Context: an optimization exercise on an open-source flow, tuned for small area. The choices shown serve that exercise and are no tape-out recipe.
Only simulation tests tie the RTL to the original design; equivalence was not proved.
The series may have gaps, and a smaller design here may also do less where the tests do not look.
No activity file was given, so power comes from the tool's default toggle rates.

$ cat constraint.sdc
create_clock -name core_clock -period 15.0 [get_ports {clk}]
set_input_delay 3.0000 -clock core_clock [delete_from_list [all_inputs] [get_ports {clk}]]
set_output_delay 3.0000 -clock core_clock [all_outputs]
set_load 0.01 [all_outputs]
$ cat config.mk
export PLATFORM = sky130hd
export DESIGN_NAME = etcpu_top
export DESIGN_NICKNAME = etcpu_top
export VERILOG_FILES = /design/flow/design.v
export SDC_FILE = /design/flow/constraint.sdc
export NUM_CORES = 4
export LEC_CHECK = 0
export CAP_MARGIN = 20
export CORE_MARGIN = 2
export CORE_UTILIZATION = 40
export SLEW_MARGIN = 20
$ cat run.sh
#!/bin/bash
# synth_recipe.tcl (not shown) runs the flow's synth.tcl, then flattens the netlist and writes it again
# the make line also repeats each setting of config.mk as NAME=value (left out here)
make -C /OpenROAD-flow-scripts/flow DESIGN_CONFIG=/design/flow/config.mk WORK_HOME=/design/flow/orfs CLKGATE_MAP_FILE= SYNTH_SCRIPT=/design/flow/synth_recipe.tcl finish
$ cat design.v
package utils_top;
parameter bit [7-1:0] OP_LUI    = 7'b0110111 ;  
parameter bit [7-1:0] OP_AUIPC  = 7'b0010111 ;  
parameter bit [7-1:0] OP_IMM    = 7'b0010011 ;  
parameter bit [7-1:0] OP_RR     = 7'b0110011 ;  
parameter bit [7-1:0] OP_FENCE  = 7'b0001111 ;  
parameter bit [7-1:0] OP_CSR    = 7'b1110011 ;  
parameter bit [7-1:0] OP_LOAD   = 7'b0000011 ;  
parameter bit [7-1:0] OP_STORE  = 7'b0100011 ;  
parameter bit [7-1:0] OP_JAL    = 7'b1101111 ;  
parameter bit [7-1:0] OP_JALR   = 7'b1100111 ;  
parameter bit [7-1:0] OP_BRANCH = 7'b1100011 ;  
parameter bit [4-1:0] ALU_ADD   = 4'b0000 ;  
parameter bit [4-1:0] ALU_SUB   = 4'b1000 ;  
parameter bit [4-1:0] ALU_AND   = 4'b0111 ;  
parameter bit [4-1:0] ALU_OR    = 4'b0110 ;  
parameter bit [4-1:0] ALU_XOR   = 4'b0100 ;  
parameter bit [4-1:0] ALU_SLT   = 4'b0010 ;  
parameter bit [4-1:0] ALU_SLTU  = 4'b0011 ;  
parameter bit [4-1:0] ALU_SRL   = 4'b0101 ;  
parameter bit [4-1:0] ALU_SRA   = 4'b1101 ;  
parameter bit [4-1:0] ALU_SLL   = 4'b0001 ;  
parameter bit [3-1:0] ALU_BEQ   =  3'b000 ;  
parameter bit [3-1:0] ALU_BNE   =  3'b001 ;  
parameter bit [3-1:0] ALU_BLT   =  3'b100 ;  
parameter bit [3-1:0] ALU_BGE   =  3'b101 ;  
parameter bit [3-1:0] ALU_BGEU  =  3'b111 ;  
parameter bit [3-1:0] ALU_ADDI  =  3'b000 ;  
parameter bit [4-1:0] ALU_SLLI  = 4'b0001 ;  
parameter bit [3-1:0] ALU_SLTI  =  3'b010 ;  
parameter bit [3-1:0] ALU_SLTIU =  3'b011 ;  
parameter bit [3-1:0] ALU_XORI  =  3'b100 ;  
parameter bit [4-1:0] ALU_SRLI  = 4'b0101 ;  
parameter bit [4-1:0] ALU_SRAI  = 4'b1101 ;  
parameter bit [3-1:0] ALU_ORI   =  3'b110 ;  
parameter bit [3-1:0] ALU_ANDI  =  3'b111 ;  
parameter bit [32-1:0] BUBBLE = 32'h33 ;  
endpackage
import utils_top::* ;  
module fetch_top #(
   parameter int INST_MEM_BYTE_ADD_W = 8  
)(
   input  logic [32-1:0] cfg_trap_hdlr_addr ,  
   input  logic [32-1:0] pc                 ,  
   output logic [32-1:0] pc_next            ,  
   output logic [32-1:0] id_inst            ,  
   input  logic          intrlock_bubble    ,  
   output logic          id_branch_taken    ,  
   output logic [32-1:0] id_branch_nt_pc    ,  
   input  logic          ex_branch_flush    ,  
   input  logic [32-1:0] ex_branch_pc       ,  
   input  logic          exc_main_addr_mis  ,  
   input  logic          exc_main_addr_oob  ,  
   output logic          exc_inst_addr_mis  ,  
   output logic          exc_inst_addr_oob  ,  
   output logic [32-1:0] mem_addr   ,  
   input  logic [32-1:0] mem_dat_out   
);
logic [07-1:0] opcode            ; 
logic [32-1:0] int_inst          ; 
logic [32-1:0] b_imm             ; 
logic [32-1:0] j_imm             ; 
logic [32-1:0] pc_p4             ; 
logic [32-1:0] pc_pb             ; 
logic [32-1:0] pc_pj             ; 
logic          jump2trap_cond    ; 
logic [32-1:0] pc_next_unmasked  ; 
assign opcode = int_inst[6:0] ; 
assign b_imm = { {20{int_inst[31]}} , int_inst[07] , int_inst[30:25] , int_inst[11:08] ,                           1'b0 } ; 
assign j_imm = { {12{int_inst[31]}} , int_inst[19:12] , int_inst[20] , int_inst[30:25] , int_inst[24:21] ,         1'b0 } ; 
assign pc_p4 = pc + 4 ; 
assign pc_pb = pc + b_imm ; 
assign pc_pj = pc + j_imm ;
assign id_branch_taken = opcode==OP_BRANCH & b_imm[31] ; 
assign id_branch_nt_pc = id_branch_taken ? pc_p4 : pc_pb ; 
assign pc_next_unmasked = ex_branch_flush ? ex_branch_pc       :  
                          intrlock_bubble ? pc                 :  
                          opcode==OP_JAL  ? pc_pj              :  
                          id_branch_taken ? pc_pb              :  
                                            pc_p4              ;  
assign pc_next = jump2trap_cond ? cfg_trap_hdlr_addr :  
                                  pc_next_unmasked   ;  
assign exc_inst_addr_mis = |(pc_next_unmasked[1:0]) ; 
assign exc_inst_addr_oob = |(pc_next_unmasked[32-1:INST_MEM_BYTE_ADD_W]) ; 
assign jump2trap_cond = exc_inst_addr_mis | exc_inst_addr_oob | exc_main_addr_mis | exc_main_addr_oob ; 
assign mem_addr = pc ; 
assign int_inst = ex_branch_flush ? BUBBLE      :
                                    mem_dat_out ; 
assign id_inst = int_inst ; 
endmodule
module decode_regfile #(
   parameter REGS_PTR_W =  5 ,  
   parameter REGS_NUM   = 32 ,  
   parameter REG_SIZE   = 32    
)(
   input  logic                  clk   ,  
   input  logic                  rst_n ,  
   input  logic                  we    ,  
   input  logic [REGS_PTR_W-1:0] wa    ,  
   input  logic [REG_SIZE  -1:0] wd    ,  
   input  logic [REGS_PTR_W-1:0] rs1   ,  
   input  logic [REGS_PTR_W-1:0] rs2   ,  
   output logic [REG_SIZE  -1:0] rd1   ,  
   output logic [REG_SIZE  -1:0] rd2      
);
logic [REGS_NUM-1:0][REG_SIZE-1:0] reg_array  ;  
logic [REGS_NUM-1:0]               reg_we_vec ;  
genvar REG_IDX ; 
generate
   for (REG_IDX=0; REG_IDX<REGS_NUM; REG_IDX++) begin: gen_regfile_loop
      assign reg_we_vec[REG_IDX] = we & (wa == REG_IDX[REGS_PTR_W-1:0]) & (REG_IDX!=0) ;  
      always_ff @(posedge clk) 
         if (!rst_n)  
            reg_array[REG_IDX] <= REG_SIZE'(0) ; 
         else if (reg_we_vec[REG_IDX])  
            reg_array[REG_IDX] <= wd ; 
   end
endgenerate
assign rd1 = reg_array[rs1] ; 
assign rd2 = reg_array[rs2] ; 
endmodule
import utils_top::* ;  
module decode_top ( 
   input  logic          clk             ,  
   input  logic          rst_n           ,  
   input  logic          ex_fwd_we       ,  
   input  logic [ 5-1:0] ex_fwd_dst      ,  
   input  logic [32-1:0] ex_fwd_dat      ,  
   input  logic          ma_fwd_we       ,  
   input  logic [ 5-1:0] ma_fwd_dst      ,  
   input  logic [32-1:0] ma_fwd_dat      ,  
   input  logic          if_branch_taken ,  
   input  logic [32-1:0] if_branch_nt_pc ,  
   output logic          ex_branch_taken ,  
   output logic [32-1:0] ex_branch_nt_pc ,  
   input  logic          ex_branch_flush ,  
   input  logic [32-1:0] wb_pc           ,  
   input  logic [32-1:0] wb_inst         ,  
   input  logic [32-1:0] wb_dat          ,  
   input  logic [32-1:0] if_inst         ,  
   input  logic [32-1:0] if_pc           ,  
   input  logic          ex_load         ,  
   output logic          intrlock_bubble ,  
   output logic [32-1:0] ex_inst         ,  
   output logic [32-1:0] ex_pc           ,  
   output logic [32-1:0] ex_dat_a        ,  
   output logic [32-1:0] ex_dat_b        ,  
   output logic [32-1:0] ex_rd2             
);
logic [32-1:0] inst           ;  
logic [32-1:0] i_imm          ;  
logic [32-1:0] s_imm          ;  
logic [32-1:0] b_imm          ;  
logic [32-1:0] u_imm          ;  
logic [32-1:0] j_imm          ;  
logic [ 7-1:0] opcode         ;  
logic [32-1:0] imm            ;  
logic          rgf_we         ;  
logic [05-1:0] rgf_wa         ;  
logic [32-1:0] rgf_wd         ;  
logic          rd1_re         ;  
logic          rd2_re         ;  
logic [05-1:0] rgf_rs1        ;  
logic [05-1:0] rgf_rs2        ;  
logic [32-1:0] rgf_rd1        ;  
logic [32-1:0] rgf_rd2        ;  
logic [32-1:0] fwd_rd1        ;  
logic [32-1:0] fwd_rd2        ;  
logic [32-1:0] wb_fwd_dat     ; 
logic [05-1:0] wb_fwd_dst     ; 
logic          wb_fwd_we      ; 
logic          fwd_rd1_ex_sel ;
logic          fwd_rd1_ma_sel ;
logic          fwd_rd1_wb_sel ;
logic          fwd_rd1_no_fwd ;  
logic          fwd_rd2_ex_sel ;
logic          fwd_rd2_ma_sel ;
logic          fwd_rd2_wb_sel ;
logic          fwd_rd2_no_fwd ;  
assign inst  = if_inst ; 
assign i_imm = { {21{inst[31]}}            , inst[30:25] , inst[24:21] ,               inst[20] } ; 
assign s_imm = { {21{inst[31]}}            , inst[30:25] , inst[11:08] ,               inst[07] } ; 
assign b_imm = { {20{inst[31]}} , inst[07] , inst[30:25] , inst[11:08] ,                   1'b0 } ; 
assign u_imm = { inst[31]                  , inst[30:20] , inst[19:12] ,                  12'b0 } ; 
assign j_imm = { {12{inst[31]}} , inst[19:12] , inst[20] , inst[30:25] , inst[24:21] ,     1'b0 } ; 
assign opcode = inst[6:0] ; 
always_comb begin
   case (opcode) 
      OP_LUI    : imm = u_imm ; 
      OP_AUIPC  : imm = u_imm ; 
      OP_STORE  : imm = s_imm ; 
      OP_JAL    : imm = j_imm ; 
      OP_BRANCH : imm = b_imm ; 
      default   : imm = i_imm ; 
   endcase
end
assign rgf_we  = ~(wb_inst[6:0]==OP_STORE | wb_inst[6:0]==OP_BRANCH) ; 
assign rgf_wa  = wb_inst[11:7] ; 
assign rgf_wd  = wb_dat        ; 
assign rgf_rs1 = inst[19:15]   ; 
assign rgf_rs2 = inst[24:20]   ; 
decode_regfile i_regfile (
   .clk   (clk     ),  
   .rst_n (rst_n   ),  
   .we    (rgf_we  ),  
   .wa    (rgf_wa  ),  
   .wd    (rgf_wd  ),  
   .rs1   (rgf_rs1 ),  
   .rs2   (rgf_rs2 ),  
   .rd1   (rgf_rd1 ),  
   .rd2   (rgf_rd2 )   
);
assign wb_fwd_we  = rgf_we ; 
assign wb_fwd_dst = rgf_wa ; 
assign wb_fwd_dat = rgf_wd ; 
assign rd1_re = opcode==OP_IMM | opcode==OP_RR | opcode==OP_LOAD | opcode==OP_STORE | opcode==OP_JALR | opcode==OP_BRANCH ; 
assign rd2_re =                  opcode==OP_RR                   | opcode==OP_STORE                   | opcode==OP_BRANCH ; 
assign fwd_rd1_ex_sel = ex_fwd_we & ex_fwd_dst!=5'h0 & rd1_re & ex_fwd_dst==rgf_rs1 ; 
assign fwd_rd1_ma_sel = ma_fwd_we & ma_fwd_dst!=5'h0 & rd1_re & ma_fwd_dst==rgf_rs1 & ~fwd_rd1_ex_sel ; 
assign fwd_rd1_wb_sel = wb_fwd_we & wb_fwd_dst!=5'h0 & rd1_re & wb_fwd_dst==rgf_rs1 & ~fwd_rd1_ex_sel & ~fwd_rd1_ma_sel ; 
assign fwd_rd1_no_fwd = ~fwd_rd1_ex_sel & ~fwd_rd1_ma_sel & ~fwd_rd1_wb_sel ;  
assign fwd_rd2_ex_sel = ex_fwd_we & ex_fwd_dst!=5'h0 & rd2_re & ex_fwd_dst==rgf_rs2 ; 
assign fwd_rd2_ma_sel = ma_fwd_we & ma_fwd_dst!=5'h0 & rd2_re & ma_fwd_dst==rgf_rs2 & ~fwd_rd2_ex_sel ; 
assign fwd_rd2_wb_sel = wb_fwd_we & wb_fwd_dst!=5'h0 & rd2_re & wb_fwd_dst==rgf_rs2 & ~fwd_rd2_ex_sel & ~fwd_rd2_ma_sel ; 
assign fwd_rd2_no_fwd = ~fwd_rd2_ex_sel & ~fwd_rd2_ma_sel & ~fwd_rd2_wb_sel ;  
assign fwd_rd1 = ({32{fwd_rd1_ex_sel}} & ex_fwd_dat) | ({32{fwd_rd1_ma_sel}} & ma_fwd_dat) | ({32{fwd_rd1_wb_sel}} & wb_fwd_dat) | ({32{fwd_rd1_no_fwd}} & rgf_rd1) ; 
assign fwd_rd2 = ({32{fwd_rd2_ex_sel}} & ex_fwd_dat) | ({32{fwd_rd2_ma_sel}} & ma_fwd_dat) | ({32{fwd_rd2_wb_sel}} & wb_fwd_dat) | ({32{fwd_rd2_no_fwd}} & rgf_rd2) ; 
assign intrlock_bubble = ex_load & (ex_fwd_dst!=5'h0) & ((rd1_re & ex_fwd_dst==rgf_rs1) | (rd2_re & ex_fwd_dst==rgf_rs2)) ; 
assign ex_inst   = ex_branch_flush | intrlock_bubble ? BUBBLE : inst ; 
assign ex_pc     = if_pc   ; 
assign ex_dat_a  = (opcode==OP_AUIPC) ? ex_pc : fwd_rd1 ;  
assign ex_dat_b  = (opcode==OP_RR | opcode==OP_BRANCH) ? fwd_rd2 : imm ; 
assign ex_rd2    = fwd_rd2 ; 
assign ex_branch_taken = if_branch_taken ; 
assign ex_branch_nt_pc = if_branch_nt_pc ; 
endmodule
import utils_top::* ;  
module execute_alu (
   input  logic [ 7-1:0] opcode ,  
   input  logic [ 3-1:0] funct3 ,  
   input  logic [ 1-1:0] funct7 ,  
   input  logic [32-1:0] a      ,  
   input  logic [32-1:0] b      ,  
   output logic [32-1:0] y         
);
logic [32-1:0] mask_stype        ; 
logic [32-1:0] mask_jtype        ;
logic [32-1:0] mask_rtype_add    ; 
logic [32-1:0] mask_rtype_sub    ; 
logic [32-1:0] mask_rtype_and    ; 
logic [32-1:0] mask_rtype_or     ; 
logic [32-1:0] mask_rtype_xor    ; 
logic [32-1:0] mask_rtype_slt    ; 
logic [32-1:0] mask_rtype_sltu   ; 
logic [32-1:0] mask_rtype_srl    ; 
logic [32-1:0] mask_rtype_sra    ; 
logic [32-1:0] mask_rtype_sll    ; 
logic [32-1:0] mask_rtype        ; 
logic [32-1:0] mask_btype_eq     ; 
logic [32-1:0] mask_btype_lt     ; 
logic [32-1:0] mask_btype_ltu    ; 
logic [32-1:0] mask_btype        ;
logic [32-1:0] mask_itype_add    ; 
logic [32-1:0] mask_itype_sll    ; 
logic [32-1:0] mask_itype_slt    ; 
logic [32-1:0] mask_itype_sltu   ; 
logic [32-1:0] mask_itype_xor    ; 
logic [32-1:0] mask_itype_srl    ; 
logic [32-1:0] mask_itype_sra    ; 
logic [32-1:0] mask_itype_or     ; 
logic [32-1:0] mask_itype_and    ; 
logic [32-1:0] mask_itype        ;
logic [32-1:0] mask_utype        ; 
logic [32-1:0] res_add           ;
logic [32-1:0] res_sub           ;
logic [32-1:0] res_and           ;
logic [32-1:0] res_or            ;
logic [32-1:0] res_xor           ;
logic [32-1:0] res_slt           ; 
logic [32-1:0] res_sltu          ; 
logic [32-1:0] res_sll           ; 
logic [32-1:0] res_srl           ; 
logic [32-1:0] res_sra           ; 
logic [32-1:0] res_rtype         ; 
logic [32-1:0] res_btype         ; 
logic [32-1:0] res_itype         ; 
logic [32-1:0] res_stype         ; 
logic [32-1:0] res_jtype         ; 
logic [32-1:0] res_utype         ; 
assign res_add  = a + b ; 
assign res_sub  = a - b ; 
assign res_and  = a & b ; 
assign res_or   = a | b ; 
assign res_xor  = a ^ b ; 
assign res_slt  = a[31] != b[31] ? (a[31] ? 1 : 0) : (res_sub[31] ? 1 : 0) ; 
assign res_sltu = a < b ? 1 : 0 ; 
assign res_sll  = a << b[4:0] ; 
assign res_srl  = a >> b[4:0] ; 
assign res_sra  = $signed(a) >> b[4:0] ; 
assign mask_rtype_add  = {32{{funct7, funct3}==ALU_ADD  }} ; 
assign mask_rtype_sub  = {32{{funct7, funct3}==ALU_SUB  }} ; 
assign mask_rtype_and  = {32{{funct7, funct3}==ALU_AND  }} ; 
assign mask_rtype_or   = {32{{funct7, funct3}==ALU_OR   }} ; 
assign mask_rtype_xor  = {32{{funct7, funct3}==ALU_XOR  }} ; 
assign mask_rtype_slt  = {32{{funct7, funct3}==ALU_SLT  }} ; 
assign mask_rtype_sltu = {32{{funct7, funct3}==ALU_SLTU }} ; 
assign mask_rtype_srl  = {32{{funct7, funct3}==ALU_SRL  }} ; 
assign mask_rtype_sra  = {32{{funct7, funct3}==ALU_SRA  }} ; 
assign mask_rtype_sll  = {32{{funct7, funct3}==ALU_SLL  }} ; 
assign mask_btype_ltu  = {32{funct3==ALU_BGEU}} ; 
assign mask_btype_lt   = {32{(funct3==ALU_BLT)|(funct3==ALU_BGE)}} ; 
assign mask_btype_eq   = {32{(funct3==ALU_BEQ)|(funct3==ALU_BNE)}} ; 
assign mask_itype_add  = {32{funct3==ALU_ADDI  }} ;  
assign mask_itype_slt  = {32{funct3==ALU_SLTI  }} ;
assign mask_itype_sltu = {32{funct3==ALU_SLTIU }} ;
assign mask_itype_xor  = {32{funct3==ALU_XORI  }} ;
assign mask_itype_or   = {32{funct3==ALU_ORI   }} ;
assign mask_itype_and  = {32{funct3==ALU_ANDI  }} ;
assign mask_itype_sll  = {32{{funct7, funct3}==ALU_SLLI }} ;
assign mask_itype_srl  = {32{{funct7, funct3}==ALU_SRLI }} ;
assign mask_itype_sra  = {32{{funct7, funct3}==ALU_SRAI }} ;
assign res_rtype = ( mask_rtype_add  & res_add  ) | 
                   ( mask_rtype_sub  & res_sub  ) | 
                   ( mask_rtype_and  & res_and  ) |
                   ( mask_rtype_or   & res_or   ) |
                   ( mask_rtype_xor  & res_xor  ) |
                   ( mask_rtype_slt  & res_slt  ) |
                   ( mask_rtype_sltu & res_sltu ) |
                   ( mask_rtype_sll  & res_sll  ) |
                   ( mask_rtype_srl  & res_srl  ) |
                   ( mask_rtype_sra  & res_sra  ) ;
assign res_btype = ( mask_btype_ltu  & res_sltu ) | 
                   ( mask_btype_lt   & res_slt  ) | 
                   ( mask_btype_eq   & res_xor  ) ;
assign res_itype = ( mask_itype_add  & res_add  ) | 
                   ( mask_itype_slt  & res_slt  ) | 
                   ( mask_itype_sltu & res_sltu ) | 
                   ( mask_itype_xor  & res_xor  ) |
                   ( mask_itype_or   & res_or   ) |
                   ( mask_itype_and  & res_and  ) |
                   ( mask_itype_sll  & res_sll  ) |
                   ( mask_itype_srl  & res_srl  ) |
                   ( mask_itype_sra  & res_sra  ) ;
assign res_stype = ( res_add ) ; 
assign res_jtype = ( res_add ) ; 
assign res_utype = ( res_add ) ; 
assign mask_rtype = {32{opcode==OP_RR}} ;
assign mask_jtype = {32{opcode==OP_JAL | opcode==OP_JALR}} ; 
assign mask_btype = {32{opcode==OP_BRANCH}} ;
assign mask_stype = {32{opcode==OP_STORE | opcode==OP_LOAD}} ; 
assign mask_itype = {32{opcode==OP_IMM}} ;
assign mask_utype = {32{(opcode==OP_LUI | opcode==OP_AUIPC)}} ;
assign y = ( mask_rtype & res_rtype ) | 
           ( mask_btype & res_btype ) | 
           ( mask_stype & res_stype ) | 
           ( mask_jtype & res_jtype ) | 
           ( mask_utype & res_utype ) | 
           ( mask_itype & res_itype ) ; 
endmodule
import utils_top::* ;  
module execute_branch_flush (
   input  logic          inst_branch , 
   input  logic          inst_jalr , 
   input  logic [32-1:0] alu_dat_out , 
   input  logic [ 3-1:0] funct3 , 
   input  logic          br_pred , 
   output logic          flush 
);
logic br_act ; 
assign br_act = funct3==ALU_BGEU | funct3==ALU_BGE ?    ~alu_dat_out[0] :  
                funct3==ALU_BLT                    ?     alu_dat_out[0] :  
                funct3==ALU_BEQ                    ? ~(|(alu_dat_out))  :  
                                                       |(alu_dat_out)   ;  
assign flush = inst_jalr | (inst_branch & (br_pred ^ br_act)) ;
endmodule
import utils_top::* ;  
module execute_top (
   input  logic [32-1:0] id_pc           ,  
   input  logic [32-1:0] id_inst         ,  
   input  logic [32-1:0] id_dat_a        ,  
   input  logic [32-1:0] id_dat_b        ,  
   input  logic [32-1:0] id_rd2          ,  
   output logic          id_fwd_we       ,  
   output logic [ 5-1:0] id_fwd_dst      ,  
   output logic [32-1:0] id_fwd_dat      ,  
   output logic          ex_load         ,  
   input  logic          id_branch_taken ,  
   input  logic [32-1:0] id_branch_nt_pc ,  
   output logic          ex_branch_flush ,  
   output logic [32-1:0] ex_branch_pc    ,  
   output logic [32-1:0] ma_inst         ,  
   output logic [32-1:0] ma_pc           ,  
   output logic [32-1:0] ma_dat          ,  
   output logic [32-1:0] ma_rd2             
);
logic inst_branch ;  
logic inst_jalr ;  
execute_alu i_alu (
   .opcode ( id_inst[ 6: 0] ) , 
   .funct3 ( id_inst[14:12] ) , 
   .funct7 ( id_inst[   30] ) ,
   .a      ( id_dat_a       ) , 
   .b      ( id_dat_b       ) , 
   .y      ( ma_dat         )   
);
assign inst_branch = id_inst[6:0]==OP_BRANCH ; 
assign inst_jalr = id_inst[6:0]==OP_JALR ; 
execute_branch_flush i_execute_branch_flush (
   .inst_branch ( inst_branch     ),
   .inst_jalr   ( inst_jalr       ),
   .alu_dat_out ( ma_dat          ),
   .funct3      ( id_inst[14:12]  ),
   .br_pred     ( id_branch_taken ),
   .flush       ( ex_branch_flush )
);
assign ex_branch_pc = inst_jalr ? ma_dat : id_branch_nt_pc ; 
assign id_fwd_we = ~(id_inst[6:0]==OP_STORE | id_inst[6:0]==OP_BRANCH) ; 
assign id_fwd_dst = id_inst[11:7] ; 
assign id_fwd_dat = id_inst[6:0]==OP_JAL | id_inst[6:0]==OP_JALR ? id_pc + 4 : ma_dat ; 
assign ex_load = id_inst[6:0]==OP_LOAD ; 
assign ma_rd2  = id_rd2  ; 
assign ma_inst = ex_branch_flush & inst_branch ? BUBBLE : id_inst ; 
assign ma_pc   = id_pc ; 
endmodule
import utils_top::* ;  
module memory_access_top #(
   parameter MAIN_MEM_BYTE_ADD_W = 8  
)(
   input  logic [32-1:0] ex_pc              ,  
   input  logic [32-1:0] ex_inst            ,  
   input  logic [32-1:0] ex_dat             ,  
   input  logic [32-1:0] ex_rd2             ,  
   output logic          id_fwd_we          ,  
   output logic [ 5-1:0] id_fwd_dst         ,  
   output logic [32-1:0] id_fwd_dat         ,  
   output logic [32-1:0] wb_dat             ,  
   output logic [32-1:0] wb_inst            ,  
   output logic [32-1:0] wb_pc              ,  
   output logic          exc_main_addr_mis  ,  
   output logic          exc_main_addr_oob  ,  
   output logic          mem_cs      ,  
   output logic          mem_wen     ,  
   output logic [32-1:0] mem_addr    ,  
   output logic [32-1:0] mem_dat_in  ,  
   input  logic [32-1:0] mem_dat_out   
);
logic [ 7-1:0] opcode       ; 
logic [ 3-1:0] f3           ; 
logic          mem_wen_int  ; 
logic          wb_sel_mem   ; 
logic          wb_sel_pc    ; 
logic [ 4-1:0] mem_byte_en  ;  
logic [32-1:0] mem_dat_mask ;  
assign opcode = ex_inst[6:0] ;
assign mem_wen_int = opcode==OP_STORE ;  
assign f3 = ex_inst[14:12] ; 
assign mem_byte_en = (f3==3'h0 | f3==3'h4) ? 4'b0001 :  
                     (f3==3'h1 | f3==3'h5) ? 4'b0011 :  
                                             4'b1111 ;  
genvar BYTE_IDX ; 
generate
   for (BYTE_IDX=0; BYTE_IDX<4; BYTE_IDX++) begin: gen_mask_loop
      assign mem_dat_mask[BYTE_IDX*8 +: 8] = {8{mem_byte_en[BYTE_IDX]}} ; 
   end
endgenerate
assign wb_sel_mem = opcode==OP_LOAD ; 
assign wb_sel_pc = opcode==OP_JAL | opcode==OP_JALR ; 
assign wb_dat = wb_sel_mem ? (mem_dat_out & mem_dat_mask) : wb_sel_pc ? (wb_pc + 4) : ex_dat ; 
assign wb_inst = exc_main_addr_mis | exc_main_addr_oob ? BUBBLE : ex_inst ; 
assign wb_pc = ex_pc ; 
assign mem_cs      = 1'b1 ; 
assign mem_wen     = mem_wen_int & ~(exc_main_addr_mis | exc_main_addr_oob) ; 
assign mem_addr    = ex_dat ; 
assign mem_dat_in  = ex_rd2 & mem_dat_mask ; 
assign id_fwd_we = ~(wb_inst[6:0]==OP_STORE | wb_inst[6:0]==OP_BRANCH) ; 
assign id_fwd_dst = wb_inst[11:7] ; 
assign id_fwd_dat = wb_sel_pc ? (wb_pc + 4) : wb_dat ; 
assign exc_main_addr_mis = (mem_wen_int | wb_sel_mem) & (|(mem_addr[1:0])) ; 
assign exc_main_addr_oob = (mem_wen_int | wb_sel_mem) & (|(mem_addr[32-1:MAIN_MEM_BYTE_ADD_W])) ; 
endmodule
module etcpu_mng_regs #(
   parameter int APB_ADD_W = 4 ,  
   parameter int APB_DAT_W = 32   
)(
   input  logic                  clk   ,
   input  logic                  rst_n ,
   output logic [32-1:0]         etcpu_mng_regs_cfg_trap_hdlr_addr        ,
   input  logic                  etcpu_mng_regs_exc_inst_addr_mis_hw_next ,
   input  logic                  etcpu_mng_regs_exc_inst_addr_oob_hw_next ,
   input  logic                  etcpu_mng_regs_exc_main_addr_mis_hw_next ,
   input  logic                  etcpu_mng_regs_exc_main_addr_oob_hw_next ,
   input  logic [32-1:0]         etcpu_mng_regs_epc_val_hw_next           ,
   input  logic                  etcpu_mng_regs_epc_val_hw_we             ,
   output logic                  etcpu_mng_regs___intr                    ,
   input  logic [APB_ADD_W-1:0]  paddr   ,
   input  logic [3-1:0]          pprot   ,
   input  logic                  psel    ,
   input  logic                  penable ,
   input  logic                  pwrite  ,
   input  logic [APB_DAT_W-1:0]  pwdata  ,
   input  logic [APB_DAT_W/8-1:0] pstrb  ,
   input  logic                  pwakeup ,
   output logic                  pready  ,
   output logic [APB_DAT_W-1:0]  prdata  ,
   output logic                  pslverr
);
logic [32-1:0] cfg_trap_hdlr_addr ;
logic [ 4-1:0] exc                ;  
logic [32-1:0] epc_val            ;
logic          addr_ok  ;
logic          wr_acc   ;
logic          wr_cfg   ;
logic          wr_exc   ;
logic [ 4-1:0] exc_set  ;
logic [ 4-1:0] exc_clr  ;
assign addr_ok = (paddr[1:0]==2'b00) & (paddr[APB_ADD_W-1:2] < 3) ;
assign wr_acc  = psel & penable & pwrite & addr_ok ;
assign wr_cfg  = wr_acc & (paddr[APB_ADD_W-1:2]==0) ;
assign wr_exc  = wr_acc & (paddr[APB_ADD_W-1:2]==1) ;
genvar BYTE_IDX ;
generate
   for (BYTE_IDX=0; BYTE_IDX<4; BYTE_IDX++) begin: gen_cfg_loop
      always_ff @(posedge clk)
         if (!rst_n)
            cfg_trap_hdlr_addr[BYTE_IDX*8 +: 8] <= 8'h0 ;
         else if (wr_cfg & pstrb[BYTE_IDX])
            cfg_trap_hdlr_addr[BYTE_IDX*8 +: 8] <= pwdata[BYTE_IDX*8 +: 8] ;
      assign exc_clr[BYTE_IDX] = wr_exc & pstrb[BYTE_IDX] & pwdata[BYTE_IDX*8] ;
   end
endgenerate
assign exc_set = { etcpu_mng_regs_exc_main_addr_oob_hw_next ,
                   etcpu_mng_regs_exc_main_addr_mis_hw_next ,
                   etcpu_mng_regs_exc_inst_addr_oob_hw_next ,
                   etcpu_mng_regs_exc_inst_addr_mis_hw_next } ;
always_ff @(posedge clk) if (!rst_n) exc <= 4'h0 ; else exc <= exc_set | (exc & ~exc_clr) ;
always_ff @(posedge clk) if (!rst_n) epc_val <= 32'h0 ; else if (etcpu_mng_regs_epc_val_hw_we) epc_val <= etcpu_mng_regs_epc_val_hw_next ;
assign etcpu_mng_regs_cfg_trap_hdlr_addr = cfg_trap_hdlr_addr ;
assign etcpu_mng_regs___intr             = |exc_set ;  
assign pready  = 1'b1 ;
assign pslverr = psel & penable & ~addr_ok ;
always_comb begin
   prdata = '0 ;
   if (psel & ~pwrite & addr_ok) begin
      case (paddr[APB_ADD_W-1:2])
         0       : prdata = cfg_trap_hdlr_addr ;
         1       : prdata = {7'h0, exc[3], 7'h0, exc[2], 7'h0, exc[1], 7'h0, exc[0]} ;
         default : prdata = epc_val ;
      endcase
   end
end
endmodule
module etcpu_top #(
   parameter  int INST_MEM_BYTE_ADD_W =  8 ,  
   parameter  int MAIN_MEM_BYTE_ADD_W =  8 ,  
   parameter  int APB_ADD_W           =  4 ,  
   parameter  int APB_DAT_W           = 32 ,  
   localparam int APB_STRB_W     = int'(APB_DAT_W/8)    
)(
   input  logic                  clk                ,  
   input  logic                  rst_n              ,  
   input  logic [APB_ADD_W -1:0] mng_apb4_s_paddr   ,
   input  logic [3         -1:0] mng_apb4_s_pprot   , 
   input  logic                  mng_apb4_s_psel    ,
   input  logic                  mng_apb4_s_penable ,
   input  logic                  mng_apb4_s_pwrite  ,
   input  logic [APB_DAT_W -1:0] mng_apb4_s_pwdata  ,
   input  logic [APB_STRB_W-1:0] mng_apb4_s_pstrb   ,
   input  logic                  mng_apb4_s_pwakeup ,
   output logic                  mng_apb4_s_pready  ,
   output logic [APB_DAT_W -1:0] mng_apb4_s_prdata  ,
   output logic                  mng_apb4_s_pslverr ,
   output logic                  exc_evnt_agg       ,  
   output logic                  main_mem_cs        ,  
   output logic                  main_mem_wen       ,  
   output logic [32-1:0]         main_mem_addr      ,  
   output logic [32-1:0]         main_mem_dat_in    ,  
   input  logic [32-1:0]         main_mem_dat_out   ,  
   output logic [32-1:0]         inst_mem_addr      ,  
   input  logic [32-1:0]         inst_mem_dat_out      
);
logic [32-1:0] cfg_trap_hdlr_addr      ;
logic          exc_inst_addr_mis       ; 
logic          exc_inst_addr_oob       ;
logic          exc_main_addr_mis       ;
logic          exc_main_addr_oob       ;
logic [32-1:0] pc_next                 ; 
logic [32-1:0] if2id_inst_next         ; 
logic [32-1:0] ma2wb_pc_next           ; 
logic [32-1:0] ma2wb_inst_next         ;
logic [32-1:0] ma2wb_dat_next          ;
logic [32-1:0] id2ex_pc_next           ; 
logic [32-1:0] id2ex_inst_next         ; 
logic [32-1:0] id2ex_dat_a_next        ;
logic [32-1:0] id2ex_dat_b_next        ;
logic [32-1:0] id2ex_rd2_next          ;
logic [32-1:0] ex2ma_pc_next           ; 
logic [32-1:0] ex2ma_inst_next         ;
logic [32-1:0] ex2ma_rd2_next          ;
logic [32-1:0] ex2ma_dat_next          ;
logic [32-1:0] ex2id_fwd_dat           ;
logic [05-1:0] ex2id_fwd_dst           ;
logic          ex2id_fwd_we            ;
logic [32-1:0] ma2id_fwd_dat           ;
logic [05-1:0] ma2id_fwd_dst           ;
logic          ma2id_fwd_we            ;
logic          ex_load                 ;
logic          intrlock_bubble         ;
logic          branch_flush            ;
logic [32-1:0] branch_flush_pc         ;
logic          if2id_branch_taken_next ; 
logic [32-1:0] if2id_branch_nt_pc_next ; 
logic          id2ex_branch_taken_next ; 
logic [32-1:0] id2ex_branch_nt_pc_next ; 
logic [32-1:0] pc                 ; 
logic [32-1:0] if2id_pc           ; 
logic [32-1:0] if2id_inst         ; 
logic [32-1:0] ma2wb_pc           ; 
logic [32-1:0] ma2wb_inst         ;
logic [32-1:0] ma2wb_dat          ;
logic [32-1:0] id2ex_inst         ; 
logic [32-1:0] id2ex_dat_a        ;
logic [32-1:0] id2ex_dat_b        ;
logic [32-1:0] id2ex_rd2          ;
logic [32-1:0] id2ex_pc           ; 
logic [32-1:0] ex2ma_inst         ;
logic [32-1:0] ex2ma_rd2          ;
logic [32-1:0] ex2ma_dat          ;
logic [32-1:0] ex2ma_pc           ; 
logic          if2id_branch_taken ; 
logic [32-1:0] if2id_branch_nt_pc ; 
logic          id2ex_branch_taken ; 
logic [32-1:0] id2ex_branch_nt_pc ; 
fetch_top #(.INST_MEM_BYTE_ADD_W(INST_MEM_BYTE_ADD_W)) i_fetch_top (
   .cfg_trap_hdlr_addr (cfg_trap_hdlr_addr      ),  
   .pc                 (pc                      ),  
   .pc_next            (pc_next                 ),  
   .id_inst            (if2id_inst_next         ),  
   .intrlock_bubble    (intrlock_bubble         ),  
   .id_branch_taken    (if2id_branch_taken_next ),
   .id_branch_nt_pc    (if2id_branch_nt_pc_next ),
   .ex_branch_flush    (branch_flush            ),
   .ex_branch_pc       (branch_flush_pc         ),
   .exc_main_addr_mis  (exc_main_addr_mis       ),  
   .exc_main_addr_oob  (exc_main_addr_oob       ),  
   .exc_inst_addr_mis  (exc_inst_addr_mis       ),  
   .exc_inst_addr_oob  (exc_inst_addr_oob       ),  
   .mem_addr          (inst_mem_addr           ),  
   .mem_dat_out       (inst_mem_dat_out        )   
);
decode_top i_decode_top (
   .clk             (clk                     ),  
   .rst_n           (rst_n                   ),  
   .ex_fwd_we       (ex2id_fwd_we            ),  
   .ex_fwd_dst      (ex2id_fwd_dst           ),  
   .ex_fwd_dat      (ex2id_fwd_dat           ),  
   .ma_fwd_we       (ma2id_fwd_we            ),  
   .ma_fwd_dst      (ma2id_fwd_dst           ),  
   .ma_fwd_dat      (ma2id_fwd_dat           ),  
   .wb_pc           (ma2wb_pc                ),  
   .wb_inst         (ma2wb_inst              ),  
   .wb_dat          (ma2wb_dat               ),  
   .if_pc           (if2id_pc                ),  
   .if_inst         (if2id_inst              ),  
   .ex_load         (ex_load                 ),  
   .intrlock_bubble (intrlock_bubble         ),  
   .if_branch_taken (if2id_branch_taken      ),
   .if_branch_nt_pc (if2id_branch_nt_pc      ),
   .ex_branch_taken (id2ex_branch_taken_next ),
   .ex_branch_nt_pc (id2ex_branch_nt_pc_next ),
   .ex_branch_flush (branch_flush            ),
   .ex_pc           (id2ex_pc_next           ),  
   .ex_inst         (id2ex_inst_next         ),  
   .ex_dat_a        (id2ex_dat_a_next        ),  
   .ex_dat_b        (id2ex_dat_b_next        ),  
   .ex_rd2          (id2ex_rd2_next          )   
);
execute_top i_execute_top (
   .id_pc           (id2ex_pc           ),  
   .id_inst         (id2ex_inst         ),  
   .id_dat_a        (id2ex_dat_a        ),  
   .id_dat_b        (id2ex_dat_b        ),  
   .id_rd2          (id2ex_rd2          ),  
   .id_fwd_we       (ex2id_fwd_we       ),  
   .id_fwd_dst      (ex2id_fwd_dst      ),  
   .id_fwd_dat      (ex2id_fwd_dat      ),  
   .ex_load         (ex_load            ),  
   .id_branch_taken (id2ex_branch_taken ),
   .id_branch_nt_pc (id2ex_branch_nt_pc ),
   .ex_branch_flush (branch_flush       ),
   .ex_branch_pc    (branch_flush_pc    ),
   .ma_pc           (ex2ma_pc_next      ),  
   .ma_inst         (ex2ma_inst_next    ),  
   .ma_dat          (ex2ma_dat_next     ),  
   .ma_rd2          (ex2ma_rd2_next     )   
);
memory_access_top #(.MAIN_MEM_BYTE_ADD_W(MAIN_MEM_BYTE_ADD_W)) i_memory_access_top (
   .ex_pc             (ex2ma_pc         ),  
   .ex_inst           (ex2ma_inst       ),  
   .ex_dat            (ex2ma_dat        ),  
   .ex_rd2            (ex2ma_rd2        ),  
   .wb_dat            (ma2wb_dat_next   ),  
   .wb_inst           (ma2wb_inst_next  ),  
   .wb_pc             (ma2wb_pc_next    ),  
   .id_fwd_we         (ma2id_fwd_we     ),  
   .id_fwd_dst        (ma2id_fwd_dst    ),  
   .id_fwd_dat        (ma2id_fwd_dat    ),  
   .exc_main_addr_mis (exc_main_addr_mis),  
   .exc_main_addr_oob (exc_main_addr_oob),  
   .mem_cs            (main_mem_cs      ),  
   .mem_wen           (main_mem_wen     ),  
   .mem_addr          (main_mem_addr    ),  
   .mem_dat_in        (main_mem_dat_in  ),  
   .mem_dat_out       (main_mem_dat_out )   
);
always_ff @(posedge clk) if (!rst_n) pc                 <=    0 ;                                                       else pc <= 32'(pc_next[INST_MEM_BYTE_ADD_W-1:0])   ; 
always_ff @(posedge clk) if (!rst_n) if2id_pc           <=    0 ;                                                       else if2id_pc           <= pc                      ; 
always_ff @(posedge clk) if (!rst_n) if2id_inst         <=    0 ;  else if (intrlock_bubble) if2id_inst <= if2id_inst ; else if2id_inst         <= if2id_inst_next         ; 
always_ff @(posedge clk) if (!rst_n) if2id_branch_taken <= 1'b0 ;                                                       else if2id_branch_taken <= if2id_branch_taken_next ; 
always_ff @(posedge clk) if (!rst_n) if2id_branch_nt_pc <=    0 ;                                                       else if2id_branch_nt_pc <= if2id_branch_nt_pc_next ; 
always_ff @(posedge clk) if (!rst_n) id2ex_inst         <=    0 ;                                                       else id2ex_inst         <= id2ex_inst_next         ; 
always_ff @(posedge clk) if (!rst_n) id2ex_dat_a        <=    0 ;                                                       else id2ex_dat_a        <= id2ex_dat_a_next        ; 
always_ff @(posedge clk) if (!rst_n) id2ex_dat_b        <=    0 ;                                                       else id2ex_dat_b        <= id2ex_dat_b_next        ; 
always_ff @(posedge clk) if (!rst_n) id2ex_rd2          <=    0 ;                                                       else id2ex_rd2          <= id2ex_rd2_next          ; 
always_ff @(posedge clk) if (!rst_n) id2ex_pc           <=    0 ;                                                       else id2ex_pc           <= id2ex_pc_next           ; 
always_ff @(posedge clk) if (!rst_n) id2ex_branch_taken <= 1'b0 ;                                                       else id2ex_branch_taken <= id2ex_branch_taken_next ; 
always_ff @(posedge clk) if (!rst_n) id2ex_branch_nt_pc <=    0 ;                                                       else id2ex_branch_nt_pc <= id2ex_branch_nt_pc_next ; 
always_ff @(posedge clk) if (!rst_n) ex2ma_pc           <=    0 ;                                                       else ex2ma_pc           <= ex2ma_pc_next           ; 
always_ff @(posedge clk) if (!rst_n) ex2ma_inst         <=    0 ;                                                       else ex2ma_inst         <= ex2ma_inst_next         ; 
always_ff @(posedge clk) if (!rst_n) ex2ma_rd2          <=    0 ;                                                       else ex2ma_rd2          <= ex2ma_rd2_next          ; 
always_ff @(posedge clk) if (!rst_n) ex2ma_dat          <=    0 ;                                                       else ex2ma_dat          <= ex2ma_dat_next          ; 
always_ff @(posedge clk) if (!rst_n) ma2wb_pc           <=    0 ;                                                       else ma2wb_pc           <= ma2wb_pc_next           ; 
always_ff @(posedge clk) if (!rst_n) ma2wb_inst         <=    0 ;                                                       else ma2wb_inst         <= ma2wb_inst_next         ; 
always_ff @(posedge clk) if (!rst_n) ma2wb_dat          <=    0 ;                                                       else ma2wb_dat          <= ma2wb_dat_next          ; 
etcpu_mng_regs i_etcpu_mng_regs ( 
   .clk   (clk   ),
   .rst_n (rst_n ),
   .etcpu_mng_regs_cfg_trap_hdlr_addr        (cfg_trap_hdlr_addr ),  
   .etcpu_mng_regs_exc_inst_addr_mis_hw_next (exc_inst_addr_mis  ),  
   .etcpu_mng_regs_exc_inst_addr_oob_hw_next (exc_inst_addr_oob  ),  
   .etcpu_mng_regs_exc_main_addr_mis_hw_next (exc_main_addr_mis  ),  
   .etcpu_mng_regs_exc_main_addr_oob_hw_next (exc_main_addr_oob  ),  
   .etcpu_mng_regs_epc_val_hw_next           (pc                 ),  
   .etcpu_mng_regs_epc_val_hw_we             (exc_evnt_agg       ),  
   .etcpu_mng_regs___intr                    (exc_evnt_agg       ),  
   .paddr   (mng_apb4_s_paddr   ),
   .pprot   (mng_apb4_s_pprot   ),
   .psel    (mng_apb4_s_psel    ),
   .penable (mng_apb4_s_penable ),
   .pwrite  (mng_apb4_s_pwrite  ),
   .pwdata  (mng_apb4_s_pwdata  ),
   .pstrb   (mng_apb4_s_pstrb   ),
   .pwakeup (mng_apb4_s_pwakeup ),
   .pready  (mng_apb4_s_pready  ),
   .prdata  (mng_apb4_s_prdata  ),
   .pslverr (mng_apb4_s_pslverr )
);
endmodule
Figure 1. Cell classes on the final placement (run 1).
Scale: 1 px per um. Fill, decap, tap and diode cells in gray.
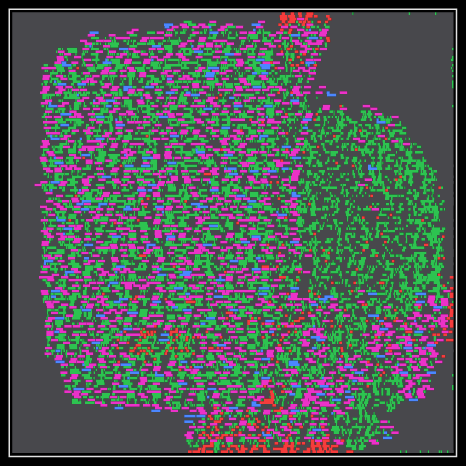
legend:
  red:
    class: other buffers and delay cells
    cells: 446
  green:
    class: all other logic
    cells: 6,840
  magenta:
    class: flip-flops
    cells: 1,393
  blue:
    class: clock drivers and dummy loads
    cells: 278

Figure 2. The whole layout, all layers (run 1).
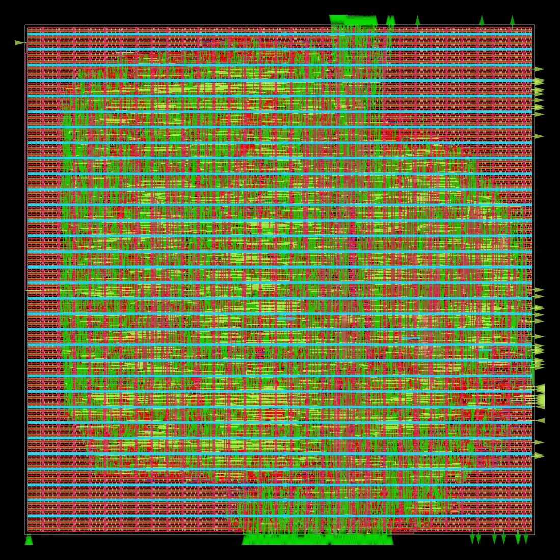
Placement Rows: 162
Post-Route WL: 321 mm
Final Cell Area: 87,400 um2
die area: 199,000 um2
Die X: 446 um

Figure 3. M3 wires (run 1).
Scale: 1 px per um. Cells faint in the background.
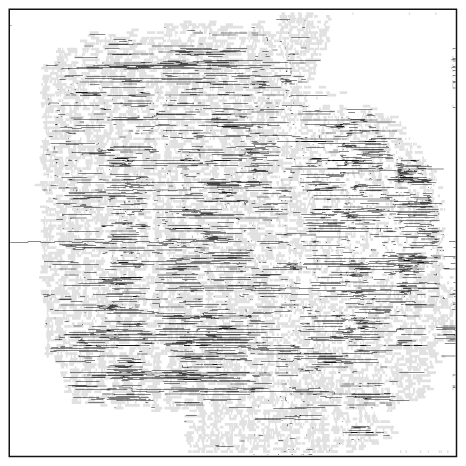
share of all routed wire: 9.6%
wire length on this layer: 30.8 mm
longest straight run: 152 um

run 1: state kept, by name (all words and copies together) (netlist names), 8 cells and up:
| name | count |
|---|---|
| i_decode_top.i_regfile.reg_array | 992 |
| if2id_inst | 32 |
| ex2ma_rd2 | 32 |
| id2ex_branch_nt_pc | 30 |
| ma2wb_inst | 11 |
| i_etcpu_mng_regs.epc_val | 8 |
| id2ex_dat_b | 32 |
| if2id_branch_nt_pc | 29 |
| pc | 8 |
| ex2ma_inst | 14 |
| if2id_pc | 8 |
| ma2wb_dat | 32 |
| id2ex_rd2 | 32 |
| ex2ma_pc | 8 |
| id2ex_dat_a | 32 |
| ex2ma_dat | 32 |
| i_etcpu_mng_regs.cfg_trap_hdlr_addr | 32 |
run 1: through the flow:
stage                      util  instance area [um2]
after global placement    0.422                82000
after floorplan               -                78100
after CTS                 0.449                87200
after detailed placement  0.422                82100
after global routing      0.449                87400
final                     0.449                87400
run 1: cells in the mapped netlist, drive strengths merged, types with 12 or more instances:
library cell | number | area [um2]
mux2 | 123 | 1400
mux2i | 148 | 1480
nand4 | 38 | 238
ha | 115 | 1440
a221oi | 31 | 284
nand3 | 102 | 521
a221o | 15 | 150
and3 | 85 | 532
xor2 | 29 | 254
a21o | 29 | 218
a211oi | 72 | 556
a22o | 72 | 631
a31oi | 56 | 357
o21ai | 155 | 780
buf | 248 | 1200
o221ai | 14 | 123
nor4 | 52 | 332
nand2b | 37 | 231
o211ai | 25 | 188
nand2 | 2329 | 8740
a21oi | 1316 | 6590
nor3 | 92 | 465
mux4 | 605 | 13600
inv | 125 | 469
dfxtp | 1393 | 27900
o31ai | 17 | 133
a22oi | 47 | 353
nor2b | 30 | 188
o21a | 22 | 165
and2 | 182 | 1140
xnor2 | 54 | 473
o22ai | 79 | 494
nor2 | 487 | 1830
or2 | 12 | 75.1
clkbuf | 651 | 2460
nor3b | 17 | 128
run 1: layer usage:
metal | vias to the layer above | wire length [um] | global-route usage
li1 | 31600 | - | -
met3 | 1084 | 30800 | 0.0625
met2 | 4029 | 147000 | 0.501
met5 | - | 36 | 0
met1 | 34900 | 120000 | 0.393
met4 | 6 | 22700 | 0.195
run 1: power by group:
part,switching [W],internal [W],total (W)
clock network,0.00167,0.00223,0.00390
logic,0.000377,0.000192,0.000570
registers,0.0000427,0.00372,0.00377
==> results.yml, run 1 <==
outcome:
  status: "no timing/DRC/antenna violations"
routing:
  detail_route.wl_per_cell_um: 27.9
  num_vias: 71600
  first_iter_violations: 9332
  vias_per_cell: 6.23
  drtPass1Iterations: 9
  drc_errors: 0
  postRouteAntennaNets: 0
sta:
  hold_slack_ns: 0.417
  setup_violations: 0
  fin_crit_ns: 14.54
  rsz0062_at_grt: "false"
  hold_viol_final: 0
  fin_ws_ns: 0.456
  slew_headroom: 0.150
  timing.final.crit_share: 0.970
  fin_worst_skew_ns: 0.0560
  clock.fmax_mhz: 68.8
  tightest_slew_ns: 1.26
  setup_tns_ns: 0
  slew_viol_final: 0
clocking:
  clk_pin_slew_ns: 0.06
  clock_path_buffers: 3
  post-cts-setup-buffer-count: 0
  cts-root-buf: "clkbuf_16"
  numClockSinks: 1393
  cts_htree_levels: 4
  hold_buffers: 0
  cts_resized: 4
  worstSkewPairLatency_ns: 0.87
  cts_tree: "yes"
finish:
  design.seq.count: 1393
  multi_input_area_share: 0.533
  diodes: 5
  seqAreaFraction: 0.320
  register_area_um2: 28000
  dominant_cells: "multi-input combinational cells"
  final_common_cell: "nand2_1"
  multi_input_gates: 6712
  fin_cells: 11500
  fin_nets: 9068
  buffers_excl_clock: 446
  final_cell_mix: "nand2_1 (2,300), dfxtp_1 (1,360), a21oi_1 (1,311)"
  buffer_area_frac: 0.0457
  drive_gt1_frac: 0.153
  multi_input_area_um2: 46600
  clk_share: 0.0589
  syn_to_final_growth_pct: 12.0
  fillerInstances: 18600
  clock_buffer_count: 226
yosys:
  synth-compound-area-share: 0.158
  synthArstFlopShare: 0
  avgSynthCellArea_um2: 8.57
  synth_top_family_by_area: "multiplexers"
  yosys.area_share.simple: 0.191
  synth_cell_types: 109
  syn_inst: 9108
  synth_edf_count: 0
  synth_area_um2: 78000
  synth.area.mux_share: 0.212
  synth-adder-area-share: 0.0197
  synthFlopType: "dfxtp_1"
  ys_seq_elements: 1393
  synth_xor_area_frac: 0.00932
  synth-seq-area-share: 0.357
  yosysWarnings: 4
grt:
  grt_max_degree: 212
  grt_pass1_wl_mm: 467
  antenna_found_initial: 15
  grt_pass1_vias: 68900
  grt_usage: 0.315
  grt-ovfl-total: 0
worst_hold_path:
  min_from: "if2id_branch_nt_pc[22]"
  hp-class: "reg -> reg"
  hold-path-endpoint: "id2ex_branch_nt_pc[22]"
  holdPathStages: 1
critical_path:
  crit_slowest_cell: "dfxtp_1"
  slowest_delay_ns: 0.65
  r2r_slack_ns: 4.23
  path_delay_family: "compound AO/OA/AOI/OAI gates"
  setup.worst_path.end: "exc_evnt_agg"
  r2r_cells: 42
  cp_common_cell: "ha_1"
  arrival_ns: 11.54
  cp_num_cells: 41
  cp_data_required_time_ns: 12.00
  regToRegEndpoint: "pc[0]"
  startpoint_type: "register"
  path_buf_inv: 4
  end_kind: "output pin"
  worstPathMaxFanout: 10
  critPathKind: "reg -> out"
  r2r-start: "id2ex_dat_a[9]"
power_and_ir_drop:
  peakVddDrop_uv: 137
  power_density_nw_per_um2: 94.2
  power_w: 0.00823
  leakagePower_nw: 29.1
placed_design:
  place_congestion: 1.00
  dp_hpwl_mm: 207
  dp.cells: 11200
  dpl_worst_slack_ns: 0.838
  io_buffers: 215
flow_run:
  cap_violations: 0
die:
  start_util: 0.401
  coreArea_um2: 194000
  io_pins: 246
--- run 2 (changed files replaced; the others as in run 1) ---
==> design.v <==
module decode_regfile (
   input  logic          clk    ,
   input  logic          rst_n  ,
   input  logic [ 5-1:0] wa     ,
   input  logic [32-1:0] wd     ,
   input  logic [ 5-1:0] rs1    ,
   input  logic          rf1_en ,  
   input  logic [ 3-1:0] fw1    ,  
   input  logic [ 5-1:0] rs2    ,
   input  logic          rf2_en ,
   input  logic [ 3-1:0] fw2    ,
   input  logic [32-1:0] ex_dat ,
   input  logic [32-1:0] ma_dat ,
   output logic [32-1:0] rd1    ,
   output logic [32-1:0] rd2
);
logic [31:1][32-1:0] rf ;
logic [32-1:0]       wdr ;
logic [31:1]         we ;
logic [31:1]         s1, s2 ;
assign wdr = wd & {32{rst_n}} ;
genvar i ;
generate
   for (i=1; i<32; i++) begin: gen_rf
      assign we[i] = ~rst_n | (wa == i[4:0]) ;
      assign s1[i] = rf1_en & (rs1 == i[4:0]) ;
      assign s2[i] = rf2_en & (rs2 == i[4:0]) ;
      always_ff @(posedge clk)
         if (we[i]) rf[i] <= wdr ;
   end
endgenerate
always_comb begin
   rd1 = ({32{fw1[0]}} & ex_dat) | ({32{fw1[1]}} & ma_dat) | ({32{fw1[2]}} & wd) ;
   rd2 = ({32{fw2[0]}} & ex_dat) | ({32{fw2[1]}} & ma_dat) | ({32{fw2[2]}} & wd) ;
   for (int k=1; k<32; k++) begin
      rd1 = rd1 | ({32{s1[k]}} & rf[k]) ;
      rd2 = rd2 | ({32{s2[k]}} & rf[k]) ;
   end
end
endmodule
module execute_alu (
   input  logic [ 4-1:0] op ,
   input  logic [32-1:0] a  ,
   input  logic [32-1:0] b  ,
   output logic [32-1:0] y
);
logic          op_add, op_sub, op_and, op_or, op_xor, op_slt, op_sltu, op_sll, op_srl ;
logic          sub_mode ;
logic [34-1:0] sum ;
logic          lt_u, lt_s ;
logic [32-1:0] sh_in, sh_out, sh_res ;
assign op_add  = op == 4'd1 ;
assign op_sub  = op == 4'd2 ;
assign op_and  = op == 4'd3 ;
assign op_or   = op == 4'd4 ;
assign op_xor  = op == 4'd5 ;
assign op_slt  = op == 4'd6 ;
assign op_sltu = op == 4'd7 ;
assign op_sll  = op == 4'd8 ;
assign op_srl  = op == 4'd9 ;
assign sub_mode = op_sub | op_slt | op_sltu ;
assign sum  = {1'b0, a, 1'b1} + {1'b0, b ^ {32{sub_mode}}, sub_mode} ;
assign lt_u = ~sum[33] ;
assign lt_s = (a[31] ^ b[31]) ? a[31] : sum[32] ;
genvar i ;
generate
   for (i=0; i<32; i++) begin: gen_rev
      assign sh_in[i]  = op_sll ? a[31-i] : a[i] ;
      assign sh_res[i] = op_sll ? sh_out[31-i] : sh_out[i] ;
   end
endgenerate
assign sh_out = sh_in >> b[4:0] ;
assign y = ({32{op_add | op_sub}} & sum[32:1])          |
           ({32{op_and}}          & (a & b))            |
           ({32{op_or }}          & (a | b))            |
           ({32{op_xor}}          & (a ^ b))            |
           ({32{op_sll | op_srl}} & sh_res)             |
           {31'b0, (op_slt & lt_s) | (op_sltu & lt_u)} ;
endmodule
module etcpu_mng_regs #(
   parameter int APB_ADD_W = 4 ,  
   parameter int APB_DAT_W = 32   
)(
   input  logic                  clk   ,
   input  logic                  rst_n ,
   output logic [32-1:0]         etcpu_mng_regs_cfg_trap_hdlr_addr        ,
   input  logic                  etcpu_mng_regs_exc_inst_addr_mis_hw_next ,
   input  logic                  etcpu_mng_regs_exc_inst_addr_oob_hw_next ,
   input  logic                  etcpu_mng_regs_exc_main_addr_mis_hw_next ,
   input  logic                  etcpu_mng_regs_exc_main_addr_oob_hw_next ,
   input  logic [ 8-1:0]         etcpu_mng_regs_epc_val_hw_next           ,
   input  logic                  etcpu_mng_regs_epc_val_hw_we             ,
   output logic                  etcpu_mng_regs___intr                    ,
   input  logic [APB_ADD_W-1:0]  paddr   ,
   input  logic [3-1:0]          pprot   ,
   input  logic                  psel    ,
   input  logic                  penable ,
   input  logic                  pwrite  ,
   input  logic [APB_DAT_W-1:0]  pwdata  ,
   input  logic [APB_DAT_W/8-1:0] pstrb  ,
   input  logic                  pwakeup ,
   output logic                  pready  ,
   output logic [APB_DAT_W-1:0]  prdata  ,
   output logic                  pslverr
);
logic [32-1:0] cfg_trap_hdlr_addr ;
logic [ 4-1:0] exc                ;  
logic [ 8-1:0] epc_val            ;  
logic          addr_ok  ;
logic          wr_acc   ;
logic          wr_cfg   ;
logic          wr_exc   ;
logic [ 4-1:0] exc_set  ;
logic [ 4-1:0] exc_clr  ;
assign addr_ok = (paddr[1:0]==2'b00) & (paddr[APB_ADD_W-1:2] < 3) ;
assign wr_acc  = psel & penable & pwrite & addr_ok ;
assign wr_cfg  = wr_acc & (paddr[APB_ADD_W-1:2]==0) ;
assign wr_exc  = wr_acc & (paddr[APB_ADD_W-1:2]==1) ;
genvar BYTE_IDX ;
generate
   for (BYTE_IDX=0; BYTE_IDX<4; BYTE_IDX++) begin: gen_cfg_loop
      always_ff @(posedge clk)
         if (!rst_n)
            cfg_trap_hdlr_addr[BYTE_IDX*8 +: 8] <= 8'h0 ;
         else if (wr_cfg & pstrb[BYTE_IDX])
            cfg_trap_hdlr_addr[BYTE_IDX*8 +: 8] <= pwdata[BYTE_IDX*8 +: 8] ;
      assign exc_clr[BYTE_IDX] = wr_exc & pstrb[BYTE_IDX] & pwdata[BYTE_IDX*8] ;
   end
endgenerate
assign exc_set = { etcpu_mng_regs_exc_main_addr_oob_hw_next ,
                   etcpu_mng_regs_exc_main_addr_mis_hw_next ,
                   etcpu_mng_regs_exc_inst_addr_oob_hw_next ,
                   etcpu_mng_regs_exc_inst_addr_mis_hw_next } ;
always_ff @(posedge clk) if (!rst_n) exc <= 4'h0 ; else exc <= exc_set | (exc & ~exc_clr) ;
always_ff @(posedge clk) if (!rst_n) epc_val <= 8'h0 ; else if (etcpu_mng_regs_epc_val_hw_we) epc_val <= etcpu_mng_regs_epc_val_hw_next ;
assign etcpu_mng_regs_cfg_trap_hdlr_addr = cfg_trap_hdlr_addr ;
assign etcpu_mng_regs___intr             = |exc_set ;  
assign pready  = 1'b1 ;
assign pslverr = psel & penable & ~addr_ok ;
always_comb begin
   prdata = '0 ;
   if (psel & ~pwrite & addr_ok) begin
      case (paddr[APB_ADD_W-1:2])
         0       : prdata = cfg_trap_hdlr_addr ;
         1       : prdata = {7'h0, exc[3], 7'h0, exc[2], 7'h0, exc[1], 7'h0, exc[0]} ;
         default : prdata = {24'h0, epc_val} ;
      endcase
   end
end
endmodule
module etcpu_top #(
   parameter  int INST_MEM_BYTE_ADD_W =  8 ,  
   parameter  int MAIN_MEM_BYTE_ADD_W =  8 ,  
   parameter  int APB_ADD_W           =  4 ,  
   parameter  int APB_DAT_W           = 32 ,  
   localparam int APB_STRB_W     = int'(APB_DAT_W/8)    
)(
   input  logic                  clk                ,  
   input  logic                  rst_n              ,  
   input  logic [APB_ADD_W -1:0] mng_apb4_s_paddr   ,
   input  logic [3         -1:0] mng_apb4_s_pprot   ,
   input  logic                  mng_apb4_s_psel    ,
   input  logic                  mng_apb4_s_penable ,
   input  logic                  mng_apb4_s_pwrite  ,
   input  logic [APB_DAT_W -1:0] mng_apb4_s_pwdata  ,
   input  logic [APB_STRB_W-1:0] mng_apb4_s_pstrb   ,
   input  logic                  mng_apb4_s_pwakeup ,
   output logic                  mng_apb4_s_pready  ,
   output logic [APB_DAT_W -1:0] mng_apb4_s_prdata  ,
   output logic                  mng_apb4_s_pslverr ,
   output logic                  exc_evnt_agg       ,  
   output logic                  main_mem_cs        ,  
   output logic                  main_mem_wen       ,  
   output logic [32-1:0]         main_mem_addr      ,  
   output logic [32-1:0]         main_mem_dat_in    ,  
   input  logic [32-1:0]         main_mem_dat_out   ,  
   output logic [32-1:0]         inst_mem_addr      ,  
   input  logic [32-1:0]         inst_mem_dat_out      
);
localparam logic [6:0] OP_LUI    = 7'b0110111 ;
localparam logic [6:0] OP_AUIPC  = 7'b0010111 ;
localparam logic [6:0] OP_IMM    = 7'b0010011 ;
localparam logic [6:0] OP_RR     = 7'b0110011 ;
localparam logic [6:0] OP_LOAD   = 7'b0000011 ;
localparam logic [6:0] OP_STORE  = 7'b0100011 ;
localparam logic [6:0] OP_JAL    = 7'b1101111 ;
localparam logic [6:0] OP_JALR   = 7'b1100111 ;
localparam logic [6:0] OP_BRANCH = 7'b1100011 ;
localparam logic [3:0] A_ZERO = 4'd0 , A_ADD = 4'd1 , A_SUB = 4'd2 , A_AND = 4'd3 , A_OR  = 4'd4 ,
                       A_XOR  = 4'd5 , A_SLT = 4'd6 , A_SLTU = 4'd7, A_SLL = 4'd8 , A_SRL = 4'd9 ;
logic [ 8-1:0] pc          ;
logic [32-1:0] if2id_inst  ;
logic [ 8-1:0] if2id_pc    ;
logic          if2id_taken ;
logic [ 9-1:0] if2id_ntpc  ;  
logic [ 4-1:0] id2ex_op    ;  
logic          id2ex_br    ;  
logic          id2ex_pinv  ;  
logic          id2ex_jalr  ;
logic          id2ex_jal   ;  
logic          id2ex_ld    ;
logic          id2ex_st    ;
logic [ 2-1:0] id2ex_msk   ;  
logic [ 5-1:0] id2ex_dst   ;  
logic [ 9-1:0] id2ex_pc4   ;
logic [ 9-1:0] id2ex_ntpc  ;
logic [32-1:0] id2ex_a     ;
logic [32-1:0] id2ex_b     ;
logic [32-1:0] id2ex_rd2   ;
logic [32-1:0] ex2ma_dat   ;
logic [32-1:0] ex2ma_rd2   ;
logic [ 9-1:0] ex2ma_pc4   ;
logic          ex2ma_ld    ;
logic          ex2ma_st    ;
logic          ex2ma_jal   ;
logic [ 2-1:0] ex2ma_msk   ;
logic [ 5-1:0] ex2ma_dst   ;
logic [32-1:0] ma2wb_dat   ;
logic [ 5-1:0] ma2wb_dst   ;
logic [32-1:0] cfg_trap_hdlr_addr ;
logic          exc_inst_addr_mis , exc_inst_addr_oob ;
logic          exc_main_addr_mis , exc_main_addr_oob ;
logic          flush      ;
logic [ 9-1:0] flush_pc   ;  
logic          bubble     ;
logic [32-1:0] y          ;  
logic [32-1:0] ex_fwd_dat ;
logic [32-1:0] wb_dat     ;
logic [ 5-1:0] wb_dst     ;
logic [32-1:0] finst ;
logic          f_jal, f_taken ;
logic [ 9-1:0] p4, pb, pj ;     
logic [ 9-1:0] pb_sum, pj_sum ;
logic [ 5-1:0] bhi ;
logic [13-1:0] jhi ;
logic [ 9-1:0] pcnu ;
logic          trap ;
assign finst   = flush ? 32'h00000033 : inst_mem_dat_out ;
assign f_jal   = finst[6:0] == OP_JAL ;
assign f_taken = finst[6:0] == OP_BRANCH & finst[31] ;
assign p4 = {1'b0, pc} + 9'd4 ;
assign bhi    = {finst[31], finst[7], finst[30:28]} ;
assign pb_sum = {1'b0, pc} + {1'b0, finst[27:25], finst[11:8], 1'b0} ;
assign pb     = {~((bhi == 5'h00 & ~pb_sum[8]) | (bhi == 5'h1f & pb_sum[8])), pb_sum[7:0]} ;
assign jhi    = {finst[31], finst[19:12], finst[20], finst[30:28]} ;
assign pj_sum = {1'b0, pc} + {1'b0, finst[27:21], 1'b0} ;
assign pj     = {~((jhi == 13'h0000 & ~pj_sum[8]) | (jhi == 13'h1fff & pj_sum[8])), pj_sum[7:0]} ;
assign pcnu = flush   ? flush_pc      :
              bubble  ? {1'b0, pc}    :
              f_jal   ? pj            :
              f_taken ? pb            :
                        p4            ;
assign exc_inst_addr_mis = |pcnu[1:0] ;
assign exc_inst_addr_oob = pcnu[8] ;
assign trap = exc_inst_addr_mis | exc_inst_addr_oob | exc_main_addr_mis | exc_main_addr_oob ;
assign inst_mem_addr = {24'h0, pc} ;
always_ff @(posedge clk)
   if (!rst_n) begin
      pc          <= 8'h0 ;
      if2id_inst  <= 32'h0 ;
      if2id_pc    <= 8'h0 ;
      if2id_taken <= 1'b0 ;
      if2id_ntpc  <= 9'h0 ;
   end else begin
      pc          <= trap ? cfg_trap_hdlr_addr[7:0] : pcnu[7:0] ;
      if (!bubble) if2id_inst <= finst ;
      if2id_pc    <= pc ;
      if2id_taken <= f_taken ;
      if2id_ntpc  <= f_taken ? p4 : pb ;
   end
logic [32-1:0] inst ;
logic [ 7-1:0] opcode ;
logic [ 3-1:0] f3 ;
logic          is_lui, is_auipc, is_imm, is_rr, is_load, is_store, is_jal, is_jalr, is_branch ;
logic          rd1_re, rd2_re ;
logic [ 5-1:0] rs1, rs2 ;
logic [ 5-1:0] ex_dst, ma_dst ;
logic          ex1, ma1, wb1, ex2, ma2, wb2 ;
logic [32-1:0] imm ;
logic [32-1:0] rd1, rd2 ;
logic [ 4-1:0] alu_op ;
logic          kill ;
assign inst   = if2id_inst ;
assign opcode = inst[6:0] ;
assign f3     = inst[14:12] ;
assign rs1    = inst[19:15] ;
assign rs2    = inst[24:20] ;
assign is_lui    = opcode == OP_LUI    ;
assign is_auipc  = opcode == OP_AUIPC  ;
assign is_imm    = opcode == OP_IMM    ;
assign is_rr     = opcode == OP_RR     ;
assign is_load   = opcode == OP_LOAD   ;
assign is_store  = opcode == OP_STORE  ;
assign is_jal    = opcode == OP_JAL    ;
assign is_jalr   = opcode == OP_JALR   ;
assign is_branch = opcode == OP_BRANCH ;
assign rd1_re = is_imm | is_rr | is_load | is_store | is_jalr | is_branch ;
assign rd2_re =          is_rr           | is_store           | is_branch ;
assign ex_dst = id2ex_dst ;
assign ma_dst = wb_dst    ;
assign ex1 = rd1_re & (ex_dst    != 5'h0) & (ex_dst    == rs1) ;
assign ma1 = rd1_re & (ma_dst    != 5'h0) & (ma_dst    == rs1) & ~ex1 ;
assign wb1 = rd1_re & (ma2wb_dst != 5'h0) & (ma2wb_dst == rs1) & ~ex1 & ~ma1 ;
assign ex2 = rd2_re & (ex_dst    != 5'h0) & (ex_dst    == rs2) ;
assign ma2 = rd2_re & (ma_dst    != 5'h0) & (ma_dst    == rs2) & ~ex2 ;
assign wb2 = rd2_re & (ma2wb_dst != 5'h0) & (ma2wb_dst == rs2) & ~ex2 & ~ma2 ;
assign bubble = id2ex_ld & (ex1 | ex2) ;
assign kill   = flush | bubble ;
decode_regfile i_regfile (
   .clk    (clk                                  ),
   .rst_n  (rst_n                                ),
   .wa     (ma2wb_dst                            ),
   .wd     (ma2wb_dat                            ),
   .rs1    (rs1                                  ),
   .rf1_en (~(ex1 | ma1 | wb1) & ~is_auipc       ),
   .fw1    ({wb1, ma1, ex1}                      ),
   .rs2    (rs2                                  ),
   .rf2_en (~(ex2 | ma2 | wb2)                   ),
   .fw2    ({wb2, ma2, ex2}                      ),
   .ex_dat (ex_fwd_dat                           ),
   .ma_dat (wb_dat                               ),
   .rd1    (rd1                                  ),
   .rd2    (rd2                                  )
);
always_comb begin
   case (opcode)
      OP_LUI, OP_AUIPC : imm = {inst[31:12], 12'b0} ;
      OP_STORE         : imm = {{21{inst[31]}}, inst[30:25], inst[11:7]} ;
      OP_JAL           : imm = {{12{inst[31]}}, inst[19:12], inst[20], inst[30:21], 1'b0} ;
      OP_BRANCH        : imm = {{20{inst[31]}}, inst[7], inst[30:25], inst[11:8], 1'b0} ;
      default          : imm = {{21{inst[31]}}, inst[30:20]} ;
   endcase
end
always_comb begin
   alu_op = A_ZERO ;
   if (is_rr) begin
      case ({inst[30], f3})
         4'b0000 : alu_op = A_ADD  ;
         4'b1000 : alu_op = A_SUB  ;
         4'b0111 : alu_op = A_AND  ;
         4'b0110 : alu_op = A_OR   ;
         4'b0100 : alu_op = A_XOR  ;
         4'b0010 : alu_op = A_SLT  ;
         4'b0011 : alu_op = A_SLTU ;
         4'b0101 : alu_op = A_SRL  ;
         4'b1101 : alu_op = A_SRL  ;  
         4'b0001 : alu_op = A_SLL  ;
         default : alu_op = A_ZERO ;
      endcase
   end else if (is_imm) begin
      case (f3)
         3'b000  : alu_op = A_ADD  ;
         3'b010  : alu_op = A_SLT  ;
         3'b011  : alu_op = A_SLTU ;
         3'b100  : alu_op = A_XOR  ;
         3'b110  : alu_op = A_OR   ;
         3'b111  : alu_op = A_AND  ;
         3'b001  : alu_op = inst[30] ? A_ZERO : A_SLL ;
         default : alu_op = A_SRL  ;
      endcase
   end else if (is_branch) begin
      case (f3)
         3'b111         : alu_op = A_SLTU ;
         3'b100, 3'b101 : alu_op = A_SLT  ;
         3'b000, 3'b001 : alu_op = A_XOR  ;
         default        : alu_op = A_ZERO ;
      endcase
   end else if (is_load | is_store | is_jal | is_jalr | is_lui | is_auipc) begin
      alu_op = A_ADD ;
   end
end
always_ff @(posedge clk)
   if (!rst_n) begin
      id2ex_op   <= A_ZERO ;
      id2ex_br   <= 1'b0 ;
      id2ex_pinv <= 1'b0 ;
      id2ex_jalr <= 1'b0 ;
      id2ex_jal  <= 1'b0 ;
      id2ex_ld   <= 1'b0 ;
      id2ex_st   <= 1'b0 ;
      id2ex_msk  <= 2'b0 ;
      id2ex_dst  <= 5'h0 ;
      id2ex_pc4  <= 9'h0 ;
      id2ex_ntpc <= 9'h0 ;
      id2ex_a    <= 32'h0 ;
      id2ex_b    <= 32'h0 ;
      id2ex_rd2  <= 32'h0 ;
   end else begin
      id2ex_op   <= kill ? A_ADD : alu_op ;  
      id2ex_br   <= ~kill & is_branch ;
      id2ex_pinv <= if2id_taken ^ (f3 == 3'b111 | f3 == 3'b101 | f3 == 3'b000) ;
      id2ex_jalr <= ~kill & is_jalr ;
      id2ex_jal  <= ~kill & (is_jal | is_jalr) ;
      id2ex_ld   <= ~kill & is_load ;
      id2ex_st   <= ~kill & is_store ;
      id2ex_msk  <= kill ? 2'b00 : {f3[1], f3[1:0] != 2'b00} ;
      id2ex_dst  <= (kill | is_store | is_branch) ? 5'h0 : inst[11:7] ;
      id2ex_pc4  <= {1'b0, if2id_pc} + 9'd4 ;
      id2ex_ntpc <= if2id_ntpc ;
      id2ex_a    <= rd1 | {24'h0, if2id_pc & {8{is_auipc}}} ;
      id2ex_b    <= (is_rr | is_branch) ? rd2 : imm ;
      id2ex_rd2  <= rd2 ;
   end
execute_alu i_alu (
   .op (id2ex_op ),
   .a  (id2ex_a  ),
   .b  (id2ex_b  ),
   .y  (y        )
);
assign flush      = id2ex_jalr | (id2ex_br & (id2ex_pinv ^ (|y))) ;
assign flush_pc   = id2ex_jalr ? {|y[31:8], y[7:0]} : id2ex_ntpc ;
assign ex_fwd_dat = id2ex_jal ? {23'h0, id2ex_pc4} : y ;
always_ff @(posedge clk)
   if (!rst_n) begin
      ex2ma_dat <= 32'h0 ;
      ex2ma_rd2 <= 32'h0 ;
      ex2ma_pc4 <= 9'h0 ;
      ex2ma_ld  <= 1'b0 ;
      ex2ma_st  <= 1'b0 ;
      ex2ma_jal <= 1'b0 ;
      ex2ma_msk <= 2'b0 ;
      ex2ma_dst <= 5'h0 ;
   end else begin
      ex2ma_dat <= y ;
      ex2ma_rd2 <= id2ex_rd2 ;
      ex2ma_pc4 <= id2ex_pc4 ;
      ex2ma_ld  <= id2ex_ld ;
      ex2ma_st  <= id2ex_st ;
      ex2ma_jal <= id2ex_jal ;
      ex2ma_msk <= (flush & id2ex_br) ? 2'b00 : id2ex_msk ;  
      ex2ma_dst <= id2ex_dst ;
   end
logic          lsu   ;
logic          exc_m ;
logic [32-1:0] mask  ;
assign lsu   = ex2ma_ld | ex2ma_st ;
assign exc_main_addr_mis = lsu & (|ex2ma_dat[1:0]) ;
assign exc_main_addr_oob = lsu & (|ex2ma_dat[31:8]) ;
assign exc_m = exc_main_addr_mis | exc_main_addr_oob ;
assign mask  = {{16{ex2ma_msk[1]}}, {8{ex2ma_msk[0]}}, 8'hff} ;
assign wb_dat = ex2ma_ld  ? (main_mem_dat_out & mask) :
                ex2ma_jal ? {23'h0, ex2ma_pc4}        :
                            ex2ma_dat                 ;
assign wb_dst = exc_m ? 5'h0 : ex2ma_dst ;
assign main_mem_cs     = 1'b1 ;
assign main_mem_wen    = ex2ma_st & ~exc_m ;
assign main_mem_addr   = ex2ma_dat ;
assign main_mem_dat_in = ex2ma_rd2 & mask ;
always_ff @(posedge clk)
   if (!rst_n) begin
      ma2wb_dat <= 32'h0 ;
      ma2wb_dst <= 5'h0 ;
   end else begin
      ma2wb_dat <= wb_dat ;
      ma2wb_dst <= wb_dst ;
   end
etcpu_mng_regs i_etcpu_mng_regs (
   .clk   (clk   ),
   .rst_n (rst_n ),
   .etcpu_mng_regs_cfg_trap_hdlr_addr        (cfg_trap_hdlr_addr ),
   .etcpu_mng_regs_exc_inst_addr_mis_hw_next (exc_inst_addr_mis  ),
   .etcpu_mng_regs_exc_inst_addr_oob_hw_next (exc_inst_addr_oob  ),
   .etcpu_mng_regs_exc_main_addr_mis_hw_next (exc_main_addr_mis  ),
   .etcpu_mng_regs_exc_main_addr_oob_hw_next (exc_main_addr_oob  ),
   .etcpu_mng_regs_epc_val_hw_next           (pc                 ),
   .etcpu_mng_regs_epc_val_hw_we             (exc_evnt_agg       ),
   .etcpu_mng_regs___intr                    (exc_evnt_agg       ),
   .paddr   (mng_apb4_s_paddr   ),
   .pprot   (mng_apb4_s_pprot   ),
   .psel    (mng_apb4_s_psel    ),
   .penable (mng_apb4_s_penable ),
   .pwrite  (mng_apb4_s_pwrite  ),
   .pwdata  (mng_apb4_s_pwdata  ),
   .pstrb   (mng_apb4_s_pstrb   ),
   .pwakeup (mng_apb4_s_pwakeup ),
   .pready  (mng_apb4_s_pready  ),
   .prdata  (mng_apb4_s_prdata  ),
   .pslverr (mng_apb4_s_pslverr )
);
endmodule
Figure 4. M1 wires (run 2).
Scale: 1 px per um. Cells faint in the background.
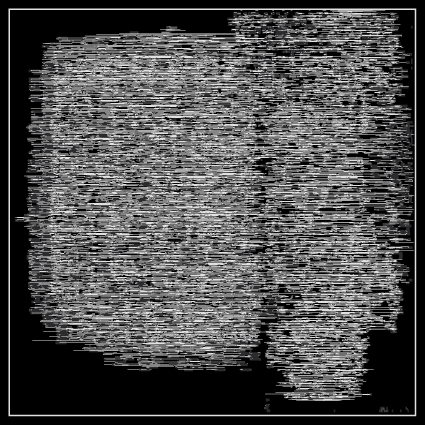
nets with wire on the layer: 5,556
wire length on this layer: 115 mm
longest straight run: 146 um
share of all routed wire: 34%
main direction: horizontal

Figure 5. M3 wires (run 2).
Scale: 1 px per um. Cells faint in the background.
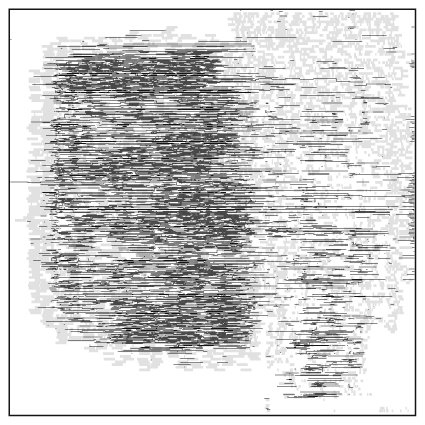
main direction: horizontal
wire length on this layer: 56.9 mm
longest straight run: 212 um
nets with wire on the layer: 1,040
share of all routed wire: 17%

==> run 2 against run 1 <==
  * Via count decreased by 18%
  * Area after synthesis decreased by 18%
  * Final area decreased by 14%
  * Worst setup slack improved by 0.25 ns
  * Non-clock buffer count decreased by 11
  * The layout now fails its checks (max-capacitance violations)
  * Largest power group is now registers
  * Core utilization increased by 1.8 points
  * Total power increased by 5.6%
  * Sequential power increased by 13%
==> results.yml, run 2 <==
critical_path:
  cp_common_cell: "buf_4"
  end_kind: "output pin"
  regToRegEndpoint: "pc[7]"
  r2r_slack_ns: 4.51
  arrival_ns: 11.29
  r2r_cells: 32
  startpoint_type: "register"
  path_delay_family: "simple AND/OR/NAND/NOR gates"
  slowest_delay_ns: 0.86
  cp_data_required_time_ns: 12.00
  path_buf_inv: 5
  critPathKind: "reg -> out"
  crit_slowest_cell: "nor4_1"
  r2r-start: "id2ex_op[2]"
finish:
  syn_to_final_growth_pct: 16.3
  drive_gt1_frac: 0.106
  largest_reg_flops: 992
  multi_input_area_um2: 26200
  register_area_um2: 36900
  fin_nets: 5904
  utilization: 0.467
  final_common_cell: "edfxtp_1"
  final_cell_mix: "edfxtp_1 (992), a22oi_1 (490), dfxtp_1 (354)"
  fillerInstances: 14500
  largest_register: "i_regfile.rf"
yosys:
  synth_xor_area_frac: 0.0125
  yosys.area_share.simple: 0.122
  yosys.area.top_type_share: 0.463
  synth.area.mux_share: 0.0268
  synth_area_um2: 64300
  synth_top_family_by_area: "compound AO/OA/AOI/OAI gates"
  synth.most_common_cell: "edfxtp_1"
  synth-adder-area-share: 0.0244
  synth_edf_count: 992
  syn_inst: 5500
  synth.largest_area_cell: "edfxtp_1"
  synth-compound-area-share: 0.206
  avgSynthCellArea_um2: 11.7
  synth-seq-area-share: 0.574
  ys_seq_elements: 1347
  yosys-top-cells-area: "edfxtp_1 (46%), dfxtp_1 (11%), a22oi_1 (5.7%), a221oi_1 (3.8%), a22o_1 (3.8%)"
  synthFlopType: "edfxtp_1"
  yosysWarnings: 3
  synth_cell_types: 94
  synthArstFlopShare: 0
flow_run:
  cap_violations: 2
worst_hold_path:
  hold-path-endpoint: "id2ex_ntpc[7]"
  min_from: "if2id_ntpc[7]"
  holdPathStages: 1
  hp-class: "reg -> reg"
power_and_ir_drop:
  switching_share: 0.265
  p_int_w: 0.00639
  switchingPower_w: 0.00230
  clockPowerShare: 0.418
  peakVddDrop_uv: 131
  leakagePower_nw: 26.2
  p_seq_frac: 0.490
  pwr-share-comb: 0.092
die:
  io_pins: 246
  dieArea_um2: 164000
  die_x_um: 405
  rows: 147
  start_util: 0.402
  coreArea_um2: 160000
placed_design:
  dpl_worst_slack_ns: 1.86
  dp_hpwl_mm: 207
  place_congestion: 1.03
  io_buffers: 215
sta:
  hold_viol_final: 0
  fin_worst_skew_ns: 0.0522
  clock.fmax_mhz: 70.0
  rsz0062_at_grt: "false"
  fin_ws_ns: 0.707
  fin_crit_ns: 14.29
  timing.final.crit_share: 0.953
  slew_headroom: -0.00904
  setup_tns_ns: 0
  setup_violations: 0
  tightest_slew_ns: 1.50
clocking:
  post-cts-setup-buffer-count: 0
  numClockSinks: 1347
  cts_htree_levels: 4
  clock_path_buffers: 3
  clk_pin_slew_ns: 0.06
  hold_buffers: 0
  cts_resized: 0
  worstSkewPairLatency_ns: 0.82
  cts-root-buf: "clkbuf_16"
  cts_tree: "yes"
grt:
  grt_pass1_wl_mm: 452
  grt_usage: 0.400
  grt_pass1_vias: 54100
  antenna_found_initial: 26
  grt_max_degree: 119
  grt-ovfl-total: 0
routing:
  vias_per_cell: 7.48
  postRouteAntennaNets: 0
  num_vias: 59000
  drc_errors: 0
  detail_route.wl_per_cell_um: 43.0
  drt_wl_total_mm: 339
  drtPass1Iterations: 14
  first_iter_violations: 12400
outcome:
  status: "finished with violations"
  violations: "max-capacitance violations"
Figure 6. Cell classes on the final placement (run 2).
Scale: 1 px per um. Fill, decap, tap and diode cells in gray.
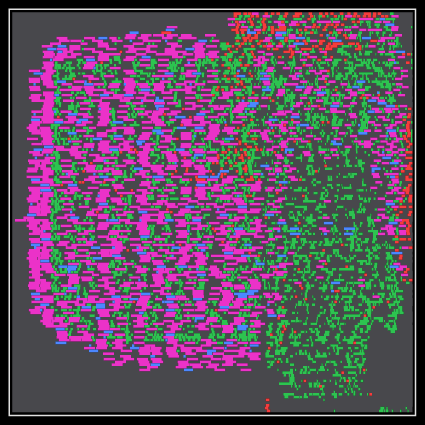
legend:
  red:
    class: other buffers and delay cells
    cells: 435
  blue:
    class: clock drivers and dummy loads
    cells: 264
  magenta:
    class: flip-flops
    cells: 1,347
  green:
    class: all other logic
    cells: 3,739

-- run 2: cell types whose count changed after synthesis, sizes merged, moves of 66 or more --
cell,before,now
a221oi,31,281
nand2,2329,204
dfxtp,1393,355
a21oi,1316,173
mux2,123,15
buf,248,109
nand4,38,183
clkbuf,651,329
nor2,487,359
mux4,605,6
a22oi,47,490
a22o,72,276
edfxtp,0,992
and2,182,248
-- run 2: worst max path at each step --
stage	end	depth (start not counted)	slack [ns]	startpoint
3_5_place_dp	exc_evnt_agg	33	1.86	id2ex_op[2]
2_1_floorplan	exc_evnt_agg	36	4.03	id2ex_op[2]
6_report	exc_evnt_agg	34	0.71	id2ex_op[2]
5_1_grt	exc_evnt_agg	34	0.23	id2ex_op[2]
3_3_place_gp	exc_evnt_agg	29	1.73	id2ex_op[0]
4_1_cts	exc_evnt_agg	33	0.98	id2ex_op[2]
-- run 2: layer usage --
metal,wire [um],vias up,GRT usage
li1,-,22300,-
met1,115000,28600,0.481
met2,137000,6141,0.571
met3,56900,1907,0.186
met4,30500,30,0.264
met5,343,-,0.00654
-- run 2: area by class of cell --
cell class	instances	area share
diodes	17	0.000569
clock buffers	192	0.0529
clock inverters	72	0.0105
inverters	98	0.00499
multi-input cells	3641	0.351
flip-flops and latches	1347	0.494
well taps	2086	0.0349
repair buffers	435	0.0517
-- run 2: cell families after synthesis --
kind of cell | after synthesis
adder cells (fa/ha/maj) | 124
AND/OR/NAND/NOR | 1493
buffers and inverters | 536
XOR/XNOR | 92
other | 2
flip-flops | 1347
multiplexers | 163
AO/OA/AOI/OAI | 1743
-- run 2: power by group through the flow --
stage	clock [W]	combinational (W)	sequential (W)
final	0.00363	0.000798	0.00426
after global routing	0.00376	0.000790	0.00427
after CTS	0.00362	0.000735	0.00425
after detailed placement	0	0.000731	0.00433
after global placement	0	0.000732	0.00433
after floorplan	0	0.000355	0.00427
-- run 2: stage by stage --
stage | power, W | area, um2 | hold WS, ns | instances
floorplan | 0.00463 | 64400 | 0.410 | 5524
global placement | 0.00506 | 69800 | 0.414 | 7604
detailed placement | 0.00506 | 69900 | 0.420 | 7607
CTS | 0.00861 | 74700 | 0.432 | 7871
global route | 0.00882 | 74700 | 0.444 | 7871
finish | 0.00869 | 74800 | 0.429 | 7888
## Run 3: what changed since run 2
--- a/design.v
+++ b/design.v
@@ -236,14 +236,14 @@
 logic [ 9-1:0] pcnu ;
 logic          trap ;
 assign finst   = flush ? 32'h00000033 : inst_mem_dat_out ;
-assign f_jal   = finst[6:0] == OP_JAL ;
-assign f_taken = finst[6:0] == OP_BRANCH & finst[31] ;
+assign f_jal   = inst_mem_dat_out[6:0] == OP_JAL ;
+assign f_taken = inst_mem_dat_out[6:0] == OP_BRANCH & inst_mem_dat_out[31] ;
 assign p4 = {1'b0, pc} + 9'd4 ;
-assign bhi    = {finst[31], finst[7], finst[30:28]} ;
-assign pb_sum = {1'b0, pc} + {1'b0, finst[27:25], finst[11:8], 1'b0} ;
+assign bhi    = {inst_mem_dat_out[31], inst_mem_dat_out[7], inst_mem_dat_out[30:28]} ;
+assign pb_sum = {1'b0, pc} + {1'b0, inst_mem_dat_out[27:25], inst_mem_dat_out[11:8], 1'b0} ;
 assign pb     = {~((bhi == 5'h00 & ~pb_sum[8]) | (bhi == 5'h1f & pb_sum[8])), pb_sum[7:0]} ;
-assign jhi    = {finst[31], finst[19:12], finst[20], finst[30:28]} ;
-assign pj_sum = {1'b0, pc} + {1'b0, finst[27:21], 1'b0} ;
+assign jhi    = {inst_mem_dat_out[31], inst_mem_dat_out[19:12], inst_mem_dat_out[20], inst_mem_dat_out[30:28]} ;
+assign pj_sum = {1'b0, pc} + {1'b0, inst_mem_dat_out[27:21], 1'b0} ;
 assign pj     = {~((jhi == 13'h0000 & ~pj_sum[8]) | (jhi == 13'h1fff & pj_sum[8])), pj_sum[7:0]} ;
 assign pcnu = flush   ? flush_pc      :
               bubble  ? {1'b0, pc}    :
@@ -265,8 +265,8 @@
       pc          <= trap ? cfg_trap_hdlr_addr[7:0] : pcnu[7:0] ;
       if (!bubble) if2id_inst <= finst ;
       if2id_pc    <= pc ;
-      if2id_taken <= f_taken ;
-      if2id_ntpc  <= f_taken ? p4 : pb ;
+      if2id_taken <= ~flush & f_taken ;
+      if2id_ntpc  <= flush ? {1'b0, pc} : f_taken ? p4 : pb ;
    end
 logic [32-1:0] inst ;
 logic [ 7-1:0] opcode ;
Figure 7. Cell classes on the final placement (run 3).
Scale: 1 px per um. Fill, decap, tap and diode cells in gray.
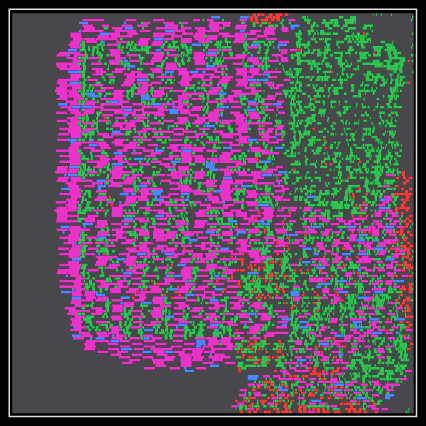
legend:
  blue:
    class: clock drivers and dummy loads
    cells: 257
  magenta:
    class: flip-flops
    cells: 1,347
  red:
    class: other buffers and delay cells
    cells: 403
  green:
    class: all other logic
    cells: 3,783

Figure 8. The whole layout, all layers (run 3).
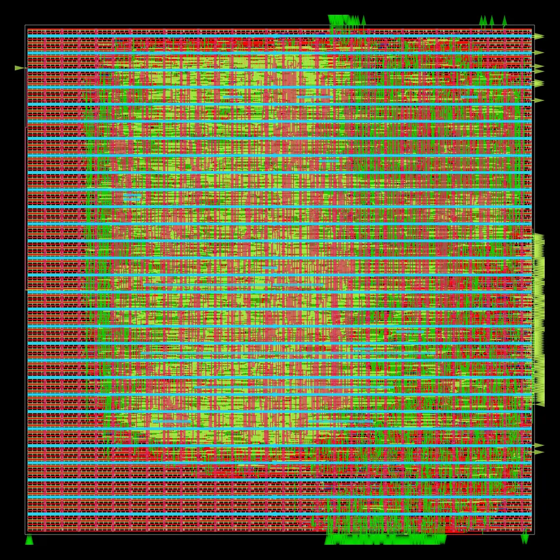
die height: 406 um
Die X: 406 um

==> run 3 against run 2 <==
  * Now clean on timing, DRC and antenna
  * Worst hold slack hardly changed
  * Sequential power hardly changed
  * Combinational power is 1% higher
  * Cell count is 1.1% higher
  * Critical path depth is 15 lower
  * Clock power is 2% lower
  * Die area is 0.50% higher
  * Critical endpoint unchanged
==> results.yml, run 3 <==
outcome:
  status: "no timing/DRC/antenna violations"
power_and_ir_drop:
  pwr-share-comb: 0.093
  p_int_w: 0.00636
  clockPowerShare: 0.413
  peakVddDrop_uv: 92.4
  switching_share: 0.263
  leakagePower_nw: 26.3
  p_seq_frac: 0.494
  switchingPower_w: 0.00228
  power_w: 0.00864
  power_density_nw_per_um2: 116
yosys:
  synthFlopType: "edfxtp_1"
  yosys.area.top_type_share: 0.461
  synth.most_common_cell: "edfxtp_1"
  syn_inst: 5552
  synthTopCellsByCount: "edfxtp_1 (992), a22oi_1 (397), nor2_1 (363), dfxtp_1 (355), a221oi_1 (337)"
  yosys-top-cells-area: "edfxtp_1 (46%), dfxtp_1 (11%), a22oi_1 (4.6%), a221oi_1 (4.6%), a22o_1 (3.8%)"
  avgSynthCellArea_um2: 11.6
  synth_area_um2: 64600
  synth-seq-area-share: 0.571
  yosysWarnings: 3
  synth.largest_area_cell: "edfxtp_1"
  synth_cell_types: 98
  synth_edf_count: 992
  ys_seq_elements: 1347
  synthArstFlopShare: 0
sta:
  setup_violations: 0
  fin_worst_skew_ns: 0.0394
  setup_tns_ns: 0
  slew_viol_final: 0
  fin_ws_ns: 1.87
  tightest_slew_ns: 1.33
  rsz0062_at_grt: "false"
  slew_headroom: 0.109
  fin_crit_ns: 13.13
  clock.fmax_mhz: 76.2
  timing.final.crit_share: 0.875
  hold_viol_final: 0
routing:
  num_vias: 58800
  postRouteAntennaNets: 0
  vias_per_cell: 7.38
  route.met2.wl_mm: 131
  drtPass1Iterations: 12
  m1WireLength_mm: 112
  detail_route.wl_per_cell_um: 41.8
  drt_wl_total_mm: 334
  first_iter_violations: 12000
  maxUsedRoutingLayer: "met5"
  met3_length_mm: 57.8
  drc_errors: 0
critical_path:
  crit_slowest_cell: "nor3b_1"
  startpoint_type: "register"
  path_delay_family: "simple AND/OR/NAND/NOR gates"
  cp_data_required_time_ns: 12.00
  slowest_delay_ns: 0.96
  worstPathMaxFanout: 61
  path_cells: "nor2b_1 > nand2_2 > xnor2_1 > ha_1 > nand2_1 > o21ai_0 > a211oi_1 > a211oi_1 > nor4_1 > nor4b_1 > o311ai_0 > nor3b_1 > and2_1 > a311oi_2 > a311oi_4 > buf_4 > mux2_4 > nand2_1 > clkdlybuf4s50_1"
  critPathKind: "reg -> out"
  arrival_ns: 10.13
  end_kind: "output pin"
  path_buf_inv: 2
clocking:
  hold_buffers: 0
  clk_pin_slew_ns: 0.06
  cts_resized: 0
  cts_tree: "yes"
  cts_htree_levels: 4
  clock_path_buffers: 3
  post-cts-setup-buffer-count: 0
  worstSkewPairLatency_ns: 0.82
  cts-root-buf: "clkbuf_16"
  numClockSinks: 1347
  cts_buffers: 141
die:
  coreArea_um2: 160000
  dieArea_um2: 165000
  rows: 147
  start_util: 0.403
  io_pins: 246
finish:
  final_cell_mix: "edfxtp_1 (992), a22oi_1 (397), dfxtp_1 (353)"
  fin_nets: 5913
  largest_reg_flops: 992
  multi_input_area_um2: 26400
  register_area_um2: 36900
  final_common_cell: "edfxtp_1"
  syn_to_final_growth_pct: 15.5
  largest_register: "i_regfile.rf"
  fillerInstances: 14400
  utilization: 0.465
  drive_gt1_frac: 0.103
  final_area_um2: 74600
placed_design:
  dp_hpwl_mm: 196
  dpl_worst_slack_ns: 3.16
  dpl_cell_area_um2: 69900
  place_congestion: 1.04
  io_buffers: 215
grt:
  grt-ovfl-total: 0
  grt_pass1_wl_mm: 445
  antenna_found_initial: 19
  grt_pass1_vias: 54100
  grt_max_degree: 98
  grt_usage: 0.392
worst_hold_path:
  hp-class: "reg -> reg"
flow_run:
  cap_violations: 0
Figure 9. M1 wires (run 3).
Scale: 1 px per um. Cells faint in the background.
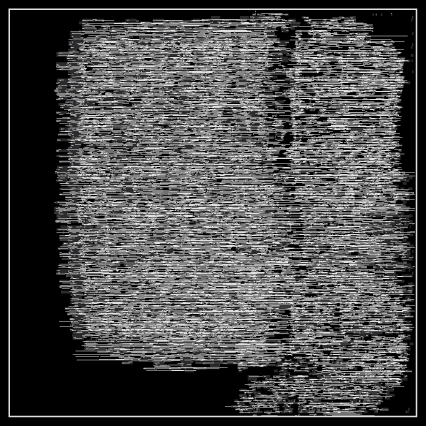
main direction: horizontal
nets with wire on the layer: 5,551
wire length on this layer: 112 mm
longest straight run: 158 um

==> run 3: cell types whose count changed in the layout (fill, tap and decap cells not counted), sizes merged, moves of 18 or more <==
| cell | delta |
|---|---|
| a221oi | +57 |
| nand2 | +93 |
| nor4 | -26 |
| a22oi | -93 |
| and2 | -38 |
| buf | -34 |
| o21ai | -23 |
| mux2 | +18 |
==> run 3: layout make-up <==
type                            count  area share
Antenna cell                       21    0.000704
Clock buffer                      191      0.0534
Clock inverter                     66     0.00850
Inverter                           97     0.00495
Multi-Input combinational cell   3686       0.354
Sequential cell                  1347       0.494
Tap cell                         2160      0.0362
Timing Repair Buffer              403      0.0478
==> run 3: per-stage QoR <==
stage	hold WS, ns	std cells
2_1_floorplan	0.406	5576
3_3_place_gp	0.418	7691
3_5_place_dp	0.418	7691
4_1_cts	0.431	7948
5_1_grt	0.444	7953
6_report	0.429	7971
==> run 3: routing by layer <==
metal	GRT usage	vias to the layer above
met5	0.0241	-
met4	0.268	30
met3	0.197	1836
met2	0.546	6094
met1	0.467	28500
li1	-	22400
==> run 3: logic make-up (layout without fill, tap and decap cells) <==
| family | count (synthesis) | after routing | share of synthesized area |
|---|---|---|---|
| compound gates | 1726 | 1726 | 0.205 |
| simple gates | 1541 | 1541 | 0.122 |
| flops | 1347 | 1347 | 0.571 |
| buf+inv | 543 | 757 | 0.0348 |
| mux | 176 | 176 | 0.0305 |
| fa+ha+maj | 124 | 124 | 0.0242 |
| xor+xnor | 93 | 93 | 0.0126 |
| other cells | 2 | 47 | 0.000116 |
==> run 3: power groups by stage <==
stage	clock network, W	logic (W)	registers [W]
6_report	0.00356	0.000807	0.00427
5_1_grt	0.00370	0.000799	0.00427
4_1_cts	0.00356	0.000746	0.00426
3_5_place_dp	0	0.000744	0.00434
3_3_place_gp	0	0.000743	0.00434
2_1_floorplan	0	0.000372	0.00428
==> run 3: final timing paths <==
| check | start | cells after the start | slack (ns) | end |
|---|---|---|---|---|
| max | id2ex_op[1] | 19 | 1.87 | exc_evnt_agg |
| min | id2ex_rd2[11] | 1 | 0.43 | ex2ma_rd2[11] |
| max reg2reg | id2ex_op[1] | 21 | 5.96 | register |
| min reg2reg | id2ex_rd2[11] | 1 | 0.43 | ex2ma_rd2[11] |

-- afterwards: timing with drivers on the ports --
Ports are ideal in the flow. The routed layouts listed here were re-timed in OpenROAD.
Step 1 sets driving cells, clkbuf_16 on the clock port and buf_2 on the other inputs (assumed; they add their load-dependent delay and slew).
Step 2 moves the port delays by t, midway between the first and last clock arrival at a register: inputs arrive t later, outputs are due t later. That takes back most of the time a late clock gives input paths.
Three values: no drivers, after step 1, after step 2; two values: the first two.
| run | t, ns | setup WS [ns] | worst hold slack (ns) | latest minus earliest clock arrival (ns) | slew at the worst register clock pin (ns) |
|---|---|---|---|---|---|
| run 1 | 0.924 | 0.456 / 0.370 / 1.294 | 0.417 / 0.417 / 0.417 | 0.060 / 0.060 | 0.07 / 0.07 |
| run 2 | 0.870 | 0.707 / 0.627 / 1.497 | 0.429 / 0.429 / 0.429 | 0.056 / 0.056 | 0.07 / 0.07 |
| run 3 | 0.885 | 1.873 / 1.790 / 2.675 | 0.429 / 0.429 / 0.429 | 0.044 / 0.044 | 0.07 / 0.07 |
